From an optimization exercise on the open Yosys and OpenROAD flow, aimed at small area and a short achievable clock period; shortcuts taken in it are not production practice. RTL that was checked went through simulation tests only; none was proved equivalent to the original. Not every run is shown, and edits may drop behaviour that the tests do not exercise. The RTL of run 5 was laid out without a check of its function. No activity file was given, so power comes from the tool's default toggle rates.

==> run_1/top_view.png <==
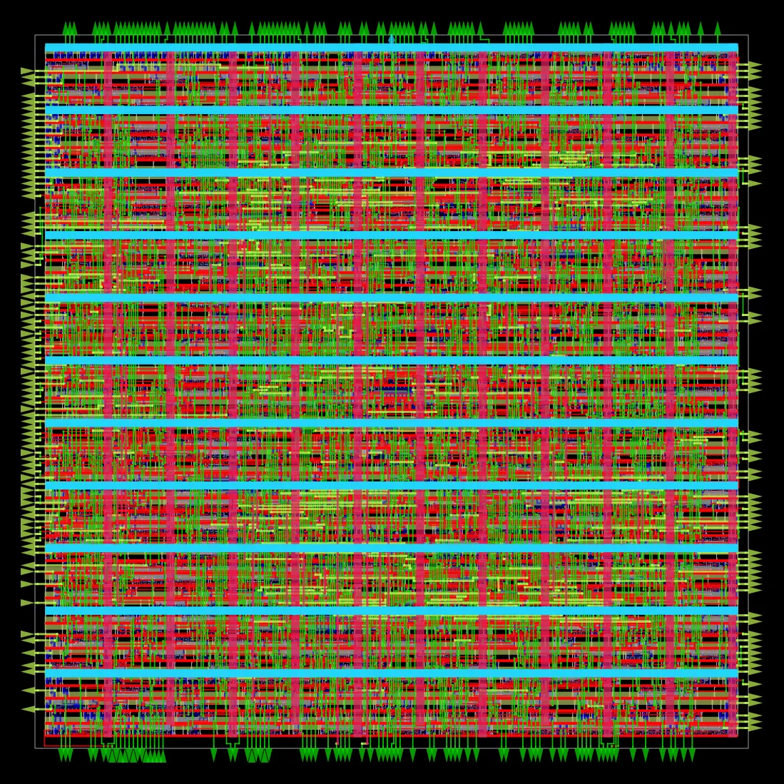
==> run_1/class_map.png <==
Fill, decap, tap and diode cells in grey.
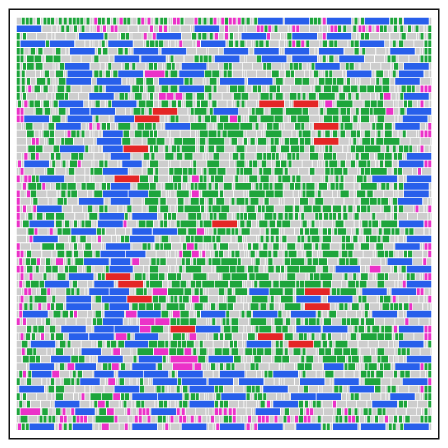
==> run_1/closeup.png <==
The bar under the picture is 5 um long. Window x 68 to 88, y 68 to 88 um. Cells in grey, sequential cells in the stronger grey; small squares are vias.
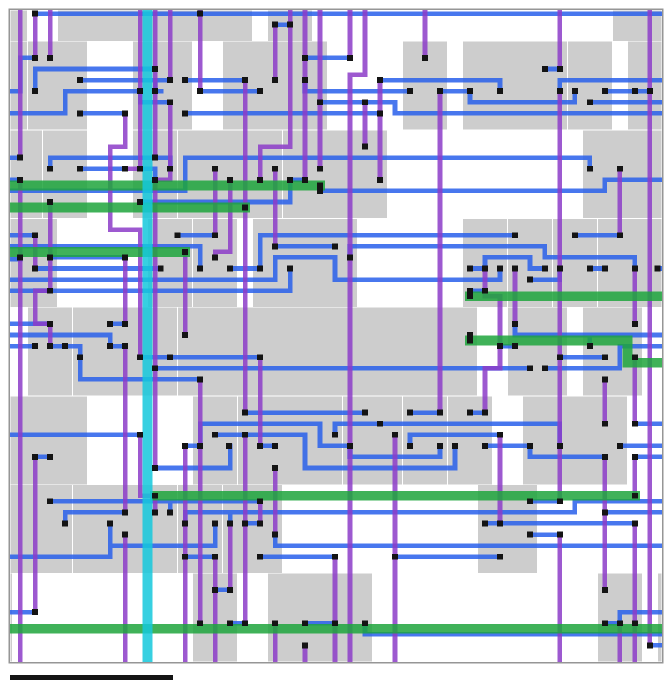
`design.v`:
```
module r6_mux4h (input [3:0] s, input [3:0] d, output y);
    assign y = (s[0] & d[0]) | (s[1] & d[1]) | (s[2] & d[2]) | (s[3] & d[3]);
endmodule
module r6_xor (input a, input b, output y);
    assign y = a ^ b;
endmodule
module r6_gt (input a, input bx, input b, input arith,
              output ng, output nt, output nab);
    assign ng  = ~(a & (bx & arith));
    assign nt  = ~(a | bx);
    assign nab = ~(a & b);
endmodule
module r6_ao (input andn, input nab, input orn, input nt, output x);
    assign x = ~((andn | nab) & (orn | nt));
endmodule
module r6_lx #(parameter IMM = 1) (input ldi, input imm, input xcls, input p, output y);
    assign y = ~((IMM ? (ldi & imm) : 1'b0) | (xcls & p));
endmodule
module r6_pe #(parameter INV = 0) (input x, input y, output pe);
    assign pe = INV ? ~(x | ~y) : (x | ~y);
endmodule
module r6_wb (
    input c, input pe, input [3:0] we, input [3:0] r,
    output [3:0] d);
    wire res = pe ^ c;
    assign d = ({4{res}} & we) | (r & ~we);
endmodule
module r6_pgn #(parameter HN = 0, parameter LN = 0, parameter ON = 1) (
    input gh, input ph, input gl, input pl, output go, output po);
    wire Gh = HN ? ~gh : gh;
    wire Ph = HN ? ~ph : ph;
    wire Gl = LN ? ~gl : gl;
    wire Pl = LN ? ~pl : pl;
    wire G = Gh | (Ph & Gl);
    wire P = Ph & Pl;
    assign go = ON ? ~G : G;
    assign po = ON ? ~P : P;
endmodule
module r6_gn #(parameter HN = 0, parameter LN = 0, parameter ON = 1) (
    input gh, input ph, input gl, output go);
    wire Gh = HN ? ~gh : gh;
    wire Ph = HN ? ~ph : ph;
    wire Gl = LN ? ~gl : gl;
    wire G = Gh | (Ph & Gl);
    assign go = ON ? ~G : G;
endmodule
module risc6_core (
    input clk,
    input rst,
    input [31:0] instr,
    output reg [31:0] pc,
    output reg [31:0] R0, R1, R2, R3,
    output [31:0] R4, R5, R6, R7,
    output reg halt
);
    assign R4 = 32'd0;
    assign R5 = 32'd0;
    assign R6 = 32'd0;
    assign R7 = 32'd0;
    wire [5:0] op = instr[31:26];
    wire       lo = (op[5:3] == 3'd0);
    reg        ir_we;       
    reg [1:0]  ir_rd;
    reg        ir_ldi;
    reg        ir_andn;     
    reg        ir_orn;      
    reg        ir_xcls;     
    reg        ir_arith;    
    reg        ir_sub;
    reg [3:0]  ir_sa, ir_sa_h;    
    reg [3:0]  ir_sb, ir_sb_h;    
    reg [19:0] ir_imm;      
    always @(posedge clk or posedge rst) begin
        if (rst)
            ir_we <= 1'b0;
        else
            ir_we <= lo && (op[2:1] != 2'b11);
    end
    always @(posedge clk) begin
        ir_rd    <= instr[25:24];
        ir_ldi   <= (op[2:0] == 3'd0);
        ir_andn  <= (op[2:0] != 3'd3);
        ir_orn   <= (op[2:0] != 3'd4);
        ir_xcls  <= (op[2:0] == 3'd1) || (op[2:0] == 3'd2) || (op[2:0] == 3'd5);
        ir_arith <= (op[2:0] == 3'd1) || (op[2:0] == 3'd2);
        ir_sub   <= (op[2:0] == 3'd2);
        ir_sa    <= 4'b0001 << instr[23:22];
        ir_sb    <= 4'b0001 << instr[21:20];
        ir_sa_h  <= {instr[23:22] == 2'd3, instr[23:22] == 2'd2, instr[23:22] == 2'd1, instr[23:22] == 2'd0};
        ir_sb_h  <= {instr[21:20] == 2'd3, instr[21:20] == 2'd2, instr[21:20] == 2'd1, instr[21:20] == 2'd0};
        ir_imm   <= instr[19:0];
    end
    always @(posedge clk or posedge rst) begin
        if (rst) begin
            pc   <= 32'd0;
            halt <= 1'b0;
        end else begin
            pc   <= (op == 6'd6) ? {8'd0, instr[23:0]} : pc + 32'd1;
            halt <= halt | ~lo;
        end
    end
    wire [23:0] imm = {ir_sa[3] | ir_sa[2], ir_sa[3] | ir_sa[1],
                       ir_sb[3] | ir_sb[2], ir_sb[3] | ir_sb[1], ir_imm};
    wire [3:0] wen = {4{ir_we}} & (4'b0001 << ir_rd);
    wire [31:0] a, b, bx, p, ng, nt, nab, x, y, pe;
    wire [31:0] d0, d1, d2, d3;
    r6_mux4h ma0 (.s(ir_sa), .d({R3[0], R2[0], R1[0], R0[0]}), .y(a[0]));
    r6_mux4h mb0 (.s(ir_sb), .d({R3[0], R2[0], R1[0], R0[0]}), .y(b[0]));
    r6_xor   xb0 (.a(b[0]), .b(ir_sub), .y(bx[0]));
    r6_xor   xp0 (.a(a[0]), .b(bx[0]), .y(p[0]));
    r6_gt    gt0 (.a(a[0]), .bx(bx[0]), .b(b[0]), .arith(ir_arith), .ng(ng[0]), .nt(nt[0]), .nab(nab[0]));
    r6_ao    ao0 (.andn(ir_andn), .nab(nab[0]), .orn(ir_orn), .nt(nt[0]), .x(x[0]));
    r6_lx #(.IMM(1)) lx0 (.ldi(ir_ldi), .imm(imm[0]), .xcls(ir_xcls), .p(p[0]), .y(y[0]));
    r6_mux4h ma1 (.s(ir_sa), .d({R3[1], R2[1], R1[1], R0[1]}), .y(a[1]));
    r6_mux4h mb1 (.s(ir_sb), .d({R3[1], R2[1], R1[1], R0[1]}), .y(b[1]));
    r6_xor   xb1 (.a(b[1]), .b(ir_sub), .y(bx[1]));
    r6_xor   xp1 (.a(a[1]), .b(bx[1]), .y(p[1]));
    r6_gt    gt1 (.a(a[1]), .bx(bx[1]), .b(b[1]), .arith(ir_arith), .ng(ng[1]), .nt(nt[1]), .nab(nab[1]));
    r6_ao    ao1 (.andn(ir_andn), .nab(nab[1]), .orn(ir_orn), .nt(nt[1]), .x(x[1]));
    r6_lx #(.IMM(1)) lx1 (.ldi(ir_ldi), .imm(imm[1]), .xcls(ir_xcls), .p(p[1]), .y(y[1]));
    r6_mux4h ma2 (.s(ir_sa), .d({R3[2], R2[2], R1[2], R0[2]}), .y(a[2]));
    r6_mux4h mb2 (.s(ir_sb), .d({R3[2], R2[2], R1[2], R0[2]}), .y(b[2]));
    r6_xor   xb2 (.a(b[2]), .b(ir_sub), .y(bx[2]));
    r6_xor   xp2 (.a(a[2]), .b(bx[2]), .y(p[2]));
    r6_gt    gt2 (.a(a[2]), .bx(bx[2]), .b(b[2]), .arith(ir_arith), .ng(ng[2]), .nt(nt[2]), .nab(nab[2]));
    r6_ao    ao2 (.andn(ir_andn), .nab(nab[2]), .orn(ir_orn), .nt(nt[2]), .x(x[2]));
    r6_lx #(.IMM(1)) lx2 (.ldi(ir_ldi), .imm(imm[2]), .xcls(ir_xcls), .p(p[2]), .y(y[2]));
    r6_mux4h ma3 (.s(ir_sa), .d({R3[3], R2[3], R1[3], R0[3]}), .y(a[3]));
    r6_mux4h mb3 (.s(ir_sb), .d({R3[3], R2[3], R1[3], R0[3]}), .y(b[3]));
    r6_xor   xb3 (.a(b[3]), .b(ir_sub), .y(bx[3]));
    r6_xor   xp3 (.a(a[3]), .b(bx[3]), .y(p[3]));
    r6_gt    gt3 (.a(a[3]), .bx(bx[3]), .b(b[3]), .arith(ir_arith), .ng(ng[3]), .nt(nt[3]), .nab(nab[3]));
    r6_ao    ao3 (.andn(ir_andn), .nab(nab[3]), .orn(ir_orn), .nt(nt[3]), .x(x[3]));
    r6_lx #(.IMM(1)) lx3 (.ldi(ir_ldi), .imm(imm[3]), .xcls(ir_xcls), .p(p[3]), .y(y[3]));
    r6_mux4h ma4 (.s(ir_sa), .d({R3[4], R2[4], R1[4], R0[4]}), .y(a[4]));
    r6_mux4h mb4 (.s(ir_sb), .d({R3[4], R2[4], R1[4], R0[4]}), .y(b[4]));
    r6_xor   xb4 (.a(b[4]), .b(ir_sub), .y(bx[4]));
    r6_xor   xp4 (.a(a[4]), .b(bx[4]), .y(p[4]));
    r6_gt    gt4 (.a(a[4]), .bx(bx[4]), .b(b[4]), .arith(ir_arith), .ng(ng[4]), .nt(nt[4]), .nab(nab[4]));
    r6_ao    ao4 (.andn(ir_andn), .nab(nab[4]), .orn(ir_orn), .nt(nt[4]), .x(x[4]));
    r6_lx #(.IMM(1)) lx4 (.ldi(ir_ldi), .imm(imm[4]), .xcls(ir_xcls), .p(p[4]), .y(y[4]));
    r6_mux4h ma5 (.s(ir_sa), .d({R3[5], R2[5], R1[5], R0[5]}), .y(a[5]));
    r6_mux4h mb5 (.s(ir_sb), .d({R3[5], R2[5], R1[5], R0[5]}), .y(b[5]));
    r6_xor   xb5 (.a(b[5]), .b(ir_sub), .y(bx[5]));
    r6_xor   xp5 (.a(a[5]), .b(bx[5]), .y(p[5]));
    r6_gt    gt5 (.a(a[5]), .bx(bx[5]), .b(b[5]), .arith(ir_arith), .ng(ng[5]), .nt(nt[5]), .nab(nab[5]));
    r6_ao    ao5 (.andn(ir_andn), .nab(nab[5]), .orn(ir_orn), .nt(nt[5]), .x(x[5]));
    r6_lx #(.IMM(1)) lx5 (.ldi(ir_ldi), .imm(imm[5]), .xcls(ir_xcls), .p(p[5]), .y(y[5]));
    r6_mux4h ma6 (.s(ir_sa), .d({R3[6], R2[6], R1[6], R0[6]}), .y(a[6]));
    r6_mux4h mb6 (.s(ir_sb), .d({R3[6], R2[6], R1[6], R0[6]}), .y(b[6]));
    r6_xor   xb6 (.a(b[6]), .b(ir_sub), .y(bx[6]));
    r6_xor   xp6 (.a(a[6]), .b(bx[6]), .y(p[6]));
    r6_gt    gt6 (.a(a[6]), .bx(bx[6]), .b(b[6]), .arith(ir_arith), .ng(ng[6]), .nt(nt[6]), .nab(nab[6]));
    r6_ao    ao6 (.andn(ir_andn), .nab(nab[6]), .orn(ir_orn), .nt(nt[6]), .x(x[6]));
    r6_lx #(.IMM(1)) lx6 (.ldi(ir_ldi), .imm(imm[6]), .xcls(ir_xcls), .p(p[6]), .y(y[6]));
    r6_mux4h ma7 (.s(ir_sa), .d({R3[7], R2[7], R1[7], R0[7]}), .y(a[7]));
    r6_mux4h mb7 (.s(ir_sb), .d({R3[7], R2[7], R1[7], R0[7]}), .y(b[7]));
    r6_xor   xb7 (.a(b[7]), .b(ir_sub), .y(bx[7]));
    r6_xor   xp7 (.a(a[7]), .b(bx[7]), .y(p[7]));
    r6_gt    gt7 (.a(a[7]), .bx(bx[7]), .b(b[7]), .arith(ir_arith), .ng(ng[7]), .nt(nt[7]), .nab(nab[7]));
    r6_ao    ao7 (.andn(ir_andn), .nab(nab[7]), .orn(ir_orn), .nt(nt[7]), .x(x[7]));
    r6_lx #(.IMM(1)) lx7 (.ldi(ir_ldi), .imm(imm[7]), .xcls(ir_xcls), .p(p[7]), .y(y[7]));
    r6_mux4h ma8 (.s(ir_sa), .d({R3[8], R2[8], R1[8], R0[8]}), .y(a[8]));
    r6_mux4h mb8 (.s(ir_sb), .d({R3[8], R2[8], R1[8], R0[8]}), .y(b[8]));
    r6_xor   xb8 (.a(b[8]), .b(ir_sub), .y(bx[8]));
    r6_xor   xp8 (.a(a[8]), .b(bx[8]), .y(p[8]));
    r6_gt    gt8 (.a(a[8]), .bx(bx[8]), .b(b[8]), .arith(ir_arith), .ng(ng[8]), .nt(nt[8]), .nab(nab[8]));
    r6_ao    ao8 (.andn(ir_andn), .nab(nab[8]), .orn(ir_orn), .nt(nt[8]), .x(x[8]));
    r6_lx #(.IMM(1)) lx8 (.ldi(ir_ldi), .imm(imm[8]), .xcls(ir_xcls), .p(p[8]), .y(y[8]));
    r6_mux4h ma9 (.s(ir_sa), .d({R3[9], R2[9], R1[9], R0[9]}), .y(a[9]));
    r6_mux4h mb9 (.s(ir_sb), .d({R3[9], R2[9], R1[9], R0[9]}), .y(b[9]));
    r6_xor   xb9 (.a(b[9]), .b(ir_sub), .y(bx[9]));
    r6_xor   xp9 (.a(a[9]), .b(bx[9]), .y(p[9]));
    r6_gt    gt9 (.a(a[9]), .bx(bx[9]), .b(b[9]), .arith(ir_arith), .ng(ng[9]), .nt(nt[9]), .nab(nab[9]));
    r6_ao    ao9 (.andn(ir_andn), .nab(nab[9]), .orn(ir_orn), .nt(nt[9]), .x(x[9]));
    r6_lx #(.IMM(1)) lx9 (.ldi(ir_ldi), .imm(imm[9]), .xcls(ir_xcls), .p(p[9]), .y(y[9]));
    r6_mux4h ma10 (.s(ir_sa), .d({R3[10], R2[10], R1[10], R0[10]}), .y(a[10]));
    r6_mux4h mb10 (.s(ir_sb), .d({R3[10], R2[10], R1[10], R0[10]}), .y(b[10]));
    r6_xor   xb10 (.a(b[10]), .b(ir_sub), .y(bx[10]));
    r6_xor   xp10 (.a(a[10]), .b(bx[10]), .y(p[10]));
    r6_gt    gt10 (.a(a[10]), .bx(bx[10]), .b(b[10]), .arith(ir_arith), .ng(ng[10]), .nt(nt[10]), .nab(nab[10]));
    r6_ao    ao10 (.andn(ir_andn), .nab(nab[10]), .orn(ir_orn), .nt(nt[10]), .x(x[10]));
    r6_lx #(.IMM(1)) lx10 (.ldi(ir_ldi), .imm(imm[10]), .xcls(ir_xcls), .p(p[10]), .y(y[10]));
    r6_mux4h ma11 (.s(ir_sa), .d({R3[11], R2[11], R1[11], R0[11]}), .y(a[11]));
    r6_mux4h mb11 (.s(ir_sb), .d({R3[11], R2[11], R1[11], R0[11]}), .y(b[11]));
    r6_xor   xb11 (.a(b[11]), .b(ir_sub), .y(bx[11]));
    r6_xor   xp11 (.a(a[11]), .b(bx[11]), .y(p[11]));
    r6_gt    gt11 (.a(a[11]), .bx(bx[11]), .b(b[11]), .arith(ir_arith), .ng(ng[11]), .nt(nt[11]), .nab(nab[11]));
    r6_ao    ao11 (.andn(ir_andn), .nab(nab[11]), .orn(ir_orn), .nt(nt[11]), .x(x[11]));
    r6_lx #(.IMM(1)) lx11 (.ldi(ir_ldi), .imm(imm[11]), .xcls(ir_xcls), .p(p[11]), .y(y[11]));
    r6_mux4h ma12 (.s(ir_sa), .d({R3[12], R2[12], R1[12], R0[12]}), .y(a[12]));
    r6_mux4h mb12 (.s(ir_sb), .d({R3[12], R2[12], R1[12], R0[12]}), .y(b[12]));
    r6_xor   xb12 (.a(b[12]), .b(ir_sub), .y(bx[12]));
    r6_xor   xp12 (.a(a[12]), .b(bx[12]), .y(p[12]));
    r6_gt    gt12 (.a(a[12]), .bx(bx[12]), .b(b[12]), .arith(ir_arith), .ng(ng[12]), .nt(nt[12]), .nab(nab[12]));
    r6_ao    ao12 (.andn(ir_andn), .nab(nab[12]), .orn(ir_orn), .nt(nt[12]), .x(x[12]));
    r6_lx #(.IMM(1)) lx12 (.ldi(ir_ldi), .imm(imm[12]), .xcls(ir_xcls), .p(p[12]), .y(y[12]));
    r6_mux4h ma13 (.s(ir_sa), .d({R3[13], R2[13], R1[13], R0[13]}), .y(a[13]));
    r6_mux4h mb13 (.s(ir_sb), .d({R3[13], R2[13], R1[13], R0[13]}), .y(b[13]));
    r6_xor   xb13 (.a(b[13]), .b(ir_sub), .y(bx[13]));
    r6_xor   xp13 (.a(a[13]), .b(bx[13]), .y(p[13]));
    r6_gt    gt13 (.a(a[13]), .bx(bx[13]), .b(b[13]), .arith(ir_arith), .ng(ng[13]), .nt(nt[13]), .nab(nab[13]));
    r6_ao    ao13 (.andn(ir_andn), .nab(nab[13]), .orn(ir_orn), .nt(nt[13]), .x(x[13]));
    r6_lx #(.IMM(1)) lx13 (.ldi(ir_ldi), .imm(imm[13]), .xcls(ir_xcls), .p(p[13]), .y(y[13]));
    r6_mux4h ma14 (.s(ir_sa), .d({R3[14], R2[14], R1[14], R0[14]}), .y(a[14]));
    r6_mux4h mb14 (.s(ir_sb), .d({R3[14], R2[14], R1[14], R0[14]}), .y(b[14]));
    r6_xor   xb14 (.a(b[14]), .b(ir_sub), .y(bx[14]));
    r6_xor   xp14 (.a(a[14]), .b(bx[14]), .y(p[14]));
    r6_gt    gt14 (.a(a[14]), .bx(bx[14]), .b(b[14]), .arith(ir_arith), .ng(ng[14]), .nt(nt[14]), .nab(nab[14]));
    r6_ao    ao14 (.andn(ir_andn), .nab(nab[14]), .orn(ir_orn), .nt(nt[14]), .x(x[14]));
    r6_lx #(.IMM(1)) lx14 (.ldi(ir_ldi), .imm(imm[14]), .xcls(ir_xcls), .p(p[14]), .y(y[14]));
    r6_mux4h ma15 (.s(ir_sa), .d({R3[15], R2[15], R1[15], R0[15]}), .y(a[15]));
    r6_mux4h mb15 (.s(ir_sb), .d({R3[15], R2[15], R1[15], R0[15]}), .y(b[15]));
    r6_xor   xb15 (.a(b[15]), .b(ir_sub), .y(bx[15]));
    r6_xor   xp15 (.a(a[15]), .b(bx[15]), .y(p[15]));
    r6_gt    gt15 (.a(a[15]), .bx(bx[15]), .b(b[15]), .arith(ir_arith), .ng(ng[15]), .nt(nt[15]), .nab(nab[15]));
    r6_ao    ao15 (.andn(ir_andn), .nab(nab[15]), .orn(ir_orn), .nt(nt[15]), .x(x[15]));
    r6_lx #(.IMM(1)) lx15 (.ldi(ir_ldi), .imm(imm[15]), .xcls(ir_xcls), .p(p[15]), .y(y[15]));
    r6_mux4h ma16 (.s(ir_sa), .d({R3[16], R2[16], R1[16], R0[16]}), .y(a[16]));
    r6_mux4h mb16 (.s(ir_sb), .d({R3[16], R2[16], R1[16], R0[16]}), .y(b[16]));
    r6_xor   xb16 (.a(b[16]), .b(ir_sub), .y(bx[16]));
    r6_xor   xp16 (.a(a[16]), .b(bx[16]), .y(p[16]));
    r6_gt    gt16 (.a(a[16]), .bx(bx[16]), .b(b[16]), .arith(ir_arith), .ng(ng[16]), .nt(nt[16]), .nab(nab[16]));
    r6_ao    ao16 (.andn(ir_andn), .nab(nab[16]), .orn(ir_orn), .nt(nt[16]), .x(x[16]));
    r6_lx #(.IMM(1)) lx16 (.ldi(ir_ldi), .imm(imm[16]), .xcls(ir_xcls), .p(p[16]), .y(y[16]));
    r6_mux4h ma17 (.s(ir_sa), .d({R3[17], R2[17], R1[17], R0[17]}), .y(a[17]));
    r6_mux4h mb17 (.s(ir_sb), .d({R3[17], R2[17], R1[17], R0[17]}), .y(b[17]));
    r6_xor   xb17 (.a(b[17]), .b(ir_sub), .y(bx[17]));
    r6_xor   xp17 (.a(a[17]), .b(bx[17]), .y(p[17]));
    r6_gt    gt17 (.a(a[17]), .bx(bx[17]), .b(b[17]), .arith(ir_arith), .ng(ng[17]), .nt(nt[17]), .nab(nab[17]));
    r6_ao    ao17 (.andn(ir_andn), .nab(nab[17]), .orn(ir_orn), .nt(nt[17]), .x(x[17]));
    r6_lx #(.IMM(1)) lx17 (.ldi(ir_ldi), .imm(imm[17]), .xcls(ir_xcls), .p(p[17]), .y(y[17]));
    r6_mux4h ma18 (.s(ir_sa), .d({R3[18], R2[18], R1[18], R0[18]}), .y(a[18]));
    r6_mux4h mb18 (.s(ir_sb), .d({R3[18], R2[18], R1[18], R0[18]}), .y(b[18]));
    r6_xor   xb18 (.a(b[18]), .b(ir_sub), .y(bx[18]));
    r6_xor   xp18 (.a(a[18]), .b(bx[18]), .y(p[18]));
    r6_gt    gt18 (.a(a[18]), .bx(bx[18]), .b(b[18]), .arith(ir_arith), .ng(ng[18]), .nt(nt[18]), .nab(nab[18]));
    r6_ao    ao18 (.andn(ir_andn), .nab(nab[18]), .orn(ir_orn), .nt(nt[18]), .x(x[18]));
    r6_lx #(.IMM(1)) lx18 (.ldi(ir_ldi), .imm(imm[18]), .xcls(ir_xcls), .p(p[18]), .y(y[18]));
    r6_mux4h ma19 (.s(ir_sa), .d({R3[19], R2[19], R1[19], R0[19]}), .y(a[19]));
    r6_mux4h mb19 (.s(ir_sb), .d({R3[19], R2[19], R1[19], R0[19]}), .y(b[19]));
    r6_xor   xb19 (.a(b[19]), .b(ir_sub), .y(bx[19]));
    r6_xor   xp19 (.a(a[19]), .b(bx[19]), .y(p[19]));
    r6_gt    gt19 (.a(a[19]), .bx(bx[19]), .b(b[19]), .arith(ir_arith), .ng(ng[19]), .nt(nt[19]), .nab(nab[19]));
    r6_ao    ao19 (.andn(ir_andn), .nab(nab[19]), .orn(ir_orn), .nt(nt[19]), .x(x[19]));
    r6_lx #(.IMM(1)) lx19 (.ldi(ir_ldi), .imm(imm[19]), .xcls(ir_xcls), .p(p[19]), .y(y[19]));
    r6_mux4h ma20 (.s(ir_sa), .d({R3[20], R2[20], R1[20], R0[20]}), .y(a[20]));
    r6_mux4h mb20 (.s(ir_sb), .d({R3[20], R2[20], R1[20], R0[20]}), .y(b[20]));
    r6_xor   xb20 (.a(b[20]), .b(ir_sub), .y(bx[20]));
    r6_xor   xp20 (.a(a[20]), .b(bx[20]), .y(p[20]));
    r6_gt    gt20 (.a(a[20]), .bx(bx[20]), .b(b[20]), .arith(ir_arith), .ng(ng[20]), .nt(nt[20]), .nab(nab[20]));
    r6_ao    ao20 (.andn(ir_andn), .nab(nab[20]), .orn(ir_orn), .nt(nt[20]), .x(x[20]));
    r6_lx #(.IMM(1)) lx20 (.ldi(ir_ldi), .imm(imm[20]), .xcls(ir_xcls), .p(p[20]), .y(y[20]));
    r6_mux4h ma21 (.s(ir_sa), .d({R3[21], R2[21], R1[21], R0[21]}), .y(a[21]));
    r6_mux4h mb21 (.s(ir_sb), .d({R3[21], R2[21], R1[21], R0[21]}), .y(b[21]));
    r6_xor   xb21 (.a(b[21]), .b(ir_sub), .y(bx[21]));
    r6_xor   xp21 (.a(a[21]), .b(bx[21]), .y(p[21]));
    r6_gt    gt21 (.a(a[21]), .bx(bx[21]), .b(b[21]), .arith(ir_arith), .ng(ng[21]), .nt(nt[21]), .nab(nab[21]));
    r6_ao    ao21 (.andn(ir_andn), .nab(nab[21]), .orn(ir_orn), .nt(nt[21]), .x(x[21]));
    r6_lx #(.IMM(1)) lx21 (.ldi(ir_ldi), .imm(imm[21]), .xcls(ir_xcls), .p(p[21]), .y(y[21]));
    r6_mux4h ma22 (.s(ir_sa), .d({R3[22], R2[22], R1[22], R0[22]}), .y(a[22]));
    r6_mux4h mb22 (.s(ir_sb), .d({R3[22], R2[22], R1[22], R0[22]}), .y(b[22]));
    r6_xor   xb22 (.a(b[22]), .b(ir_sub), .y(bx[22]));
    r6_xor   xp22 (.a(a[22]), .b(bx[22]), .y(p[22]));
    r6_gt    gt22 (.a(a[22]), .bx(bx[22]), .b(b[22]), .arith(ir_arith), .ng(ng[22]), .nt(nt[22]), .nab(nab[22]));
    r6_ao    ao22 (.andn(ir_andn), .nab(nab[22]), .orn(ir_orn), .nt(nt[22]), .x(x[22]));
    r6_lx #(.IMM(1)) lx22 (.ldi(ir_ldi), .imm(imm[22]), .xcls(ir_xcls), .p(p[22]), .y(y[22]));
    r6_mux4h ma23 (.s(ir_sa), .d({R3[23], R2[23], R1[23], R0[23]}), .y(a[23]));
    r6_mux4h mb23 (.s(ir_sb), .d({R3[23], R2[23], R1[23], R0[23]}), .y(b[23]));
    r6_xor   xb23 (.a(b[23]), .b(ir_sub), .y(bx[23]));
    r6_xor   xp23 (.a(a[23]), .b(bx[23]), .y(p[23]));
    r6_gt    gt23 (.a(a[23]), .bx(bx[23]), .b(b[23]), .arith(ir_arith), .ng(ng[23]), .nt(nt[23]), .nab(nab[23]));
    r6_ao    ao23 (.andn(ir_andn), .nab(nab[23]), .orn(ir_orn), .nt(nt[23]), .x(x[23]));
    r6_lx #(.IMM(1)) lx23 (.ldi(ir_ldi), .imm(imm[23]), .xcls(ir_xcls), .p(p[23]), .y(y[23]));
    r6_mux4h ma24 (.s(ir_sa), .d({R3[24], R2[24], R1[24], R0[24]}), .y(a[24]));
    r6_mux4h mb24 (.s(ir_sb), .d({R3[24], R2[24], R1[24], R0[24]}), .y(b[24]));
    r6_xor   xb24 (.a(b[24]), .b(ir_sub), .y(bx[24]));
    r6_xor   xp24 (.a(a[24]), .b(bx[24]), .y(p[24]));
    r6_gt    gt24 (.a(a[24]), .bx(bx[24]), .b(b[24]), .arith(ir_arith), .ng(ng[24]), .nt(nt[24]), .nab(nab[24]));
    r6_ao    ao24 (.andn(ir_andn), .nab(nab[24]), .orn(ir_orn), .nt(nt[24]), .x(x[24]));
    r6_lx #(.IMM(0)) lx24 (.ldi(ir_ldi), .imm(1'b0), .xcls(ir_xcls), .p(p[24]), .y(y[24]));
    r6_mux4h ma25 (.s(ir_sa), .d({R3[25], R2[25], R1[25], R0[25]}), .y(a[25]));
    r6_mux4h mb25 (.s(ir_sb), .d({R3[25], R2[25], R1[25], R0[25]}), .y(b[25]));
    r6_xor   xb25 (.a(b[25]), .b(ir_sub), .y(bx[25]));
    r6_xor   xp25 (.a(a[25]), .b(bx[25]), .y(p[25]));
    r6_gt    gt25 (.a(a[25]), .bx(bx[25]), .b(b[25]), .arith(ir_arith), .ng(ng[25]), .nt(nt[25]), .nab(nab[25]));
    r6_ao    ao25 (.andn(ir_andn), .nab(nab[25]), .orn(ir_orn), .nt(nt[25]), .x(x[25]));
    r6_lx #(.IMM(0)) lx25 (.ldi(ir_ldi), .imm(1'b0), .xcls(ir_xcls), .p(p[25]), .y(y[25]));
    r6_mux4h ma26 (.s(ir_sa), .d({R3[26], R2[26], R1[26], R0[26]}), .y(a[26]));
    r6_mux4h mb26 (.s(ir_sb), .d({R3[26], R2[26], R1[26], R0[26]}), .y(b[26]));
    r6_xor   xb26 (.a(b[26]), .b(ir_sub), .y(bx[26]));
    r6_xor   xp26 (.a(a[26]), .b(bx[26]), .y(p[26]));
    r6_gt    gt26 (.a(a[26]), .bx(bx[26]), .b(b[26]), .arith(ir_arith), .ng(ng[26]), .nt(nt[26]), .nab(nab[26]));
    r6_ao    ao26 (.andn(ir_andn), .nab(nab[26]), .orn(ir_orn), .nt(nt[26]), .x(x[26]));
    r6_lx #(.IMM(0)) lx26 (.ldi(ir_ldi), .imm(1'b0), .xcls(ir_xcls), .p(p[26]), .y(y[26]));
    r6_mux4h ma27 (.s(ir_sa), .d({R3[27], R2[27], R1[27], R0[27]}), .y(a[27]));
    r6_mux4h mb27 (.s(ir_sb), .d({R3[27], R2[27], R1[27], R0[27]}), .y(b[27]));
    r6_xor   xb27 (.a(b[27]), .b(ir_sub), .y(bx[27]));
    r6_xor   xp27 (.a(a[27]), .b(bx[27]), .y(p[27]));
    r6_gt    gt27 (.a(a[27]), .bx(bx[27]), .b(b[27]), .arith(ir_arith), .ng(ng[27]), .nt(nt[27]), .nab(nab[27]));
    r6_ao    ao27 (.andn(ir_andn), .nab(nab[27]), .orn(ir_orn), .nt(nt[27]), .x(x[27]));
    r6_lx #(.IMM(0)) lx27 (.ldi(ir_ldi), .imm(1'b0), .xcls(ir_xcls), .p(p[27]), .y(y[27]));
    r6_mux4h ma28 (.s(ir_sa), .d({R3[28], R2[28], R1[28], R0[28]}), .y(a[28]));
    r6_mux4h mb28 (.s(ir_sb), .d({R3[28], R2[28], R1[28], R0[28]}), .y(b[28]));
    r6_xor   xb28 (.a(b[28]), .b(ir_sub), .y(bx[28]));
    r6_xor   xp28 (.a(a[28]), .b(bx[28]), .y(p[28]));
    r6_gt    gt28 (.a(a[28]), .bx(bx[28]), .b(b[28]), .arith(ir_arith), .ng(ng[28]), .nt(nt[28]), .nab(nab[28]));
    r6_ao    ao28 (.andn(ir_andn), .nab(nab[28]), .orn(ir_orn), .nt(nt[28]), .x(x[28]));
    r6_lx #(.IMM(0)) lx28 (.ldi(ir_ldi), .imm(1'b0), .xcls(ir_xcls), .p(p[28]), .y(y[28]));
    r6_mux4h ma29 (.s(ir_sa), .d({R3[29], R2[29], R1[29], R0[29]}), .y(a[29]));
    r6_mux4h mb29 (.s(ir_sb), .d({R3[29], R2[29], R1[29], R0[29]}), .y(b[29]));
    r6_xor   xb29 (.a(b[29]), .b(ir_sub), .y(bx[29]));
    r6_xor   xp29 (.a(a[29]), .b(bx[29]), .y(p[29]));
    r6_gt    gt29 (.a(a[29]), .bx(bx[29]), .b(b[29]), .arith(ir_arith), .ng(ng[29]), .nt(nt[29]), .nab(nab[29]));
    r6_ao    ao29 (.andn(ir_andn), .nab(nab[29]), .orn(ir_orn), .nt(nt[29]), .x(x[29]));
    r6_lx #(.IMM(0)) lx29 (.ldi(ir_ldi), .imm(1'b0), .xcls(ir_xcls), .p(p[29]), .y(y[29]));
    r6_mux4h ma30 (.s(ir_sa), .d({R3[30], R2[30], R1[30], R0[30]}), .y(a[30]));
    r6_mux4h mb30 (.s(ir_sb), .d({R3[30], R2[30], R1[30], R0[30]}), .y(b[30]));
    r6_xor   xb30 (.a(b[30]), .b(ir_sub), .y(bx[30]));
    r6_xor   xp30 (.a(a[30]), .b(bx[30]), .y(p[30]));
    r6_gt    gt30 (.a(a[30]), .bx(bx[30]), .b(b[30]), .arith(ir_arith), .ng(ng[30]), .nt(nt[30]), .nab(nab[30]));
    r6_ao    ao30 (.andn(ir_andn), .nab(nab[30]), .orn(ir_orn), .nt(nt[30]), .x(x[30]));
    r6_lx #(.IMM(0)) lx30 (.ldi(ir_ldi), .imm(1'b0), .xcls(ir_xcls), .p(p[30]), .y(y[30]));
    r6_mux4h ma31 (.s(ir_sa), .d({R3[31], R2[31], R1[31], R0[31]}), .y(a[31]));
    r6_mux4h mb31 (.s(ir_sb), .d({R3[31], R2[31], R1[31], R0[31]}), .y(b[31]));
    r6_xor   xb31 (.a(b[31]), .b(ir_sub), .y(bx[31]));
    r6_xor   xp31 (.a(a[31]), .b(bx[31]), .y(p[31]));
    r6_gt    gt31 (.a(a[31]), .bx(bx[31]), .b(b[31]), .arith(ir_arith), .ng(ng[31]), .nt(nt[31]), .nab(nab[31]));
    r6_ao    ao31 (.andn(ir_andn), .nab(nab[31]), .orn(ir_orn), .nt(nt[31]), .x(x[31]));
    r6_lx #(.IMM(0)) lx31 (.ldi(ir_ldi), .imm(1'b0), .xcls(ir_xcls), .p(p[31]), .y(y[31]));
    wire pgc_0_g;
    r6_gn #(.HN(1), .LN(0), .ON(0)) nc_0 (.gh(ng[0]), .ph(nt[0]), .gl(ir_sub), .go(pgc_0_g));
    wire pg0_1_g;
    r6_gn #(.HN(1), .LN(0), .ON(0)) n0_1 (.gh(ng[1]), .ph(nt[1]), .gl(pgc_0_g), .go(pg0_1_g));
    wire pg0_2_g;
    wire pg0_2_p;
    r6_pgn #(.HN(1), .LN(1), .ON(0)) n0_2 (.gh(ng[2]), .ph(nt[2]), .gl(ng[1]), .pl(nt[1]), .go(pg0_2_g), .po(pg0_2_p));
    wire pg0_3_g;
    wire pg0_3_p;
    r6_pgn #(.HN(1), .LN(1), .ON(0)) n0_3 (.gh(ng[3]), .ph(nt[3]), .gl(ng[2]), .pl(nt[2]), .go(pg0_3_g), .po(pg0_3_p));
    wire pg0_4_g;
    wire pg0_4_p;
    r6_pgn #(.HN(1), .LN(1), .ON(0)) n0_4 (.gh(ng[4]), .ph(nt[4]), .gl(ng[3]), .pl(nt[3]), .go(pg0_4_g), .po(pg0_4_p));
    wire pg0_5_g;
    wire pg0_5_p;
    r6_pgn #(.HN(1), .LN(1), .ON(0)) n0_5 (.gh(ng[5]), .ph(nt[5]), .gl(ng[4]), .pl(nt[4]), .go(pg0_5_g), .po(pg0_5_p));
    wire pg0_6_g;
    wire pg0_6_p;
    r6_pgn #(.HN(1), .LN(1), .ON(0)) n0_6 (.gh(ng[6]), .ph(nt[6]), .gl(ng[5]), .pl(nt[5]), .go(pg0_6_g), .po(pg0_6_p));
    wire pg0_7_g;
    wire pg0_7_p;
    r6_pgn #(.HN(1), .LN(1), .ON(0)) n0_7 (.gh(ng[7]), .ph(nt[7]), .gl(ng[6]), .pl(nt[6]), .go(pg0_7_g), .po(pg0_7_p));
    wire pg0_8_g;
    wire pg0_8_p;
    r6_pgn #(.HN(1), .LN(1), .ON(0)) n0_8 (.gh(ng[8]), .ph(nt[8]), .gl(ng[7]), .pl(nt[7]), .go(pg0_8_g), .po(pg0_8_p));
    wire pg0_9_g;
    wire pg0_9_p;
    r6_pgn #(.HN(1), .LN(1), .ON(0)) n0_9 (.gh(ng[9]), .ph(nt[9]), .gl(ng[8]), .pl(nt[8]), .go(pg0_9_g), .po(pg0_9_p));
    wire pg0_10_g;
    wire pg0_10_p;
    r6_pgn #(.HN(1), .LN(1), .ON(0)) n0_10 (.gh(ng[10]), .ph(nt[10]), .gl(ng[9]), .pl(nt[9]), .go(pg0_10_g), .po(pg0_10_p));
    wire pg0_11_g;
    wire pg0_11_p;
    r6_pgn #(.HN(1), .LN(1), .ON(0)) n0_11 (.gh(ng[11]), .ph(nt[11]), .gl(ng[10]), .pl(nt[10]), .go(pg0_11_g), .po(pg0_11_p));
    wire pg0_12_g;
    wire pg0_12_p;
    r6_pgn #(.HN(1), .LN(1), .ON(0)) n0_12 (.gh(ng[12]), .ph(nt[12]), .gl(ng[11]), .pl(nt[11]), .go(pg0_12_g), .po(pg0_12_p));
    wire pg0_13_g;
    wire pg0_13_p;
    r6_pgn #(.HN(1), .LN(1), .ON(0)) n0_13 (.gh(ng[13]), .ph(nt[13]), .gl(ng[12]), .pl(nt[12]), .go(pg0_13_g), .po(pg0_13_p));
    wire pg0_14_g;
    wire pg0_14_p;
    r6_pgn #(.HN(1), .LN(1), .ON(0)) n0_14 (.gh(ng[14]), .ph(nt[14]), .gl(ng[13]), .pl(nt[13]), .go(pg0_14_g), .po(pg0_14_p));
    wire pg0_15_g;
    wire pg0_15_p;
    r6_pgn #(.HN(1), .LN(1), .ON(0)) n0_15 (.gh(ng[15]), .ph(nt[15]), .gl(ng[14]), .pl(nt[14]), .go(pg0_15_g), .po(pg0_15_p));
    wire pg0_16_g;
    wire pg0_16_p;
    r6_pgn #(.HN(1), .LN(1), .ON(0)) n0_16 (.gh(ng[16]), .ph(nt[16]), .gl(ng[15]), .pl(nt[15]), .go(pg0_16_g), .po(pg0_16_p));
    wire pg0_17_g;
    wire pg0_17_p;
    r6_pgn #(.HN(1), .LN(1), .ON(0)) n0_17 (.gh(ng[17]), .ph(nt[17]), .gl(ng[16]), .pl(nt[16]), .go(pg0_17_g), .po(pg0_17_p));
    wire pg0_18_g;
    wire pg0_18_p;
    r6_pgn #(.HN(1), .LN(1), .ON(0)) n0_18 (.gh(ng[18]), .ph(nt[18]), .gl(ng[17]), .pl(nt[17]), .go(pg0_18_g), .po(pg0_18_p));
    wire pg0_19_g;
    wire pg0_19_p;
    r6_pgn #(.HN(1), .LN(1), .ON(0)) n0_19 (.gh(ng[19]), .ph(nt[19]), .gl(ng[18]), .pl(nt[18]), .go(pg0_19_g), .po(pg0_19_p));
    wire pg0_20_g;
    wire pg0_20_p;
    r6_pgn #(.HN(1), .LN(1), .ON(0)) n0_20 (.gh(ng[20]), .ph(nt[20]), .gl(ng[19]), .pl(nt[19]), .go(pg0_20_g), .po(pg0_20_p));
    wire pg0_21_g;
    wire pg0_21_p;
    r6_pgn #(.HN(1), .LN(1), .ON(0)) n0_21 (.gh(ng[21]), .ph(nt[21]), .gl(ng[20]), .pl(nt[20]), .go(pg0_21_g), .po(pg0_21_p));
    wire pg0_22_g;
    wire pg0_22_p;
    r6_pgn #(.HN(1), .LN(1), .ON(0)) n0_22 (.gh(ng[22]), .ph(nt[22]), .gl(ng[21]), .pl(nt[21]), .go(pg0_22_g), .po(pg0_22_p));
    wire pg0_23_g;
    wire pg0_23_p;
    r6_pgn #(.HN(1), .LN(1), .ON(0)) n0_23 (.gh(ng[23]), .ph(nt[23]), .gl(ng[22]), .pl(nt[22]), .go(pg0_23_g), .po(pg0_23_p));
    wire pg0_24_g;
    wire pg0_24_p;
    r6_pgn #(.HN(1), .LN(1), .ON(0)) n0_24 (.gh(ng[24]), .ph(nt[24]), .gl(ng[23]), .pl(nt[23]), .go(pg0_24_g), .po(pg0_24_p));
    wire pg0_25_g;
    wire pg0_25_p;
    r6_pgn #(.HN(1), .LN(1), .ON(0)) n0_25 (.gh(ng[25]), .ph(nt[25]), .gl(ng[24]), .pl(nt[24]), .go(pg0_25_g), .po(pg0_25_p));
    wire pg0_26_g;
    wire pg0_26_p;
    r6_pgn #(.HN(1), .LN(1), .ON(0)) n0_26 (.gh(ng[26]), .ph(nt[26]), .gl(ng[25]), .pl(nt[25]), .go(pg0_26_g), .po(pg0_26_p));
    wire pg0_27_g;
    wire pg0_27_p;
    r6_pgn #(.HN(1), .LN(1), .ON(0)) n0_27 (.gh(ng[27]), .ph(nt[27]), .gl(ng[26]), .pl(nt[26]), .go(pg0_27_g), .po(pg0_27_p));
    wire pg0_28_g;
    wire pg0_28_p;
    r6_pgn #(.HN(1), .LN(1), .ON(0)) n0_28 (.gh(ng[28]), .ph(nt[28]), .gl(ng[27]), .pl(nt[27]), .go(pg0_28_g), .po(pg0_28_p));
    wire pg0_29_g;
    wire pg0_29_p;
    r6_pgn #(.HN(1), .LN(1), .ON(0)) n0_29 (.gh(ng[29]), .ph(nt[29]), .gl(ng[28]), .pl(nt[28]), .go(pg0_29_g), .po(pg0_29_p));
    wire pg0_30_g;
    wire pg0_30_p;
    r6_pgn #(.HN(1), .LN(1), .ON(0)) n0_30 (.gh(ng[30]), .ph(nt[30]), .gl(ng[29]), .pl(nt[29]), .go(pg0_30_g), .po(pg0_30_p));
    wire pg0_31_g;
    wire pg0_31_p;
    r6_pgn #(.HN(1), .LN(1), .ON(0)) n0_31 (.gh(ng[31]), .ph(nt[31]), .gl(ng[30]), .pl(nt[30]), .go(pg0_31_g), .po(pg0_31_p));
    wire pg1_2_g;
    r6_gn #(.HN(0), .LN(0), .ON(1)) n1_2 (.gh(pg0_2_g), .ph(pg0_2_p), .gl(pgc_0_g), .go(pg1_2_g));
    wire pg1_3_g;
    r6_gn #(.HN(0), .LN(0), .ON(1)) n1_3 (.gh(pg0_3_g), .ph(pg0_3_p), .gl(pg0_1_g), .go(pg1_3_g));
    wire pg1_4_g;
    wire pg1_4_p;
    r6_pgn #(.HN(0), .LN(0), .ON(1)) n1_4 (.gh(pg0_4_g), .ph(pg0_4_p), .gl(pg0_2_g), .pl(pg0_2_p), .go(pg1_4_g), .po(pg1_4_p));
    wire pg1_5_g;
    wire pg1_5_p;
    r6_pgn #(.HN(0), .LN(0), .ON(1)) n1_5 (.gh(pg0_5_g), .ph(pg0_5_p), .gl(pg0_3_g), .pl(pg0_3_p), .go(pg1_5_g), .po(pg1_5_p));
    wire pg1_6_g;
    wire pg1_6_p;
    r6_pgn #(.HN(0), .LN(0), .ON(1)) n1_6 (.gh(pg0_6_g), .ph(pg0_6_p), .gl(pg0_4_g), .pl(pg0_4_p), .go(pg1_6_g), .po(pg1_6_p));
    wire pg1_7_g;
    wire pg1_7_p;
    r6_pgn #(.HN(0), .LN(0), .ON(1)) n1_7 (.gh(pg0_7_g), .ph(pg0_7_p), .gl(pg0_5_g), .pl(pg0_5_p), .go(pg1_7_g), .po(pg1_7_p));
    wire pg1_8_g;
    wire pg1_8_p;
    r6_pgn #(.HN(0), .LN(0), .ON(1)) n1_8 (.gh(pg0_8_g), .ph(pg0_8_p), .gl(pg0_6_g), .pl(pg0_6_p), .go(pg1_8_g), .po(pg1_8_p));
    wire pg1_9_g;
    wire pg1_9_p;
    r6_pgn #(.HN(0), .LN(0), .ON(1)) n1_9 (.gh(pg0_9_g), .ph(pg0_9_p), .gl(pg0_7_g), .pl(pg0_7_p), .go(pg1_9_g), .po(pg1_9_p));
    wire pg1_10_g;
    wire pg1_10_p;
    r6_pgn #(.HN(0), .LN(0), .ON(1)) n1_10 (.gh(pg0_10_g), .ph(pg0_10_p), .gl(pg0_8_g), .pl(pg0_8_p), .go(pg1_10_g), .po(pg1_10_p));
    wire pg1_11_g;
    wire pg1_11_p;
    r6_pgn #(.HN(0), .LN(0), .ON(1)) n1_11 (.gh(pg0_11_g), .ph(pg0_11_p), .gl(pg0_9_g), .pl(pg0_9_p), .go(pg1_11_g), .po(pg1_11_p));
    wire pg1_12_g;
    wire pg1_12_p;
    r6_pgn #(.HN(0), .LN(0), .ON(1)) n1_12 (.gh(pg0_12_g), .ph(pg0_12_p), .gl(pg0_10_g), .pl(pg0_10_p), .go(pg1_12_g), .po(pg1_12_p));
    wire pg1_13_g;
    wire pg1_13_p;
    r6_pgn #(.HN(0), .LN(0), .ON(1)) n1_13 (.gh(pg0_13_g), .ph(pg0_13_p), .gl(pg0_11_g), .pl(pg0_11_p), .go(pg1_13_g), .po(pg1_13_p));
    wire pg1_14_g;
    wire pg1_14_p;
    r6_pgn #(.HN(0), .LN(0), .ON(1)) n1_14 (.gh(pg0_14_g), .ph(pg0_14_p), .gl(pg0_12_g), .pl(pg0_12_p), .go(pg1_14_g), .po(pg1_14_p));
    wire pg1_15_g;
    wire pg1_15_p;
    r6_pgn #(.HN(0), .LN(0), .ON(1)) n1_15 (.gh(pg0_15_g), .ph(pg0_15_p), .gl(pg0_13_g), .pl(pg0_13_p), .go(pg1_15_g), .po(pg1_15_p));
    wire pg1_16_g;
    wire pg1_16_p;
    r6_pgn #(.HN(0), .LN(0), .ON(1)) n1_16 (.gh(pg0_16_g), .ph(pg0_16_p), .gl(pg0_14_g), .pl(pg0_14_p), .go(pg1_16_g), .po(pg1_16_p));
    wire pg1_17_g;
    wire pg1_17_p;
    r6_pgn #(.HN(0), .LN(0), .ON(1)) n1_17 (.gh(pg0_17_g), .ph(pg0_17_p), .gl(pg0_15_g), .pl(pg0_15_p), .go(pg1_17_g), .po(pg1_17_p));
    wire pg1_18_g;
    wire pg1_18_p;
    r6_pgn #(.HN(0), .LN(0), .ON(1)) n1_18 (.gh(pg0_18_g), .ph(pg0_18_p), .gl(pg0_16_g), .pl(pg0_16_p), .go(pg1_18_g), .po(pg1_18_p));
    wire pg1_19_g;
    wire pg1_19_p;
    r6_pgn #(.HN(0), .LN(0), .ON(1)) n1_19 (.gh(pg0_19_g), .ph(pg0_19_p), .gl(pg0_17_g), .pl(pg0_17_p), .go(pg1_19_g), .po(pg1_19_p));
    wire pg1_20_g;
    wire pg1_20_p;
    r6_pgn #(.HN(0), .LN(0), .ON(1)) n1_20 (.gh(pg0_20_g), .ph(pg0_20_p), .gl(pg0_18_g), .pl(pg0_18_p), .go(pg1_20_g), .po(pg1_20_p));
    wire pg1_21_g;
    wire pg1_21_p;
    r6_pgn #(.HN(0), .LN(0), .ON(1)) n1_21 (.gh(pg0_21_g), .ph(pg0_21_p), .gl(pg0_19_g), .pl(pg0_19_p), .go(pg1_21_g), .po(pg1_21_p));
    wire pg1_22_g;
    wire pg1_22_p;
    r6_pgn #(.HN(0), .LN(0), .ON(1)) n1_22 (.gh(pg0_22_g), .ph(pg0_22_p), .gl(pg0_20_g), .pl(pg0_20_p), .go(pg1_22_g), .po(pg1_22_p));
    wire pg1_23_g;
    wire pg1_23_p;
    r6_pgn #(.HN(0), .LN(0), .ON(1)) n1_23 (.gh(pg0_23_g), .ph(pg0_23_p), .gl(pg0_21_g), .pl(pg0_21_p), .go(pg1_23_g), .po(pg1_23_p));
    wire pg1_24_g;
    wire pg1_24_p;
    r6_pgn #(.HN(0), .LN(0), .ON(1)) n1_24 (.gh(pg0_24_g), .ph(pg0_24_p), .gl(pg0_22_g), .pl(pg0_22_p), .go(pg1_24_g), .po(pg1_24_p));
    wire pg1_25_g;
    wire pg1_25_p;
    r6_pgn #(.HN(0), .LN(0), .ON(1)) n1_25 (.gh(pg0_25_g), .ph(pg0_25_p), .gl(pg0_23_g), .pl(pg0_23_p), .go(pg1_25_g), .po(pg1_25_p));
    wire pg1_26_g;
    wire pg1_26_p;
    r6_pgn #(.HN(0), .LN(0), .ON(1)) n1_26 (.gh(pg0_26_g), .ph(pg0_26_p), .gl(pg0_24_g), .pl(pg0_24_p), .go(pg1_26_g), .po(pg1_26_p));
    wire pg1_27_g;
    wire pg1_27_p;
    r6_pgn #(.HN(0), .LN(0), .ON(1)) n1_27 (.gh(pg0_27_g), .ph(pg0_27_p), .gl(pg0_25_g), .pl(pg0_25_p), .go(pg1_27_g), .po(pg1_27_p));
    wire pg1_28_g;
    wire pg1_28_p;
    r6_pgn #(.HN(0), .LN(0), .ON(1)) n1_28 (.gh(pg0_28_g), .ph(pg0_28_p), .gl(pg0_26_g), .pl(pg0_26_p), .go(pg1_28_g), .po(pg1_28_p));
    wire pg1_29_g;
    wire pg1_29_p;
    r6_pgn #(.HN(0), .LN(0), .ON(1)) n1_29 (.gh(pg0_29_g), .ph(pg0_29_p), .gl(pg0_27_g), .pl(pg0_27_p), .go(pg1_29_g), .po(pg1_29_p));
    wire pg1_30_g;
    wire pg1_30_p;
    r6_pgn #(.HN(0), .LN(0), .ON(1)) n1_30 (.gh(pg0_30_g), .ph(pg0_30_p), .gl(pg0_28_g), .pl(pg0_28_p), .go(pg1_30_g), .po(pg1_30_p));
    wire pg1_31_g;
    wire pg1_31_p;
    r6_pgn #(.HN(0), .LN(0), .ON(1)) n1_31 (.gh(pg0_31_g), .ph(pg0_31_p), .gl(pg0_29_g), .pl(pg0_29_p), .go(pg1_31_g), .po(pg1_31_p));
    wire pg2_4_g;
    r6_gn #(.HN(1), .LN(0), .ON(0)) n2_4 (.gh(pg1_4_g), .ph(pg1_4_p), .gl(pgc_0_g), .go(pg2_4_g));
    wire pg2_5_g;
    r6_gn #(.HN(1), .LN(0), .ON(0)) n2_5 (.gh(pg1_5_g), .ph(pg1_5_p), .gl(pg0_1_g), .go(pg2_5_g));
    wire pg2_6_g;
    r6_gn #(.HN(1), .LN(1), .ON(0)) n2_6 (.gh(pg1_6_g), .ph(pg1_6_p), .gl(pg1_2_g), .go(pg2_6_g));
    wire pg2_7_g;
    r6_gn #(.HN(1), .LN(1), .ON(0)) n2_7 (.gh(pg1_7_g), .ph(pg1_7_p), .gl(pg1_3_g), .go(pg2_7_g));
    wire pg2_8_g;
    wire pg2_8_p;
    r6_pgn #(.HN(1), .LN(1), .ON(0)) n2_8 (.gh(pg1_8_g), .ph(pg1_8_p), .gl(pg1_4_g), .pl(pg1_4_p), .go(pg2_8_g), .po(pg2_8_p));
    wire pg2_9_g;
    wire pg2_9_p;
    r6_pgn #(.HN(1), .LN(1), .ON(0)) n2_9 (.gh(pg1_9_g), .ph(pg1_9_p), .gl(pg1_5_g), .pl(pg1_5_p), .go(pg2_9_g), .po(pg2_9_p));
    wire pg2_10_g;
    wire pg2_10_p;
    r6_pgn #(.HN(1), .LN(1), .ON(0)) n2_10 (.gh(pg1_10_g), .ph(pg1_10_p), .gl(pg1_6_g), .pl(pg1_6_p), .go(pg2_10_g), .po(pg2_10_p));
    wire pg2_11_g;
    wire pg2_11_p;
    r6_pgn #(.HN(1), .LN(1), .ON(0)) n2_11 (.gh(pg1_11_g), .ph(pg1_11_p), .gl(pg1_7_g), .pl(pg1_7_p), .go(pg2_11_g), .po(pg2_11_p));
    wire pg2_12_g;
    wire pg2_12_p;
    r6_pgn #(.HN(1), .LN(1), .ON(0)) n2_12 (.gh(pg1_12_g), .ph(pg1_12_p), .gl(pg1_8_g), .pl(pg1_8_p), .go(pg2_12_g), .po(pg2_12_p));
    wire pg2_13_g;
    wire pg2_13_p;
    r6_pgn #(.HN(1), .LN(1), .ON(0)) n2_13 (.gh(pg1_13_g), .ph(pg1_13_p), .gl(pg1_9_g), .pl(pg1_9_p), .go(pg2_13_g), .po(pg2_13_p));
    wire pg2_14_g;
    wire pg2_14_p;
    r6_pgn #(.HN(1), .LN(1), .ON(0)) n2_14 (.gh(pg1_14_g), .ph(pg1_14_p), .gl(pg1_10_g), .pl(pg1_10_p), .go(pg2_14_g), .po(pg2_14_p));
    wire pg2_15_g;
    wire pg2_15_p;
    r6_pgn #(.HN(1), .LN(1), .ON(0)) n2_15 (.gh(pg1_15_g), .ph(pg1_15_p), .gl(pg1_11_g), .pl(pg1_11_p), .go(pg2_15_g), .po(pg2_15_p));
    wire pg2_16_g;
    wire pg2_16_p;
    r6_pgn #(.HN(1), .LN(1), .ON(0)) n2_16 (.gh(pg1_16_g), .ph(pg1_16_p), .gl(pg1_12_g), .pl(pg1_12_p), .go(pg2_16_g), .po(pg2_16_p));
    wire pg2_17_g;
    wire pg2_17_p;
    r6_pgn #(.HN(1), .LN(1), .ON(0)) n2_17 (.gh(pg1_17_g), .ph(pg1_17_p), .gl(pg1_13_g), .pl(pg1_13_p), .go(pg2_17_g), .po(pg2_17_p));
    wire pg2_18_g;
    wire pg2_18_p;
    r6_pgn #(.HN(1), .LN(1), .ON(0)) n2_18 (.gh(pg1_18_g), .ph(pg1_18_p), .gl(pg1_14_g), .pl(pg1_14_p), .go(pg2_18_g), .po(pg2_18_p));
    wire pg2_19_g;
    wire pg2_19_p;
    r6_pgn #(.HN(1), .LN(1), .ON(0)) n2_19 (.gh(pg1_19_g), .ph(pg1_19_p), .gl(pg1_15_g), .pl(pg1_15_p), .go(pg2_19_g), .po(pg2_19_p));
    wire pg2_20_g;
    wire pg2_20_p;
    r6_pgn #(.HN(1), .LN(1), .ON(0)) n2_20 (.gh(pg1_20_g), .ph(pg1_20_p), .gl(pg1_16_g), .pl(pg1_16_p), .go(pg2_20_g), .po(pg2_20_p));
    wire pg2_21_g;
    wire pg2_21_p;
    r6_pgn #(.HN(1), .LN(1), .ON(0)) n2_21 (.gh(pg1_21_g), .ph(pg1_21_p), .gl(pg1_17_g), .pl(pg1_17_p), .go(pg2_21_g), .po(pg2_21_p));
    wire pg2_22_g;
    wire pg2_22_p;
    r6_pgn #(.HN(1), .LN(1), .ON(0)) n2_22 (.gh(pg1_22_g), .ph(pg1_22_p), .gl(pg1_18_g), .pl(pg1_18_p), .go(pg2_22_g), .po(pg2_22_p));
    wire pg2_23_g;
    wire pg2_23_p;
    r6_pgn #(.HN(1), .LN(1), .ON(0)) n2_23 (.gh(pg1_23_g), .ph(pg1_23_p), .gl(pg1_19_g), .pl(pg1_19_p), .go(pg2_23_g), .po(pg2_23_p));
    wire pg2_24_g;
    wire pg2_24_p;
    r6_pgn #(.HN(1), .LN(1), .ON(0)) n2_24 (.gh(pg1_24_g), .ph(pg1_24_p), .gl(pg1_20_g), .pl(pg1_20_p), .go(pg2_24_g), .po(pg2_24_p));
    wire pg2_25_g;
    wire pg2_25_p;
    r6_pgn #(.HN(1), .LN(1), .ON(0)) n2_25 (.gh(pg1_25_g), .ph(pg1_25_p), .gl(pg1_21_g), .pl(pg1_21_p), .go(pg2_25_g), .po(pg2_25_p));
    wire pg2_26_g;
    wire pg2_26_p;
    r6_pgn #(.HN(1), .LN(1), .ON(0)) n2_26 (.gh(pg1_26_g), .ph(pg1_26_p), .gl(pg1_22_g), .pl(pg1_22_p), .go(pg2_26_g), .po(pg2_26_p));
    wire pg2_27_g;
    wire pg2_27_p;
    r6_pgn #(.HN(1), .LN(1), .ON(0)) n2_27 (.gh(pg1_27_g), .ph(pg1_27_p), .gl(pg1_23_g), .pl(pg1_23_p), .go(pg2_27_g), .po(pg2_27_p));
    wire pg2_28_g;
    wire pg2_28_p;
    r6_pgn #(.HN(1), .LN(1), .ON(0)) n2_28 (.gh(pg1_28_g), .ph(pg1_28_p), .gl(pg1_24_g), .pl(pg1_24_p), .go(pg2_28_g), .po(pg2_28_p));
    wire pg2_29_g;
    wire pg2_29_p;
    r6_pgn #(.HN(1), .LN(1), .ON(0)) n2_29 (.gh(pg1_29_g), .ph(pg1_29_p), .gl(pg1_25_g), .pl(pg1_25_p), .go(pg2_29_g), .po(pg2_29_p));
    wire pg2_30_g;
    wire pg2_30_p;
    r6_pgn #(.HN(1), .LN(1), .ON(0)) n2_30 (.gh(pg1_30_g), .ph(pg1_30_p), .gl(pg1_26_g), .pl(pg1_26_p), .go(pg2_30_g), .po(pg2_30_p));
    wire pg2_31_g;
    wire pg2_31_p;
    r6_pgn #(.HN(1), .LN(1), .ON(0)) n2_31 (.gh(pg1_31_g), .ph(pg1_31_p), .gl(pg1_27_g), .pl(pg1_27_p), .go(pg2_31_g), .po(pg2_31_p));
    wire pg3_8_g;
    r6_gn #(.HN(0), .LN(0), .ON(1)) n3_8 (.gh(pg2_8_g), .ph(pg2_8_p), .gl(pgc_0_g), .go(pg3_8_g));
    wire pg3_9_g;
    r6_gn #(.HN(0), .LN(0), .ON(1)) n3_9 (.gh(pg2_9_g), .ph(pg2_9_p), .gl(pg0_1_g), .go(pg3_9_g));
    wire pg3_10_g;
    r6_gn #(.HN(0), .LN(1), .ON(1)) n3_10 (.gh(pg2_10_g), .ph(pg2_10_p), .gl(pg1_2_g), .go(pg3_10_g));
    wire pg3_11_g;
    r6_gn #(.HN(0), .LN(1), .ON(1)) n3_11 (.gh(pg2_11_g), .ph(pg2_11_p), .gl(pg1_3_g), .go(pg3_11_g));
    wire pg3_12_g;
    r6_gn #(.HN(0), .LN(0), .ON(1)) n3_12 (.gh(pg2_12_g), .ph(pg2_12_p), .gl(pg2_4_g), .go(pg3_12_g));
    wire pg3_13_g;
    r6_gn #(.HN(0), .LN(0), .ON(1)) n3_13 (.gh(pg2_13_g), .ph(pg2_13_p), .gl(pg2_5_g), .go(pg3_13_g));
    wire pg3_14_g;
    r6_gn #(.HN(0), .LN(0), .ON(1)) n3_14 (.gh(pg2_14_g), .ph(pg2_14_p), .gl(pg2_6_g), .go(pg3_14_g));
    wire pg3_15_g;
    r6_gn #(.HN(0), .LN(0), .ON(1)) n3_15 (.gh(pg2_15_g), .ph(pg2_15_p), .gl(pg2_7_g), .go(pg3_15_g));
    wire pg3_16_g;
    wire pg3_16_p;
    r6_pgn #(.HN(0), .LN(0), .ON(1)) n3_16 (.gh(pg2_16_g), .ph(pg2_16_p), .gl(pg2_8_g), .pl(pg2_8_p), .go(pg3_16_g), .po(pg3_16_p));
    wire pg3_17_g;
    wire pg3_17_p;
    r6_pgn #(.HN(0), .LN(0), .ON(1)) n3_17 (.gh(pg2_17_g), .ph(pg2_17_p), .gl(pg2_9_g), .pl(pg2_9_p), .go(pg3_17_g), .po(pg3_17_p));
    wire pg3_18_g;
    wire pg3_18_p;
    r6_pgn #(.HN(0), .LN(0), .ON(1)) n3_18 (.gh(pg2_18_g), .ph(pg2_18_p), .gl(pg2_10_g), .pl(pg2_10_p), .go(pg3_18_g), .po(pg3_18_p));
    wire pg3_19_g;
    wire pg3_19_p;
    r6_pgn #(.HN(0), .LN(0), .ON(1)) n3_19 (.gh(pg2_19_g), .ph(pg2_19_p), .gl(pg2_11_g), .pl(pg2_11_p), .go(pg3_19_g), .po(pg3_19_p));
    wire pg3_20_g;
    wire pg3_20_p;
    r6_pgn #(.HN(0), .LN(0), .ON(1)) n3_20 (.gh(pg2_20_g), .ph(pg2_20_p), .gl(pg2_12_g), .pl(pg2_12_p), .go(pg3_20_g), .po(pg3_20_p));
    wire pg3_21_g;
    wire pg3_21_p;
    r6_pgn #(.HN(0), .LN(0), .ON(1)) n3_21 (.gh(pg2_21_g), .ph(pg2_21_p), .gl(pg2_13_g), .pl(pg2_13_p), .go(pg3_21_g), .po(pg3_21_p));
    wire pg3_22_g;
    wire pg3_22_p;
    r6_pgn #(.HN(0), .LN(0), .ON(1)) n3_22 (.gh(pg2_22_g), .ph(pg2_22_p), .gl(pg2_14_g), .pl(pg2_14_p), .go(pg3_22_g), .po(pg3_22_p));
    wire pg3_23_g;
    wire pg3_23_p;
    r6_pgn #(.HN(0), .LN(0), .ON(1)) n3_23 (.gh(pg2_23_g), .ph(pg2_23_p), .gl(pg2_15_g), .pl(pg2_15_p), .go(pg3_23_g), .po(pg3_23_p));
    wire pg3_24_g;
    wire pg3_24_p;
    r6_pgn #(.HN(0), .LN(0), .ON(1)) n3_24 (.gh(pg2_24_g), .ph(pg2_24_p), .gl(pg2_16_g), .pl(pg2_16_p), .go(pg3_24_g), .po(pg3_24_p));
    wire pg3_25_g;
    wire pg3_25_p;
    r6_pgn #(.HN(0), .LN(0), .ON(1)) n3_25 (.gh(pg2_25_g), .ph(pg2_25_p), .gl(pg2_17_g), .pl(pg2_17_p), .go(pg3_25_g), .po(pg3_25_p));
    wire pg3_26_g;
    wire pg3_26_p;
    r6_pgn #(.HN(0), .LN(0), .ON(1)) n3_26 (.gh(pg2_26_g), .ph(pg2_26_p), .gl(pg2_18_g), .pl(pg2_18_p), .go(pg3_26_g), .po(pg3_26_p));
    wire pg3_27_g;
    wire pg3_27_p;
    r6_pgn #(.HN(0), .LN(0), .ON(1)) n3_27 (.gh(pg2_27_g), .ph(pg2_27_p), .gl(pg2_19_g), .pl(pg2_19_p), .go(pg3_27_g), .po(pg3_27_p));
    wire pg3_28_g;
    wire pg3_28_p;
    r6_pgn #(.HN(0), .LN(0), .ON(1)) n3_28 (.gh(pg2_28_g), .ph(pg2_28_p), .gl(pg2_20_g), .pl(pg2_20_p), .go(pg3_28_g), .po(pg3_28_p));
    wire pg3_29_g;
    wire pg3_29_p;
    r6_pgn #(.HN(0), .LN(0), .ON(1)) n3_29 (.gh(pg2_29_g), .ph(pg2_29_p), .gl(pg2_21_g), .pl(pg2_21_p), .go(pg3_29_g), .po(pg3_29_p));
    wire pg3_30_g;
    wire pg3_30_p;
    r6_pgn #(.HN(0), .LN(0), .ON(1)) n3_30 (.gh(pg2_30_g), .ph(pg2_30_p), .gl(pg2_22_g), .pl(pg2_22_p), .go(pg3_30_g), .po(pg3_30_p));
    wire pg3_31_g;
    wire pg3_31_p;
    r6_pgn #(.HN(0), .LN(0), .ON(1)) n3_31 (.gh(pg2_31_g), .ph(pg2_31_p), .gl(pg2_23_g), .pl(pg2_23_p), .go(pg3_31_g), .po(pg3_31_p));
    wire pg4_16_g;
    r6_gn #(.HN(1), .LN(0), .ON(0)) n4_16 (.gh(pg3_16_g), .ph(pg3_16_p), .gl(pgc_0_g), .go(pg4_16_g));
    wire pg4_17_g;
    r6_gn #(.HN(1), .LN(0), .ON(0)) n4_17 (.gh(pg3_17_g), .ph(pg3_17_p), .gl(pg0_1_g), .go(pg4_17_g));
    wire pg4_18_g;
    r6_gn #(.HN(1), .LN(1), .ON(0)) n4_18 (.gh(pg3_18_g), .ph(pg3_18_p), .gl(pg1_2_g), .go(pg4_18_g));
    wire pg4_19_g;
    r6_gn #(.HN(1), .LN(1), .ON(0)) n4_19 (.gh(pg3_19_g), .ph(pg3_19_p), .gl(pg1_3_g), .go(pg4_19_g));
    wire pg4_20_g;
    r6_gn #(.HN(1), .LN(0), .ON(0)) n4_20 (.gh(pg3_20_g), .ph(pg3_20_p), .gl(pg2_4_g), .go(pg4_20_g));
    wire pg4_21_g;
    r6_gn #(.HN(1), .LN(0), .ON(0)) n4_21 (.gh(pg3_21_g), .ph(pg3_21_p), .gl(pg2_5_g), .go(pg4_21_g));
    wire pg4_22_g;
    r6_gn #(.HN(1), .LN(0), .ON(0)) n4_22 (.gh(pg3_22_g), .ph(pg3_22_p), .gl(pg2_6_g), .go(pg4_22_g));
    wire pg4_23_g;
    r6_gn #(.HN(1), .LN(0), .ON(0)) n4_23 (.gh(pg3_23_g), .ph(pg3_23_p), .gl(pg2_7_g), .go(pg4_23_g));
    wire pg4_24_g;
    r6_gn #(.HN(1), .LN(1), .ON(0)) n4_24 (.gh(pg3_24_g), .ph(pg3_24_p), .gl(pg3_8_g), .go(pg4_24_g));
    wire pg4_25_g;
    r6_gn #(.HN(1), .LN(1), .ON(0)) n4_25 (.gh(pg3_25_g), .ph(pg3_25_p), .gl(pg3_9_g), .go(pg4_25_g));
    wire pg4_26_g;
    r6_gn #(.HN(1), .LN(1), .ON(0)) n4_26 (.gh(pg3_26_g), .ph(pg3_26_p), .gl(pg3_10_g), .go(pg4_26_g));
    wire pg4_27_g;
    r6_gn #(.HN(1), .LN(1), .ON(0)) n4_27 (.gh(pg3_27_g), .ph(pg3_27_p), .gl(pg3_11_g), .go(pg4_27_g));
    wire pg4_28_g;
    r6_gn #(.HN(1), .LN(1), .ON(0)) n4_28 (.gh(pg3_28_g), .ph(pg3_28_p), .gl(pg3_12_g), .go(pg4_28_g));
    wire pg4_29_g;
    r6_gn #(.HN(1), .LN(1), .ON(0)) n4_29 (.gh(pg3_29_g), .ph(pg3_29_p), .gl(pg3_13_g), .go(pg4_29_g));
    wire pg4_30_g;
    r6_gn #(.HN(1), .LN(1), .ON(0)) n4_30 (.gh(pg3_30_g), .ph(pg3_30_p), .gl(pg3_14_g), .go(pg4_30_g));
    wire pg4_31_g;
    r6_gn #(.HN(1), .LN(1), .ON(0)) n4_31 (.gh(pg3_31_g), .ph(pg3_31_p), .gl(pg3_15_g), .go(pg4_31_g));
    r6_pe #(.INV(0)) pe0 (.x(x[0]), .y(y[0]), .pe(pe[0]));
    r6_wb wb0 (.c(ir_sub), .pe(pe[0]), .we(wen), .r({R3[0], R2[0], R1[0], R0[0]}), .d({d3[0], d2[0], d1[0], d0[0]}));
    r6_pe #(.INV(0)) pe1 (.x(x[1]), .y(y[1]), .pe(pe[1]));
    r6_wb wb1 (.c(pgc_0_g), .pe(pe[1]), .we(wen), .r({R3[1], R2[1], R1[1], R0[1]}), .d({d3[1], d2[1], d1[1], d0[1]}));
    r6_pe #(.INV(0)) pe2 (.x(x[2]), .y(y[2]), .pe(pe[2]));
    r6_wb wb2 (.c(pg0_1_g), .pe(pe[2]), .we(wen), .r({R3[2], R2[2], R1[2], R0[2]}), .d({d3[2], d2[2], d1[2], d0[2]}));
    r6_pe #(.INV(1)) pe3 (.x(x[3]), .y(y[3]), .pe(pe[3]));
    r6_wb wb3 (.c(pg1_2_g), .pe(pe[3]), .we(wen), .r({R3[3], R2[3], R1[3], R0[3]}), .d({d3[3], d2[3], d1[3], d0[3]}));
    r6_pe #(.INV(1)) pe4 (.x(x[4]), .y(y[4]), .pe(pe[4]));
    r6_wb wb4 (.c(pg1_3_g), .pe(pe[4]), .we(wen), .r({R3[4], R2[4], R1[4], R0[4]}), .d({d3[4], d2[4], d1[4], d0[4]}));
    r6_pe #(.INV(0)) pe5 (.x(x[5]), .y(y[5]), .pe(pe[5]));
    r6_wb wb5 (.c(pg2_4_g), .pe(pe[5]), .we(wen), .r({R3[5], R2[5], R1[5], R0[5]}), .d({d3[5], d2[5], d1[5], d0[5]}));
    r6_pe #(.INV(0)) pe6 (.x(x[6]), .y(y[6]), .pe(pe[6]));
    r6_wb wb6 (.c(pg2_5_g), .pe(pe[6]), .we(wen), .r({R3[6], R2[6], R1[6], R0[6]}), .d({d3[6], d2[6], d1[6], d0[6]}));
    r6_pe #(.INV(0)) pe7 (.x(x[7]), .y(y[7]), .pe(pe[7]));
    r6_wb wb7 (.c(pg2_6_g), .pe(pe[7]), .we(wen), .r({R3[7], R2[7], R1[7], R0[7]}), .d({d3[7], d2[7], d1[7], d0[7]}));
    r6_pe #(.INV(0)) pe8 (.x(x[8]), .y(y[8]), .pe(pe[8]));
    r6_wb wb8 (.c(pg2_7_g), .pe(pe[8]), .we(wen), .r({R3[8], R2[8], R1[8], R0[8]}), .d({d3[8], d2[8], d1[8], d0[8]}));
    r6_pe #(.INV(1)) pe9 (.x(x[9]), .y(y[9]), .pe(pe[9]));
    r6_wb wb9 (.c(pg3_8_g), .pe(pe[9]), .we(wen), .r({R3[9], R2[9], R1[9], R0[9]}), .d({d3[9], d2[9], d1[9], d0[9]}));
    r6_pe #(.INV(1)) pe10 (.x(x[10]), .y(y[10]), .pe(pe[10]));
    r6_wb wb10 (.c(pg3_9_g), .pe(pe[10]), .we(wen), .r({R3[10], R2[10], R1[10], R0[10]}), .d({d3[10], d2[10], d1[10], d0[10]}));
    r6_pe #(.INV(1)) pe11 (.x(x[11]), .y(y[11]), .pe(pe[11]));
    r6_wb wb11 (.c(pg3_10_g), .pe(pe[11]), .we(wen), .r({R3[11], R2[11], R1[11], R0[11]}), .d({d3[11], d2[11], d1[11], d0[11]}));
    r6_pe #(.INV(1)) pe12 (.x(x[12]), .y(y[12]), .pe(pe[12]));
    r6_wb wb12 (.c(pg3_11_g), .pe(pe[12]), .we(wen), .r({R3[12], R2[12], R1[12], R0[12]}), .d({d3[12], d2[12], d1[12], d0[12]}));
    r6_pe #(.INV(1)) pe13 (.x(x[13]), .y(y[13]), .pe(pe[13]));
    r6_wb wb13 (.c(pg3_12_g), .pe(pe[13]), .we(wen), .r({R3[13], R2[13], R1[13], R0[13]}), .d({d3[13], d2[13], d1[13], d0[13]}));
    r6_pe #(.INV(1)) pe14 (.x(x[14]), .y(y[14]), .pe(pe[14]));
    r6_wb wb14 (.c(pg3_13_g), .pe(pe[14]), .we(wen), .r({R3[14], R2[14], R1[14], R0[14]}), .d({d3[14], d2[14], d1[14], d0[14]}));
    r6_pe #(.INV(1)) pe15 (.x(x[15]), .y(y[15]), .pe(pe[15]));
    r6_wb wb15 (.c(pg3_14_g), .pe(pe[15]), .we(wen), .r({R3[15], R2[15], R1[15], R0[15]}), .d({d3[15], d2[15], d1[15], d0[15]}));
    r6_pe #(.INV(1)) pe16 (.x(x[16]), .y(y[16]), .pe(pe[16]));
    r6_wb wb16 (.c(pg3_15_g), .pe(pe[16]), .we(wen), .r({R3[16], R2[16], R1[16], R0[16]}), .d({d3[16], d2[16], d1[16], d0[16]}));
    r6_pe #(.INV(0)) pe17 (.x(x[17]), .y(y[17]), .pe(pe[17]));
    r6_wb wb17 (.c(pg4_16_g), .pe(pe[17]), .we(wen), .r({R3[17], R2[17], R1[17], R0[17]}), .d({d3[17], d2[17], d1[17], d0[17]}));
    r6_pe #(.INV(0)) pe18 (.x(x[18]), .y(y[18]), .pe(pe[18]));
    r6_wb wb18 (.c(pg4_17_g), .pe(pe[18]), .we(wen), .r({R3[18], R2[18], R1[18], R0[18]}), .d({d3[18], d2[18], d1[18], d0[18]}));
    r6_pe #(.INV(0)) pe19 (.x(x[19]), .y(y[19]), .pe(pe[19]));
    r6_wb wb19 (.c(pg4_18_g), .pe(pe[19]), .we(wen), .r({R3[19], R2[19], R1[19], R0[19]}), .d({d3[19], d2[19], d1[19], d0[19]}));
    r6_pe #(.INV(0)) pe20 (.x(x[20]), .y(y[20]), .pe(pe[20]));
    r6_wb wb20 (.c(pg4_19_g), .pe(pe[20]), .we(wen), .r({R3[20], R2[20], R1[20], R0[20]}), .d({d3[20], d2[20], d1[20], d0[20]}));
    r6_pe #(.INV(0)) pe21 (.x(x[21]), .y(y[21]), .pe(pe[21]));
    r6_wb wb21 (.c(pg4_20_g), .pe(pe[21]), .we(wen), .r({R3[21], R2[21], R1[21], R0[21]}), .d({d3[21], d2[21], d1[21], d0[21]}));
    r6_pe #(.INV(0)) pe22 (.x(x[22]), .y(y[22]), .pe(pe[22]));
    r6_wb wb22 (.c(pg4_21_g), .pe(pe[22]), .we(wen), .r({R3[22], R2[22], R1[22], R0[22]}), .d({d3[22], d2[22], d1[22], d0[22]}));
    r6_pe #(.INV(0)) pe23 (.x(x[23]), .y(y[23]), .pe(pe[23]));
    r6_wb wb23 (.c(pg4_22_g), .pe(pe[23]), .we(wen), .r({R3[23], R2[23], R1[23], R0[23]}), .d({d3[23], d2[23], d1[23], d0[23]}));
    r6_pe #(.INV(0)) pe24 (.x(x[24]), .y(y[24]), .pe(pe[24]));
    r6_wb wb24 (.c(pg4_23_g), .pe(pe[24]), .we(wen), .r({R3[24], R2[24], R1[24], R0[24]}), .d({d3[24], d2[24], d1[24], d0[24]}));
    r6_pe #(.INV(0)) pe25 (.x(x[25]), .y(y[25]), .pe(pe[25]));
    r6_wb wb25 (.c(pg4_24_g), .pe(pe[25]), .we(wen), .r({R3[25], R2[25], R1[25], R0[25]}), .d({d3[25], d2[25], d1[25], d0[25]}));
    r6_pe #(.INV(0)) pe26 (.x(x[26]), .y(y[26]), .pe(pe[26]));
    r6_wb wb26 (.c(pg4_25_g), .pe(pe[26]), .we(wen), .r({R3[26], R2[26], R1[26], R0[26]}), .d({d3[26], d2[26], d1[26], d0[26]}));
    r6_pe #(.INV(0)) pe27 (.x(x[27]), .y(y[27]), .pe(pe[27]));
    r6_wb wb27 (.c(pg4_26_g), .pe(pe[27]), .we(wen), .r({R3[27], R2[27], R1[27], R0[27]}), .d({d3[27], d2[27], d1[27], d0[27]}));
    r6_pe #(.INV(0)) pe28 (.x(x[28]), .y(y[28]), .pe(pe[28]));
    r6_wb wb28 (.c(pg4_27_g), .pe(pe[28]), .we(wen), .r({R3[28], R2[28], R1[28], R0[28]}), .d({d3[28], d2[28], d1[28], d0[28]}));
    r6_pe #(.INV(0)) pe29 (.x(x[29]), .y(y[29]), .pe(pe[29]));
    r6_wb wb29 (.c(pg4_28_g), .pe(pe[29]), .we(wen), .r({R3[29], R2[29], R1[29], R0[29]}), .d({d3[29], d2[29], d1[29], d0[29]}));
    r6_pe #(.INV(0)) pe30 (.x(x[30]), .y(y[30]), .pe(pe[30]));
    r6_wb wb30 (.c(pg4_29_g), .pe(pe[30]), .we(wen), .r({R3[30], R2[30], R1[30], R0[30]}), .d({d3[30], d2[30], d1[30], d0[30]}));
    r6_pe #(.INV(0)) pe31 (.x(x[31]), .y(y[31]), .pe(pe[31]));
    r6_wb wb31 (.c(pg4_30_g), .pe(pe[31]), .we(wen), .r({R3[31], R2[31], R1[31], R0[31]}), .d({d3[31], d2[31], d1[31], d0[31]}));
    always @(posedge clk or posedge rst) begin
        if (rst) begin
            R0 <= 32'd0; R1 <= 32'd0; R2 <= 32'd0; R3 <= 32'd0;
        end else begin
            R0 <= d0; R1 <= d1; R2 <= d2; R3 <= d3;
        end
    end
endmodule
```
`flow/run.sh`:
```
#!/bin/bash
# Standard layout, with plain buffers (not delay cells) on the ports, and
# a clock tree with larger sink clusters and no dummy loads.
set -e
export BUFFER_PORTS_ARGS="-buffer_cell sky130_fd_sc_hd__buf_1"
export CTS_ARGS="-sink_clustering_enable -repair_clock_nets -dont_use_dummy_load -sink_clustering_size 30 -sink_clustering_max_diameter 120"
bash standard.sh > standard.log 2>&1
```
`standard.sh`:
```
#!/bin/bash
# synth_recipe.tcl (not shown) runs the flow's synth.tcl, then flattens the netlist and writes it again
# the make line also repeats each setting of config.mk as NAME=value (left out here)
make -C /OpenROAD-flow-scripts/flow DESIGN_CONFIG=/design/flow/config.mk WORK_HOME=/design/flow/orfs CLKGATE_MAP_FILE= SYNTH_SCRIPT=/design/flow/synth_recipe.tcl "${@:-finish}"
```
`config.mk`:
```
export PLATFORM = sky130hd
export DESIGN_NAME = risc6_core
export DESIGN_NICKNAME = risc6_core
export VERILOG_FILES = /design/flow/design.v
export SDC_FILE = /design/flow/constraint.sdc
export NUM_CORES = 4
export LEC_CHECK = 0
export ABC_AREA = 0
export CAP_MARGIN = 20
export CORE_MARGIN = 2
export CORE_UTILIZATION = 55
export SETUP_SLACK_MARGIN = 3.1
export SLEW_MARGIN = 20
export SYNTH_HIERARCHICAL = 1
```
`constraint.sdc`:
```
create_clock -name core_clock -period 6.0 [get_ports {clk}]
set_input_delay 1.2000 -clock core_clock [delete_from_list [all_inputs] [get_ports {clk}]]
set_output_delay 1.2000 -clock core_clock [all_outputs]
set_load 0.01 [all_outputs]
```
==> run_results.csv, run 1 <==
group,metric,value,unit
worst_setup_path,crit_buf_inv,1,
timing,hold_ws,481.7,ps
yosys,syn_inst,1502,
worst_setup_path,critPathKind,"reg -> reg",
grt,busiest_layer,"met2",
timing,finalHoldViolCount,0,
hold_path,hp-class,"reg -> reg",
worst_setup_path,crit_fanout,11,
grt,grt_pass1_wl,60920,um
route,first_iter_violations,1047,
route,dr_wl_met3,2651,um
grt,grt_util_met3,0.05125,
finish,layout_common_cells,"nor2_1, buf_1, nand2_1",
finish,fin_nets,1776,
power,max-vdd-ir-drop,0.1969,mV
finish,final_common_cell,"nor2_1",
clock_tree,clk_pin_slew,90,ps
placed_design,hpwl,26130,um
finish,area_growth,14.13,%
yosys,yosys_warnings,7,
route,routedWlPerCell,19.42,um
finish,drive_above_1_share,0.1317,
grt,overflow,0,
finish,ff_latch_area,4798,sq um
clock_tree,cts_root_buffer,"clkbuf_16",
floorplan,rows,55,
clock_tree,postCtsSetupBuffers,12,
worst_setup_path,r2r_slack,3220,ps
floorplan,core-area,22500,sq um
clock_tree,ctsResizeCount,9,
route,viasPerCell,5.885,
route,drtPass1Iterations,7,
timing,fin_crit_sh,0.4634,
yosys,synth.cell_area,12540,sq um
run,drv_cap,0,
route,ant_nets,0,
worst_setup_path,worst_setup_path_end_kind,"flop",
worst_setup_path,critPathMaxStageDelay,420,ps
floorplan,start_util,0.5575,
timing,fin_tns_setup,0,ps
worst_setup_path,worst_ep_arrival_time,3030,ps
timing,rsz0062_at_grt,"yes",
grt,grt_max_degree,163,
clock_tree,ctsHoldBuffers,0,
yosys,syn_avg_cell_area,8.352,sq um
timing,tightest_slew,1104,ps
route,drcViolationCount,0,
timing,setup_viol,0,
clock_tree,insertion_delay,450,ps
hold_path,min_from,"halt",
worst_setup_path,r2r-end,"R2[25]",
timing,finalClockSkew,39.24,ps
placed_design,place_congestion,0.9449,
clock_tree,numCtsBuffers,17,
route,wirelength_met1,16130,um
worst_setup_path,critical_path_depth,12,
grt,use_met2,0.5505,
finish,fillCellCount,2040,
timing,slew_headroom,0.2641,
clock_tree,cts_tree,"yes",
route,dr_wl_met2,19470,um
grt,grt_pass1_vias,11170,
grt,antenna_found_initial,0,
clock_tree,clock-sinks,198,
grt,gr-usage-all-layers,0.3209,
power,finalPower,5.684,mW
clock_tree,clockBufferDepth,2,
placed_design,dp_cells,1982,
clock_tree,cts_max_level,4,
timing,fmax,359.6,MHz
worst_setup_path,r2r-start,"ir_sb[1]",
worst_setup_path,crit_chain,"buf_12, a22oi_1, nand2_1, xor2_1, nor2_1, nor2_1, nand2_1, o21ai_1, a21oi_2, o21ai_2, xnor2_2, a21oi_1",
worst_setup_path,startpoint_type,"flop",
worst_setup_path,critPathSlowestCell,"dfxtp_4",
power,p_per_area,397.0,nW/um^2
route,vias,11910,
floorplan,die_area,24030,sq um
worst_setup_path,r2r_cells,12,
finish,diodes,0,
hold_path,holdPathEnd,"halt",
power,p_leak,5.831,nW
hold_path,holdPathStages,1,
worst_setup_path,crit_required,6250,ps
placed_design,port_buffers,194,
grt,grt_util_met1,0.4121,
worst_setup_path,critPathTopFamily,"compound AO/OA/AOI/OAI gates",
route,dr.max_layer_used,"met4",
finish,multi_input_area,7542,sq um
timing,min_period,2781,ps
placed_design,placed_area,13260,sq um
status,outcome,"finished clean",
finish,fin_area,14320,sq um
timing,drv_slew,0,
-- top_view.png (at the start) --
Non-Filler Instances: 2024
I/O pin cnt: 323
Die Span X: 155.0 um
Final Util: 0.6363
final wirelength: 39310 um

-- class_map.png (at the start) --
Blue stands for registers, cells 198, share of their area 34%. Red stands for clock-net drivers, cells 17, share of their area 3.0%. Green stands for remaining logic cells, cells 1290, share of their area 54%. Magenta stands for remaining buffers and delay cells, cells 234, share of their area 8.1%.

-- closeup.png (at the start) --
Purple stands for M2. Cyan stands for M4. Blue stands for M1. Green stands for M3.
Most frequent: a21oi_2 (9), nor2_1 (8), o21ai_1 (8). 39 logic cells have their middle in the window. Sequential cells in the window: 0.

## run 1: power by group
group / leakage (nW) / switching [mW] / internal (mW)
registers: 2.19 / 0.533 / 1.72
clock network: 0.209 / 0.461 / 0.495
logic: 3.43 / 1.58 / 0.893
## run 1: worst max-delay path by stage
stage | slack (ps) | from | to
finish | 3220 | ir_sb[1] | R2[25]
global placement | 2520 | ir_sa[3] | R0[24]
floorplan | 2740 | rst | R0[0]
CTS | 3050 | ir_sa[3] | R1[24]
detailed placement | 2400 | ir_sa[3] | R3[24]
global route | 3010 | R2[0] | R1[24]
## run 1: through the flow
stage / worst slack (ps) / util
after floorplan: 2743 / -
after global placement: 2517 / 0.5892
after detailed placement: 2397 / 0.5892
after CTS: 3053 / 0.6153
after global routing: 3011 / 0.6363
final: 3219 / 0.6363
## run 1: flip-flops by register name (all words and copies together), names as in the netlist, 2 cells and up
signal and flops:
R3 32, R1 32, ir_rd 2, R2 32, R0 32, ir_imm 20
pc 32, ir_sb 4, ir_sa 4
## run 1: area by class of cell
class | count | area share
clock buffers | 17 | 0.02971
multi-input cells | 1274 | 0.5268
repair buffers | 234 | 0.07900
inverters | 16 | 0.004457
flip-flops and latches | 198 | 0.3351
well taps | 285 | 0.02491
==> run_1/route_heat.png <==
The bar under the picture is 50 um long. 31 x 31 tiles, from white (low) to dark blue (high), scaled to the fullest tile. Values are wire area over tile area, all layers added.
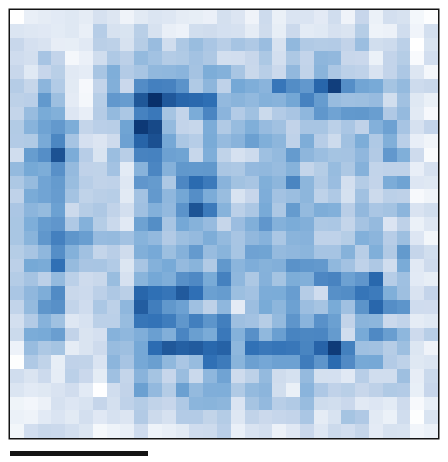

==> run 1 -> run 2 <==
--- a/config.mk
+++ b/config.mk
@@ -10,5 +10,5 @@
 export CORE_MARGIN = 2
 export CORE_UTILIZATION = 55
-export SETUP_SLACK_MARGIN = 3.1
+export SETUP_SLACK_MARGIN = 3.2
 export SLEW_MARGIN = 20
 export SYNTH_HIERARCHICAL = 1
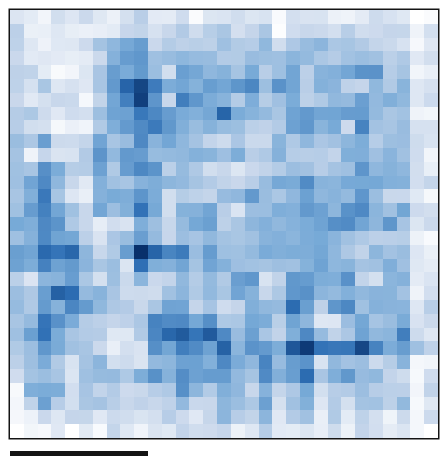
(run_2/route_heat.png)
The bar under the picture is 50 um long. 31 x 31 tiles, from white (low) to dark blue (high), scaled to the fullest tile. Values are wire area over tile area, all layers added.
The mean over all tiles is 0.26. 0.50% of the tiles are nearly empty. 21% of the tiles are over half the peak. The fullest tile reaches 0.70.

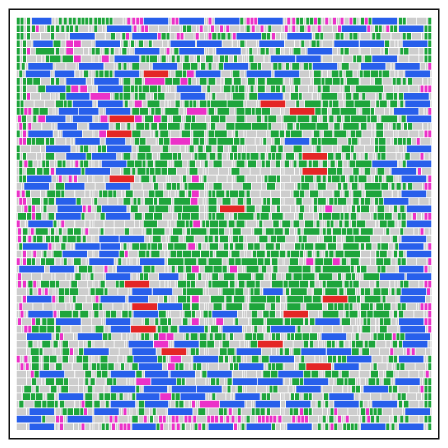
(run_2/class_map.png)
Fill, decap, tap and diode cells in grey.
Green stands for remaining logic cells, cells 1290, share of their area 55%. Magenta stands for remaining buffers and delay cells, cells 234, share of their area 7.8%. Red stands for clock-net drivers, cells 17, share of their area 3.0%. Blue stands for registers, cells 198, share of their area 34%.

==> run 2 against run 1 <==
  * Still clean on timing, DRC and antenna
  * Worst setup slack improved by 100 ps
  * Wire length decreased by 3.1%
  * Sequential share of layout area decreased by 0.60 points
  * Core utilization increased by 1.3 points
  * Die area unchanged
  * Clock power decreased by 0.4%
  * Largest cell class unchanged
==> run_results.csv, run 2 <==
group,metric,value,unit
status,outcome,"finished clean",
grt,grt_max_degree,163,
grt,gr-usage-all-layers,0.3131,
finish,diodes,0,
clock_tree,clockBufferDepth,2,
worst_setup_path,r2r_cells,10,
yosys,syn_avg_cell_area,8.352,sq um
timing,slew_headroom,0.3074,
route,drcViolationCount,0,
worst_setup_path,crit_buf_inv,1,
placed_design,dp_cells,1978,
timing,setup_viol,0,
worst_setup_path,startpoint_type,"flop",
route,viasPerCell,5.785,
floorplan,die_area,24030,sq um
yosys,syn_inst,1502,
timing,finalHoldViolCount,0,
route,drtPass1Iterations,5,
finish,clock_cell_area_share,0.02912,
worst_setup_path,worst_setup_path_end_kind,"flop",
finish,n_all_buffers,234,
grt,antenna_found_initial,0,
timing,fin_tns_setup,0,ps
yosys,synth.cell_area,12540,sq um
worst_setup_path,crit_chain,"a22oi_1, nand2_1, nor2_1, o21ai_2, buf_4, a21oi_2, o21ai_2, a21oi_2, xnor2_1, a21oi_1",
finish,multiInputCombCellCount,1274,
hold_path,hp-class,"reg -> reg",
timing,min_period,2681,ps
finish,seq_cells,198,
floorplan,start_util,0.5575,
worst_setup_path,cp-startpoint,"ir_sa[0]",
timing,fmax,373.0,MHz
worst_setup_path,critPathCapture,"R3[15]",
finish,final_common_cell,"buf_1",
yosys,yosys_warnings,7,
power,p_per_area,395.0,nW/um^2
worst_setup_path,critPathMaxStageDelay,660,ps
worst_setup_path,r2r-end,"R3[15]",
run,drv_cap,0,
power,finalPower,5.770,mW
clock_tree,cts_root_buffer,"clkbuf_16",
worst_setup_path,r2r_slack,3320,ps
power,p_leak,5.869,nW
worst_setup_path,crit_required,6270,ps
finish,drive_above_1_share,0.1685,
floorplan,core-area,22500,sq um
finish,inv_count,16,
worst_setup_path,critical_path_depth,10,
finish,fin_area,14610,sq um
worst_setup_path,critPathKind,"reg -> reg",
placed_design,placed_area,13240,sq um
route,vias,11710,
timing,setup_ws,3319,ps
floorplan,rows,55,
timing,rsz0062_at_grt,"yes",
finish,utilization,0.6493,
clock_tree,clk_pin_slew,80,ps
worst_setup_path,crit_fanout,32,
placed_design,hpwl,25880,um
finish,ff_latch_area,4808,sq um
grt,grt_pass1_vias,11160,
grt,grt_pass1_wl,59700,um
finish,area_growth,16.47,%
finish,fin_cells,2024,
floorplan,ios,323,
worst_setup_path,r2r-start,"ir_sa[0]",
worst_setup_path,critPathSlowestCell,"dfxtp_4",
finish,fillCellCount,2013,
finish,fin_nets,1776,
route,routed_wl,38100,um
floorplan,die_width,155.0,um
clock_tree,insertion_delay,440,ps
timing,fin_crit_sh,0.4468,
timing,hold_ws,475.2,ps
clock_tree,cts_tree,"yes",
clock_tree,numCtsBuffers,17,
route,first_iter_violations,886,
placed_design,place_congestion,0.9589,
finish,buffer_area_frac,0.07622,
finish,layout_common_cells,"buf_1, nand2_1, nor2_1",
power,max-vdd-ir-drop,0.2143,mV
timing,finalClockSkew,27.35,ps
finish,seq_area_frac,0.3291,
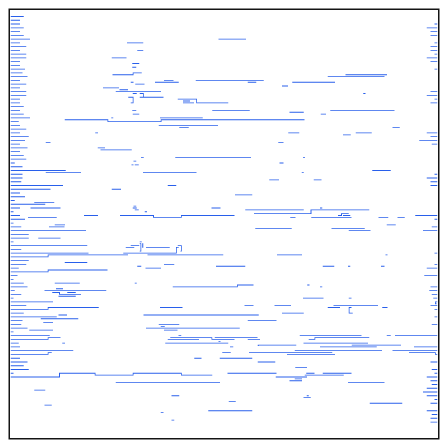
(run_2/m3.png)
The wires run mostly horizontal. The layer carries 2460 um of wire. The layer holds 6.5% of the routed length. The longest straight run is 51.8 um. 252 nets have wire on it.

-- run 2: cell count changes in the layout (fill, tap and decap cells not counted), moves of 8 or more --
cell	change
nor2_1	-37
nor2_2	+29
xor2_1	-11
xor2_2	+11
o21ai_1	-10
o21ai_2	+9
nor2_4	+8
-- run 2: layer usage --
metal,share of wire,track usage,vias to the layer above
li1,-,-,5562
met1,0.41,0.3986,5603
met2,0.50,0.5399,469
met3,0.065,0.05515,74
met4,0.023,0.1049,0
met5,0,0,-
-- run 2: what timing repair did --
item | in CTS | in global routing
resized for setup | 24 | 119
setup endpoints to repair | 109 | 98
pin swaps | 1 | 8
buffers inserted | 16 | 13
-- run 2: how the worst min path moves through the flow --
| stage | end | slack (ps) | depth (start not counted) |
|---|---|---|---|
| finish | halt | 480 | 1 |
| global placement | halt | 460 | 1 |
| global route | halt | 530 | 1 |
| floorplan | halt | 500 | 1 |
| CTS | halt | 480 | 1 |
| detailed placement | halt | 460 | 1 |
-- run 2: report_power, final --
part / internal (mW) / total (mW) / switching, mW / leakage [nW]
combinational: 0.938 / 2.58 / 1.64 / 3.47
clock: 0.494 / 0.952 / 0.457 / 0.209
sequential: 1.72 / 2.24 / 0.522 / 2.19
==> run 2 -> run 3 <==
==> flow/run.sh (replaced) <==
#!/bin/bash
# Standard layout, with plain buffers (not delay cells) on the ports, and
# a clock tree with larger sink clusters and no dummy loads.
set -e
export BUFFER_PORTS_ARGS="-buffer_cell sky130_fd_sc_hd__buf_1"
export CTS_ARGS="-sink_clustering_enable -repair_clock_nets -dont_use_dummy_load -sink_clustering_size 24 -sink_clustering_max_diameter 100"
bash standard.sh > standard.log 2>&1
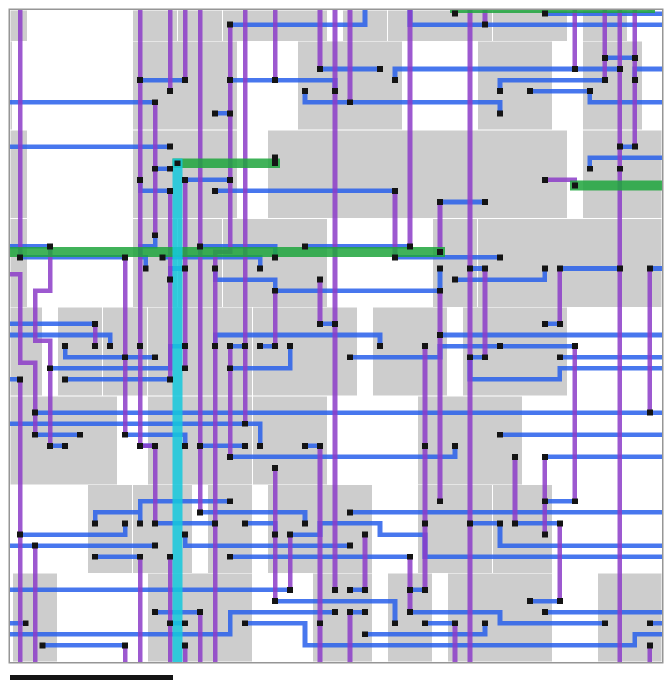
(run_3/closeup.png)
The bar under the picture is 5 um long. Window x 68 to 88, y 68 to 88 um. Cells in grey, sequential cells in the stronger grey; small squares are vias.
Blue stands for M1. Cyan stands for M4. Green stands for M3. Purple stands for M2.
34 logic cells have their middle in the window. Sequential cells in the window: 0. Most frequent: a21oi_2 (10), nor2_2 (5), nand2_1 (5).

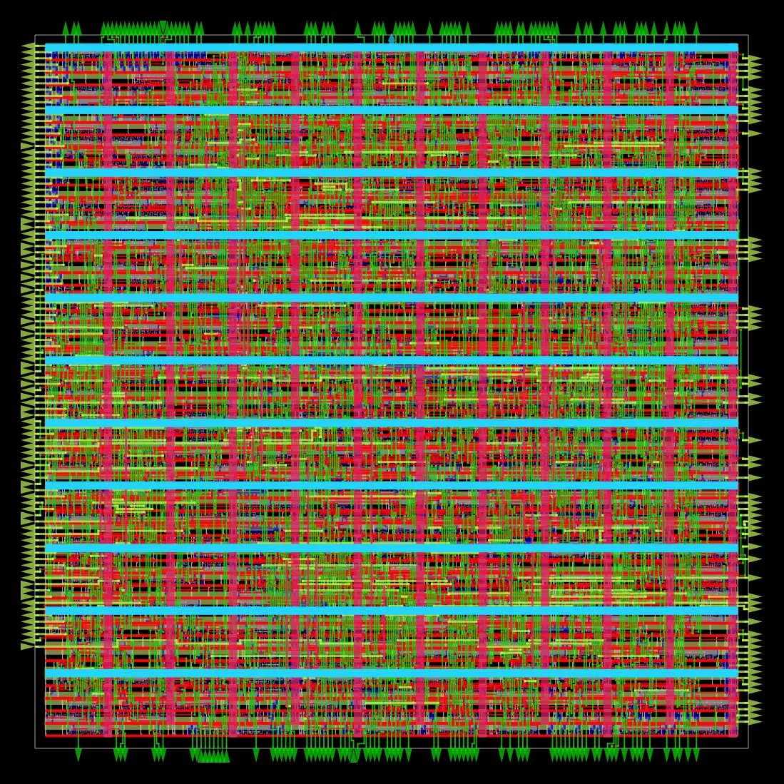
(run_3/top_view.png)
final wirelength: 38100 um
Final Util: 0.6493

==> run 3 against run 2 <==
  * Critical endpoint unchanged
  * Synthesized area did not move
  * Clock-buffer cell count did not move
  * Fmax did not move
  * Highest routed layer unchanged
==> run_results.csv, run 3 <==
group,metric,value,unit
worst_setup_path,critPathKind,"reg -> reg",
placed_design,dp_cells,1978,
finish,fin_nets,1776,
timing,setup_viol,0,
route,viasPerCell,5.785,
route,first_iter_violations,886,
power,finalPower,5.770,mW
timing,finalClockSkew,27.35,ps
grt,grt_pass1_vias,11160,
hold_path,hp-class,"reg -> reg",
worst_setup_path,r2r-end,"R3[15]",
power,power.switching,2.620,mW
power,p_per_area,395.0,nW/um^2
worst_setup_path,cp-startpoint,"ir_sa[0]",
grt,grt_util_met1,0.3986,
status,outcome,"finished clean",
placed_design,hpwl,25880,um
timing,hold_ws,475.2,ps
grt,grt_util_met3,0.05515,
power,comb_power_share,0.447,
worst_setup_path,crit_fanout,32,
grt,grt_pass1_wl,59700,um
grt,use_met2,0.5399,
power,p_comb,2.58,mW
floorplan,die_width,155.0,um
power,maxPowerGroup,"combinational cells",
floorplan,core-area,22500,sq um
timing,fmax,373.0,MHz
power,p_clk_frac,0.165,
worst_setup_path,crit_required,6270,ps
timing,finalHoldViolCount,0,
clock_tree,clockBufferDepth,2,
power,swShare,0.4540,
timing,setup_ws,3319,ps
finish,drive_above_1_share,0.1685,
grt,antenna_found_initial,0,
worst_setup_path,startpoint_type,"flop",
power,seq_power,2.24,mW
placed_design,place_congestion,0.9589,
finish,final_common_cell,"buf_1",
power,p_leak,5.869,nW
yosys,syn_inst,1502,
hold_path,holdPathStages,1,
timing,fin_tns_setup,0,ps
clock_tree,cts_root_buffer,"clkbuf_16",
finish,diodes,0,
route,drtPass1Iterations,5,
power,seqPwrFrac,0.388,
finish,fin_area,14610,sq um
finish,layout_common_cells,"buf_1, nand2_1, nor2_1",
placed_design,placed_area,13240,sq um
grt,grt_max_degree,163,
worst_setup_path,critPathMaxStageDelay,660,ps
floorplan,rows,55,
clock_tree,clk_pin_slew,80,ps
timing,min_period,2681,ps
clock_tree,numCtsBuffers,17,
hold_path,holdPathEnd,"halt",
power,p_int,3.150,mW
finish,area_growth,16.47,%
worst_setup_path,critPathSlowestCell,"dfxtp_4",
-- run 3: timing repair --
action / in CTS / in global routing
pin swaps: 1 / 8
gates cloned: 0 / 0
buffers inserted: 16 / 13
setup endpoints to repair: 109 / 98
resized for setup: 24 / 119
-- run 3: how the worst max path moves through the flow --
stage	endpoint	slack, ps	cells after the start
finish	R3[15]	3320	10
global route	R1[31]	3140	11
CTS	R1[31]	3160	12
detailed placement	R0[24]	2590	13
global placement	R3[24]	2670	13
floorplan	R0[0]	2740	1
-- run 3: metal layers --
| layer | vias up | share of wire | wire length [um] |
|---|---|---|---|
| met5 | - | 0 | 0 |
| met4 | 0 | 0.023 | 878 |
| met3 | 74 | 0.065 | 2462 |
| met2 | 469 | 0.50 | 19150 |
| met1 | 5603 | 0.41 | 15610 |
| li1 | 5562 | - | - |
-- run 3: cell type report --
type                            count  area (sq um)
Fill cell                        2013          7893
Tap cell                          285         356.6
Timing Repair Buffer              234          1114
Sequential cell                   198          4808
Multi-Input combinational cell   1274          7843
Inverter                           16         63.81
Clock buffer                       17         425.4
==> run 3 -> run 4 <==
==> flow/run.sh (replaced) <==
#!/bin/bash
# Standard layout, with plain buffers (not delay cells) on the ports, and
# a clock tree with larger sink clusters and no dummy loads.
set -e
export BUFFER_PORTS_ARGS="-buffer_cell sky130_fd_sc_hd__buf_1"
export CTS_ARGS="-sink_clustering_enable -repair_clock_nets -dont_use_dummy_load -sink_clustering_size 36 -sink_clustering_max_diameter 150"
bash standard.sh > standard.log 2>&1
==> run 4 against run 3 <==
  * Core utilization did not move
  * Synthesized cell count is the same
  * Power did not move
  * Flip-flop and latch count unchanged
  * Synthesized area did not move
  * Register-to-register slack is essentially flat
  * Via count did not move
==> run_results.csv, run 4 <==
group,metric,value,unit
worst_setup_path,critPathKind,"reg -> reg",
finish,utilization,0.6493,
placed_design,hpwl,25880,um
clock_tree,cts_tree,"yes",
grt,gr-usage-all-layers,0.3131,
timing,fin_tns_setup,0,ps
power,seqPwrFrac,0.388,
floorplan,core-area,22500,sq um
yosys,syn_inst,1502,
power,p_clk_frac,0.165,
worst_setup_path,worst_ep_arrival_time,2950,ps
route,drtPass1Iterations,5,
route,routedWlPerCell,18.82,um
worst_setup_path,r2r_slack,3320,ps
placed_design,port_buffers,194,
yosys,yosys_warnings,7,
finish,area_growth,16.47,%
power,swShare,0.4540,
clock_tree,clockBufferDepth,2,
finish,fin_cells,2024,
yosys,synth.cell_area,12540,sq um
placed_design,dp_cells,1978,
finish,fin_nets,1776,
run,drv_cap,0,
worst_setup_path,crit_buf_inv,1,
route,first_iter_violations,886,
placed_design,placed_area,13240,sq um
route,drcViolationCount,0,
route,vias,11710,
route,ant_nets,0,
power,max-vdd-ir-drop,0.2143,mV
clock_tree,clock-sinks,198,
clock_tree,cts_root_buffer,"clkbuf_16",
worst_setup_path,startpoint_type,"flop",
floorplan,start_util,0.5575,
clock_tree,numCtsBuffers,17,
worst_setup_path,crit_required,6270,ps
power,p_leak,5.869,nW
placed_design,place_congestion,0.9589,
floorplan,rows,55,
clock_tree,ctsResizeCount,24,
status,outcome,"finished clean",
timing,setup_viol,0,
worst_setup_path,critPathMaxStageDelay,660,ps
clock_tree,ctsHoldBuffers,0,
clock_tree,cts_max_level,4,
worst_setup_path,critPathSlowestCell,"dfxtp_4",
timing,hold_ws,475.2,ps
timing,fmax,373.0,MHz
floorplan,ios,323,
finish,drive_above_1_share,0.1685,
worst_setup_path,crit_chain,"a22oi_1, nand2_1, nor2_1, o21ai_2, buf_4, a21oi_2, o21ai_2, a21oi_2, xnor2_1, a21oi_1",
power,p_per_area,395.0,nW/um^2
grt,antenna_found_initial,0,
timing,finalClockSkew,27.35,ps
worst_setup_path,critPathTopFamily,"compound AO/OA/AOI/OAI gates",
route,routed_wl,38100,um
power,power.switching,2.620,mW
worst_setup_path,crit_fanout,32,
power,p_int,3.150,mW
hold_path,hp-class,"reg -> reg",
power,comb_power_share,0.447,
finish,fin_area,14610,sq um
clock_tree,postCtsSetupBuffers,16,
grt,grt_pass1_wl,59700,um
timing,setup_ws,3319,ps
worst_setup_path,worst_setup_path_end_kind,"flop",
timing,rsz0062_at_grt,"yes",
finish,diodes,0,
yosys,syn_avg_cell_area,8.352,sq um
timing,fin_crit_sh,0.4468,
floorplan,die_area,24030,sq um
timing,finalHoldViolCount,0,
finish,layout_common_cells,"buf_1, nand2_1, nor2_1",
finish,final_common_cell,"buf_1",
timing,slew_headroom,0.3074,
timing,min_period,2681,ps
grt,grt_max_degree,163,
power,finalPower,5.770,mW
route,viasPerCell,5.785,
timing,tightest_slew,1039,ps
grt,grt_pass1_vias,11160,
floorplan,die_width,155.0,um
floorplan,die_height,155.0,um
grt,overflow,0,
clock_tree,insertion_delay,440,ps
timing,drv_slew,0,
placed_design,place_ws,2589,ps
clock_tree,clk_pin_slew,80,ps
-- run 4: power groups by stage --
stage               sequential [mW]  clock (mW)  combinational (mW)
finish                         2.24       0.952                2.58
global route                   2.30        1.02                2.86
CTS                            2.23       0.970                2.37
detailed placement             2.26           0                2.30
global placement               2.26           0                2.26
floorplan                      2.31           0                1.53
-- run 4: worst paths after layout --
| check | start | to | depth (start not counted) |
|---|---|---|---|
| worst max-delay path | ir_sa[0] | R3[15] | 10 |
| worst min-delay path | halt | halt | 1 |
| worst max register to register | ir_sa[0] | R3[15] | 10 |
| worst min register to register | halt | halt | 1 |
| max in group asynchronous | rst | R3[14] | 3 |
| min in group asynchronous | rst | R3[11] | 3 |
-- run 4: routing by layer --
| layer | vias up | track usage | routed length, um |
|---|---|---|---|
| li1 | 5562 | - | - |
| met5 | - | 0 | 0 |
| met1 | 5603 | 0.3986 | 15610 |
| met3 | 74 | 0.05515 | 2462 |
| met4 | 0 | 0.1049 | 878 |
| met2 | 469 | 0.5399 | 19150 |
-- run 4: final cells by class --
class	count	area (sq um)
flip-flops and latches	198	4808
clock buffers	17	425.4
well taps	285	356.6
inverters	16	63.81
multi-input cells	1274	7843
fillers	2013	7893
repair buffers	234	1114
==> run 5: too many edits to list; what changed since run 4 <==
design.v: 760 -> 613 lines; modules unchanged: 9
  risc6_core: edited, 714 -> 567 lines
==> flow/run.sh (replaced) <==
#!/bin/bash
# Standard layout, with plain buffers (not delay cells) on the ports, and
# a clock tree with larger sink clusters and no dummy loads.
set -e
export BUFFER_PORTS_ARGS="-buffer_cell sky130_fd_sc_hd__buf_1"
export CTS_ARGS="-sink_clustering_enable -repair_clock_nets -dont_use_dummy_load -sink_clustering_size 30 -sink_clustering_max_diameter 120"
bash standard.sh > standard.log 2>&1
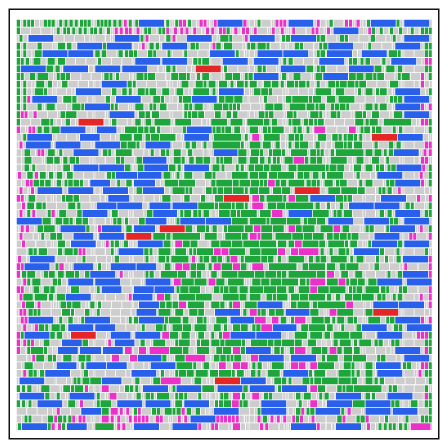
(run_5/class_map.png)
Fill, decap, tap and diode cells in grey.
Blue stands for registers, cells 206, share of their area 34%. Green stands for remaining logic cells, cells 1198, share of their area 55%. Red stands for clock-net drivers, cells 10, share of their area 1.7%. Magenta stands for remaining buffers and delay cells, cells 267, share of their area 9.5%.
num rows: 54
design area: 14920 sq um

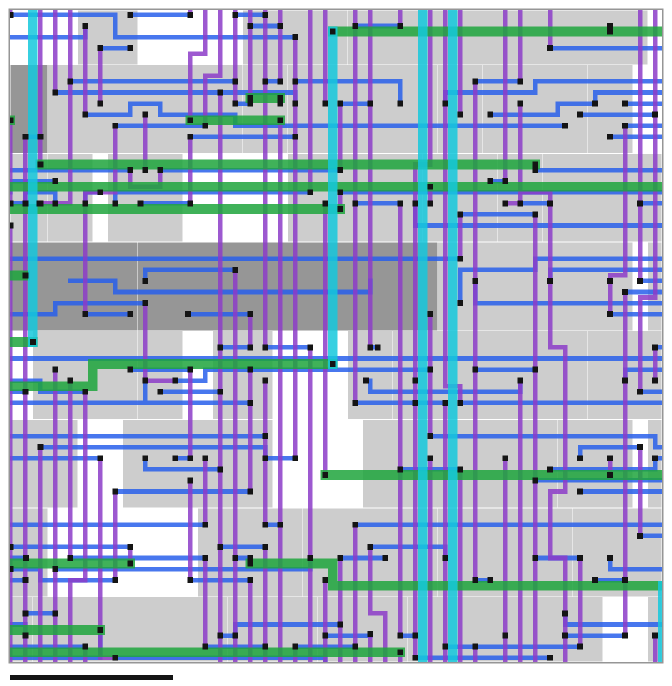
(run_5/closeup.png)
The bar under the picture is 5 um long. Window x 66 to 86, y 66 to 86 um. Cells in grey, sequential cells in the stronger grey; small squares are vias.
Purple stands for M2. Cyan stands for M4. Blue stands for M1. Green stands for M3.
35 logic cells have their middle in the window. Sequential cells in the window: 1. Netlist names of flops here include `R2` (1). Most frequent: nor2_1 (3), o21ai_4 (3).

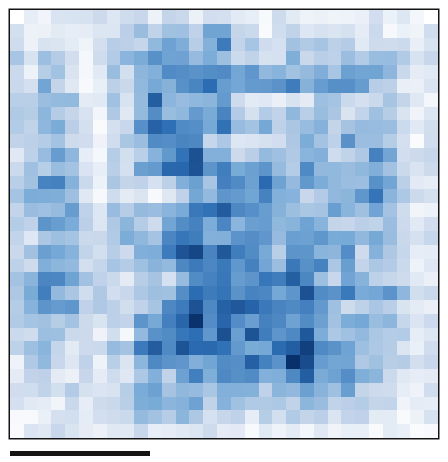
(run_5/route_heat.png)
The bar under the picture is 50 um long. 31 x 31 tiles, from white (low) to dark blue (high), scaled to the fullest tile. Values are wire area over tile area, all layers added.
0.20% of the tiles are nearly empty. The mean over all tiles is 0.27. 26% of the tiles are over half the peak. The fullest tile reaches 0.74.

==> run 5 against run 4 <==
  * Still clean on timing, DRC and antenna
  * Sequential power grew 5%
  * Die area fell by 2.6%
  * Fmax is 5.8% lower
  * Core utilization grew 3.4 points
  * Critical path type unchanged
==> run_results.csv, run 5 <==
group,metric,value,unit
yosys,synth.cell_area,12210,sq um
power,comb_power_share,0.463,
grt,grt_max_degree,163,
placed_design,port_buffers,194,
route,ant_nets,0,
finish,final_common_cell,"buf_1",
floorplan,start_util,0.5593,
power,p_per_area,385.4,nW/um^2
finish,area_growth,22.21,%
power,p_leak,5.999,nW
floorplan,ios,323,
floorplan,core-area,21820,sq um
grt,grt_pass1_vias,10370,
finish,multi_input_area,7864,sq um
placed_design,place_congestion,0.9024,
timing,tightest_slew,1064,ps
clock_tree,cts_max_level,1,
worst_setup_path,cp-startpoint,"ir_sb[2]",
power,maxPowerGroup,"combinational cells",
hold_path,hp-class,"reg -> reg",
worst_setup_path,critPathKind,"reg -> reg",
worst_setup_path,r2r_cells,14,
clock_tree,insertion_delay,500,ps
power,p_int,3.105,mW
power,seq_power,2.35,mW
yosys,syn_avg_cell_area,8.621,sq um
clock_tree,cts_root_buffer,"clkbuf_16",
clock_tree,ctsHoldBuffers,0,
worst_setup_path,worst_setup_path_end_kind,"flop",
finish,ff_latch_area,4982,sq um
power,max-vdd-ir-drop,0.3041,mV
power,finalPower,5.749,mW
worst_setup_path,crit_chain,"buf_8, a22oi_2, nand2_2, xor2_4, nand3_1, o21ai_4, a21oi_4, o21ai_4, a21oi_4, o21ai_4, inv_2, o21ai_4, xnor2_4, a21oi_1",
worst_setup_path,r2r-start,"ir_sb[2]",
power,p_clk_frac,0.128,
clock_tree,cts_tree,"yes",
timing,drv_slew,0,
timing,rsz0062_at_grt,"yes",
clock_tree,clock-sinks,206,
hold_path,holdPathEnd,"halt",
route,drcViolationCount,0,
worst_setup_path,r2r_slack,3150,ps
timing,finalHoldViolCount,0,
floorplan,die_height,153.0,um
finish,drive_above_1_share,0.2070,
timing,min_period,2846,ps
clock_tree,ctsResizeCount,85,
finish,diodes,0,
route,viasPerCell,5.884,
route,drtPass1Iterations,8,
clock_tree,numCtsBuffers,10,
route,first_iter_violations,929,
status,outcome,"finished clean",
route,vias,11540,
hold_path,min_from,"halt",
placed_design,hpwl,24380,um
clock_tree,clk_pin_slew,120,ps
timing,setup_viol,0,
finish,layout_common_cells,"buf_1, dfrtp_1, nor2_1",
yosys,yosys_warnings,7,
power,p_comb,2.66,mW
worst_setup_path,r2r-end,"R3[31]",
hold_path,holdPathStages,1,
worst_setup_path,crit_fanout,8,
worst_setup_path,critPathMaxStageDelay,420,ps
worst_setup_path,critical_path_depth,14,
route,routedWlPerCell,19.74,um
timing,fin_tns_setup,0,ps
power,clk-power,0.738,mW
grt,overflow,0,
worst_setup_path,worst_ep_arrival_time,3150,ps
worst_setup_path,critPathCapture,"R3[31]",
timing,hold_ws,480.4,ps
worst_setup_path,startpoint_type,"flop",
finish,fin_nets,1718,
timing,fin_crit_sh,0.4743,
worst_setup_path,critPathTopFamily,"compound AO/OA/AOI/OAI gates",
power,swShare,0.4600,
yosys,syn_inst,1416,
timing,fmax,351.4,MHz
worst_setup_path,crit_required,6300,ps
timing,finalClockSkew,69.74,ps
timing,slew_headroom,0.2906,
route,routed_wl,38710,um
power,seqPwrFrac,0.408,
finish,fillCellCount,1781,
worst_setup_path,crit_buf_inv,2,
power,power.switching,2.645,mW
==> run 5: cell types whose count changed in the layout (fill, tap and decap cells not counted), sizes merged, moves of 7 or more <==
cell / delta
a21oi: -27
buf: +33
clkbuf: -7
dfxtp: +8
inv: +8
nand2: -25
nor2: -25
o21ai: -23
==> run 5: metrics by stage <==
| step | cell area, sq um | utilization | instances | setup slack, ps |
|---|---|---|---|---|
| after floorplan | 12700 | - | 1543 | 2743 |
| after global placement | 12870 | 0.5897 | 1887 | 2566 |
| after detailed placement | 12870 | 0.5897 | 1887 | 2521 |
| after CTS | 13660 | 0.6261 | 1915 | 3171 |
| after global routing | 14920 | 0.6836 | 1961 | 3047 |
| final | 14920 | 0.6836 | 1961 | 3154 |
==> run 5: routing by layer <==
layer / vias up / wire (um) / global-route usage
met2: 597 / 18360 / 0.4896
li1: 5297 / - / -
met4: 0 / 1236 / 0.08598
met3: 86 / 3090 / 0.03657
met5: - / 0 / 0
met1: 5559 / 16030 / 0.4341
==> run 5: cell type report <==
class / instances / area share
flip-flops and latches: 206 / 0.3340
repair buffers: 267 / 0.09234
multi-input cells: 1174 / 0.5271
well taps: 280 / 0.02348
inverters: 24 / 0.006290
clock buffers: 10 / 0.01677

[re-timing with driven ports]
In the flow no input, the clock included, has a driving cell. The finished layouts below were timed again as built, in two steps. Step 1 assumes that a clkbuf_16 drives the clock port and a buf_2 every other input. Step 2 adds t to the input delays and takes it off the output delays; t is the mean of the earliest and latest rising clock arrival at the registers after step 1. Input paths then give back, and output paths get back, about the clock's delay inside the block. a / b / c = no drivers / after step 1 / after step 2; a / b = the first two.
run	t (ns)	setup slack, ns	hold slack, ns
run 1	0.475	3.219 / 3.219 / 3.219	0.482 / 0.482 / 0.482
run 2	0.475	3.319 / 3.319 / 3.230	0.475 / 0.475 / 0.475
run 3	0.475	3.319 / 3.319 / 3.230	0.475 / 0.475 / 0.475
run 4	0.475	3.319 / 3.319 / 3.230	0.475 / 0.475 / 0.475
run 5	0.514	3.154 / 3.154 / 3.154	0.480 / 0.480 / 0.480
After both steps setup and hold are still met in every run listed.
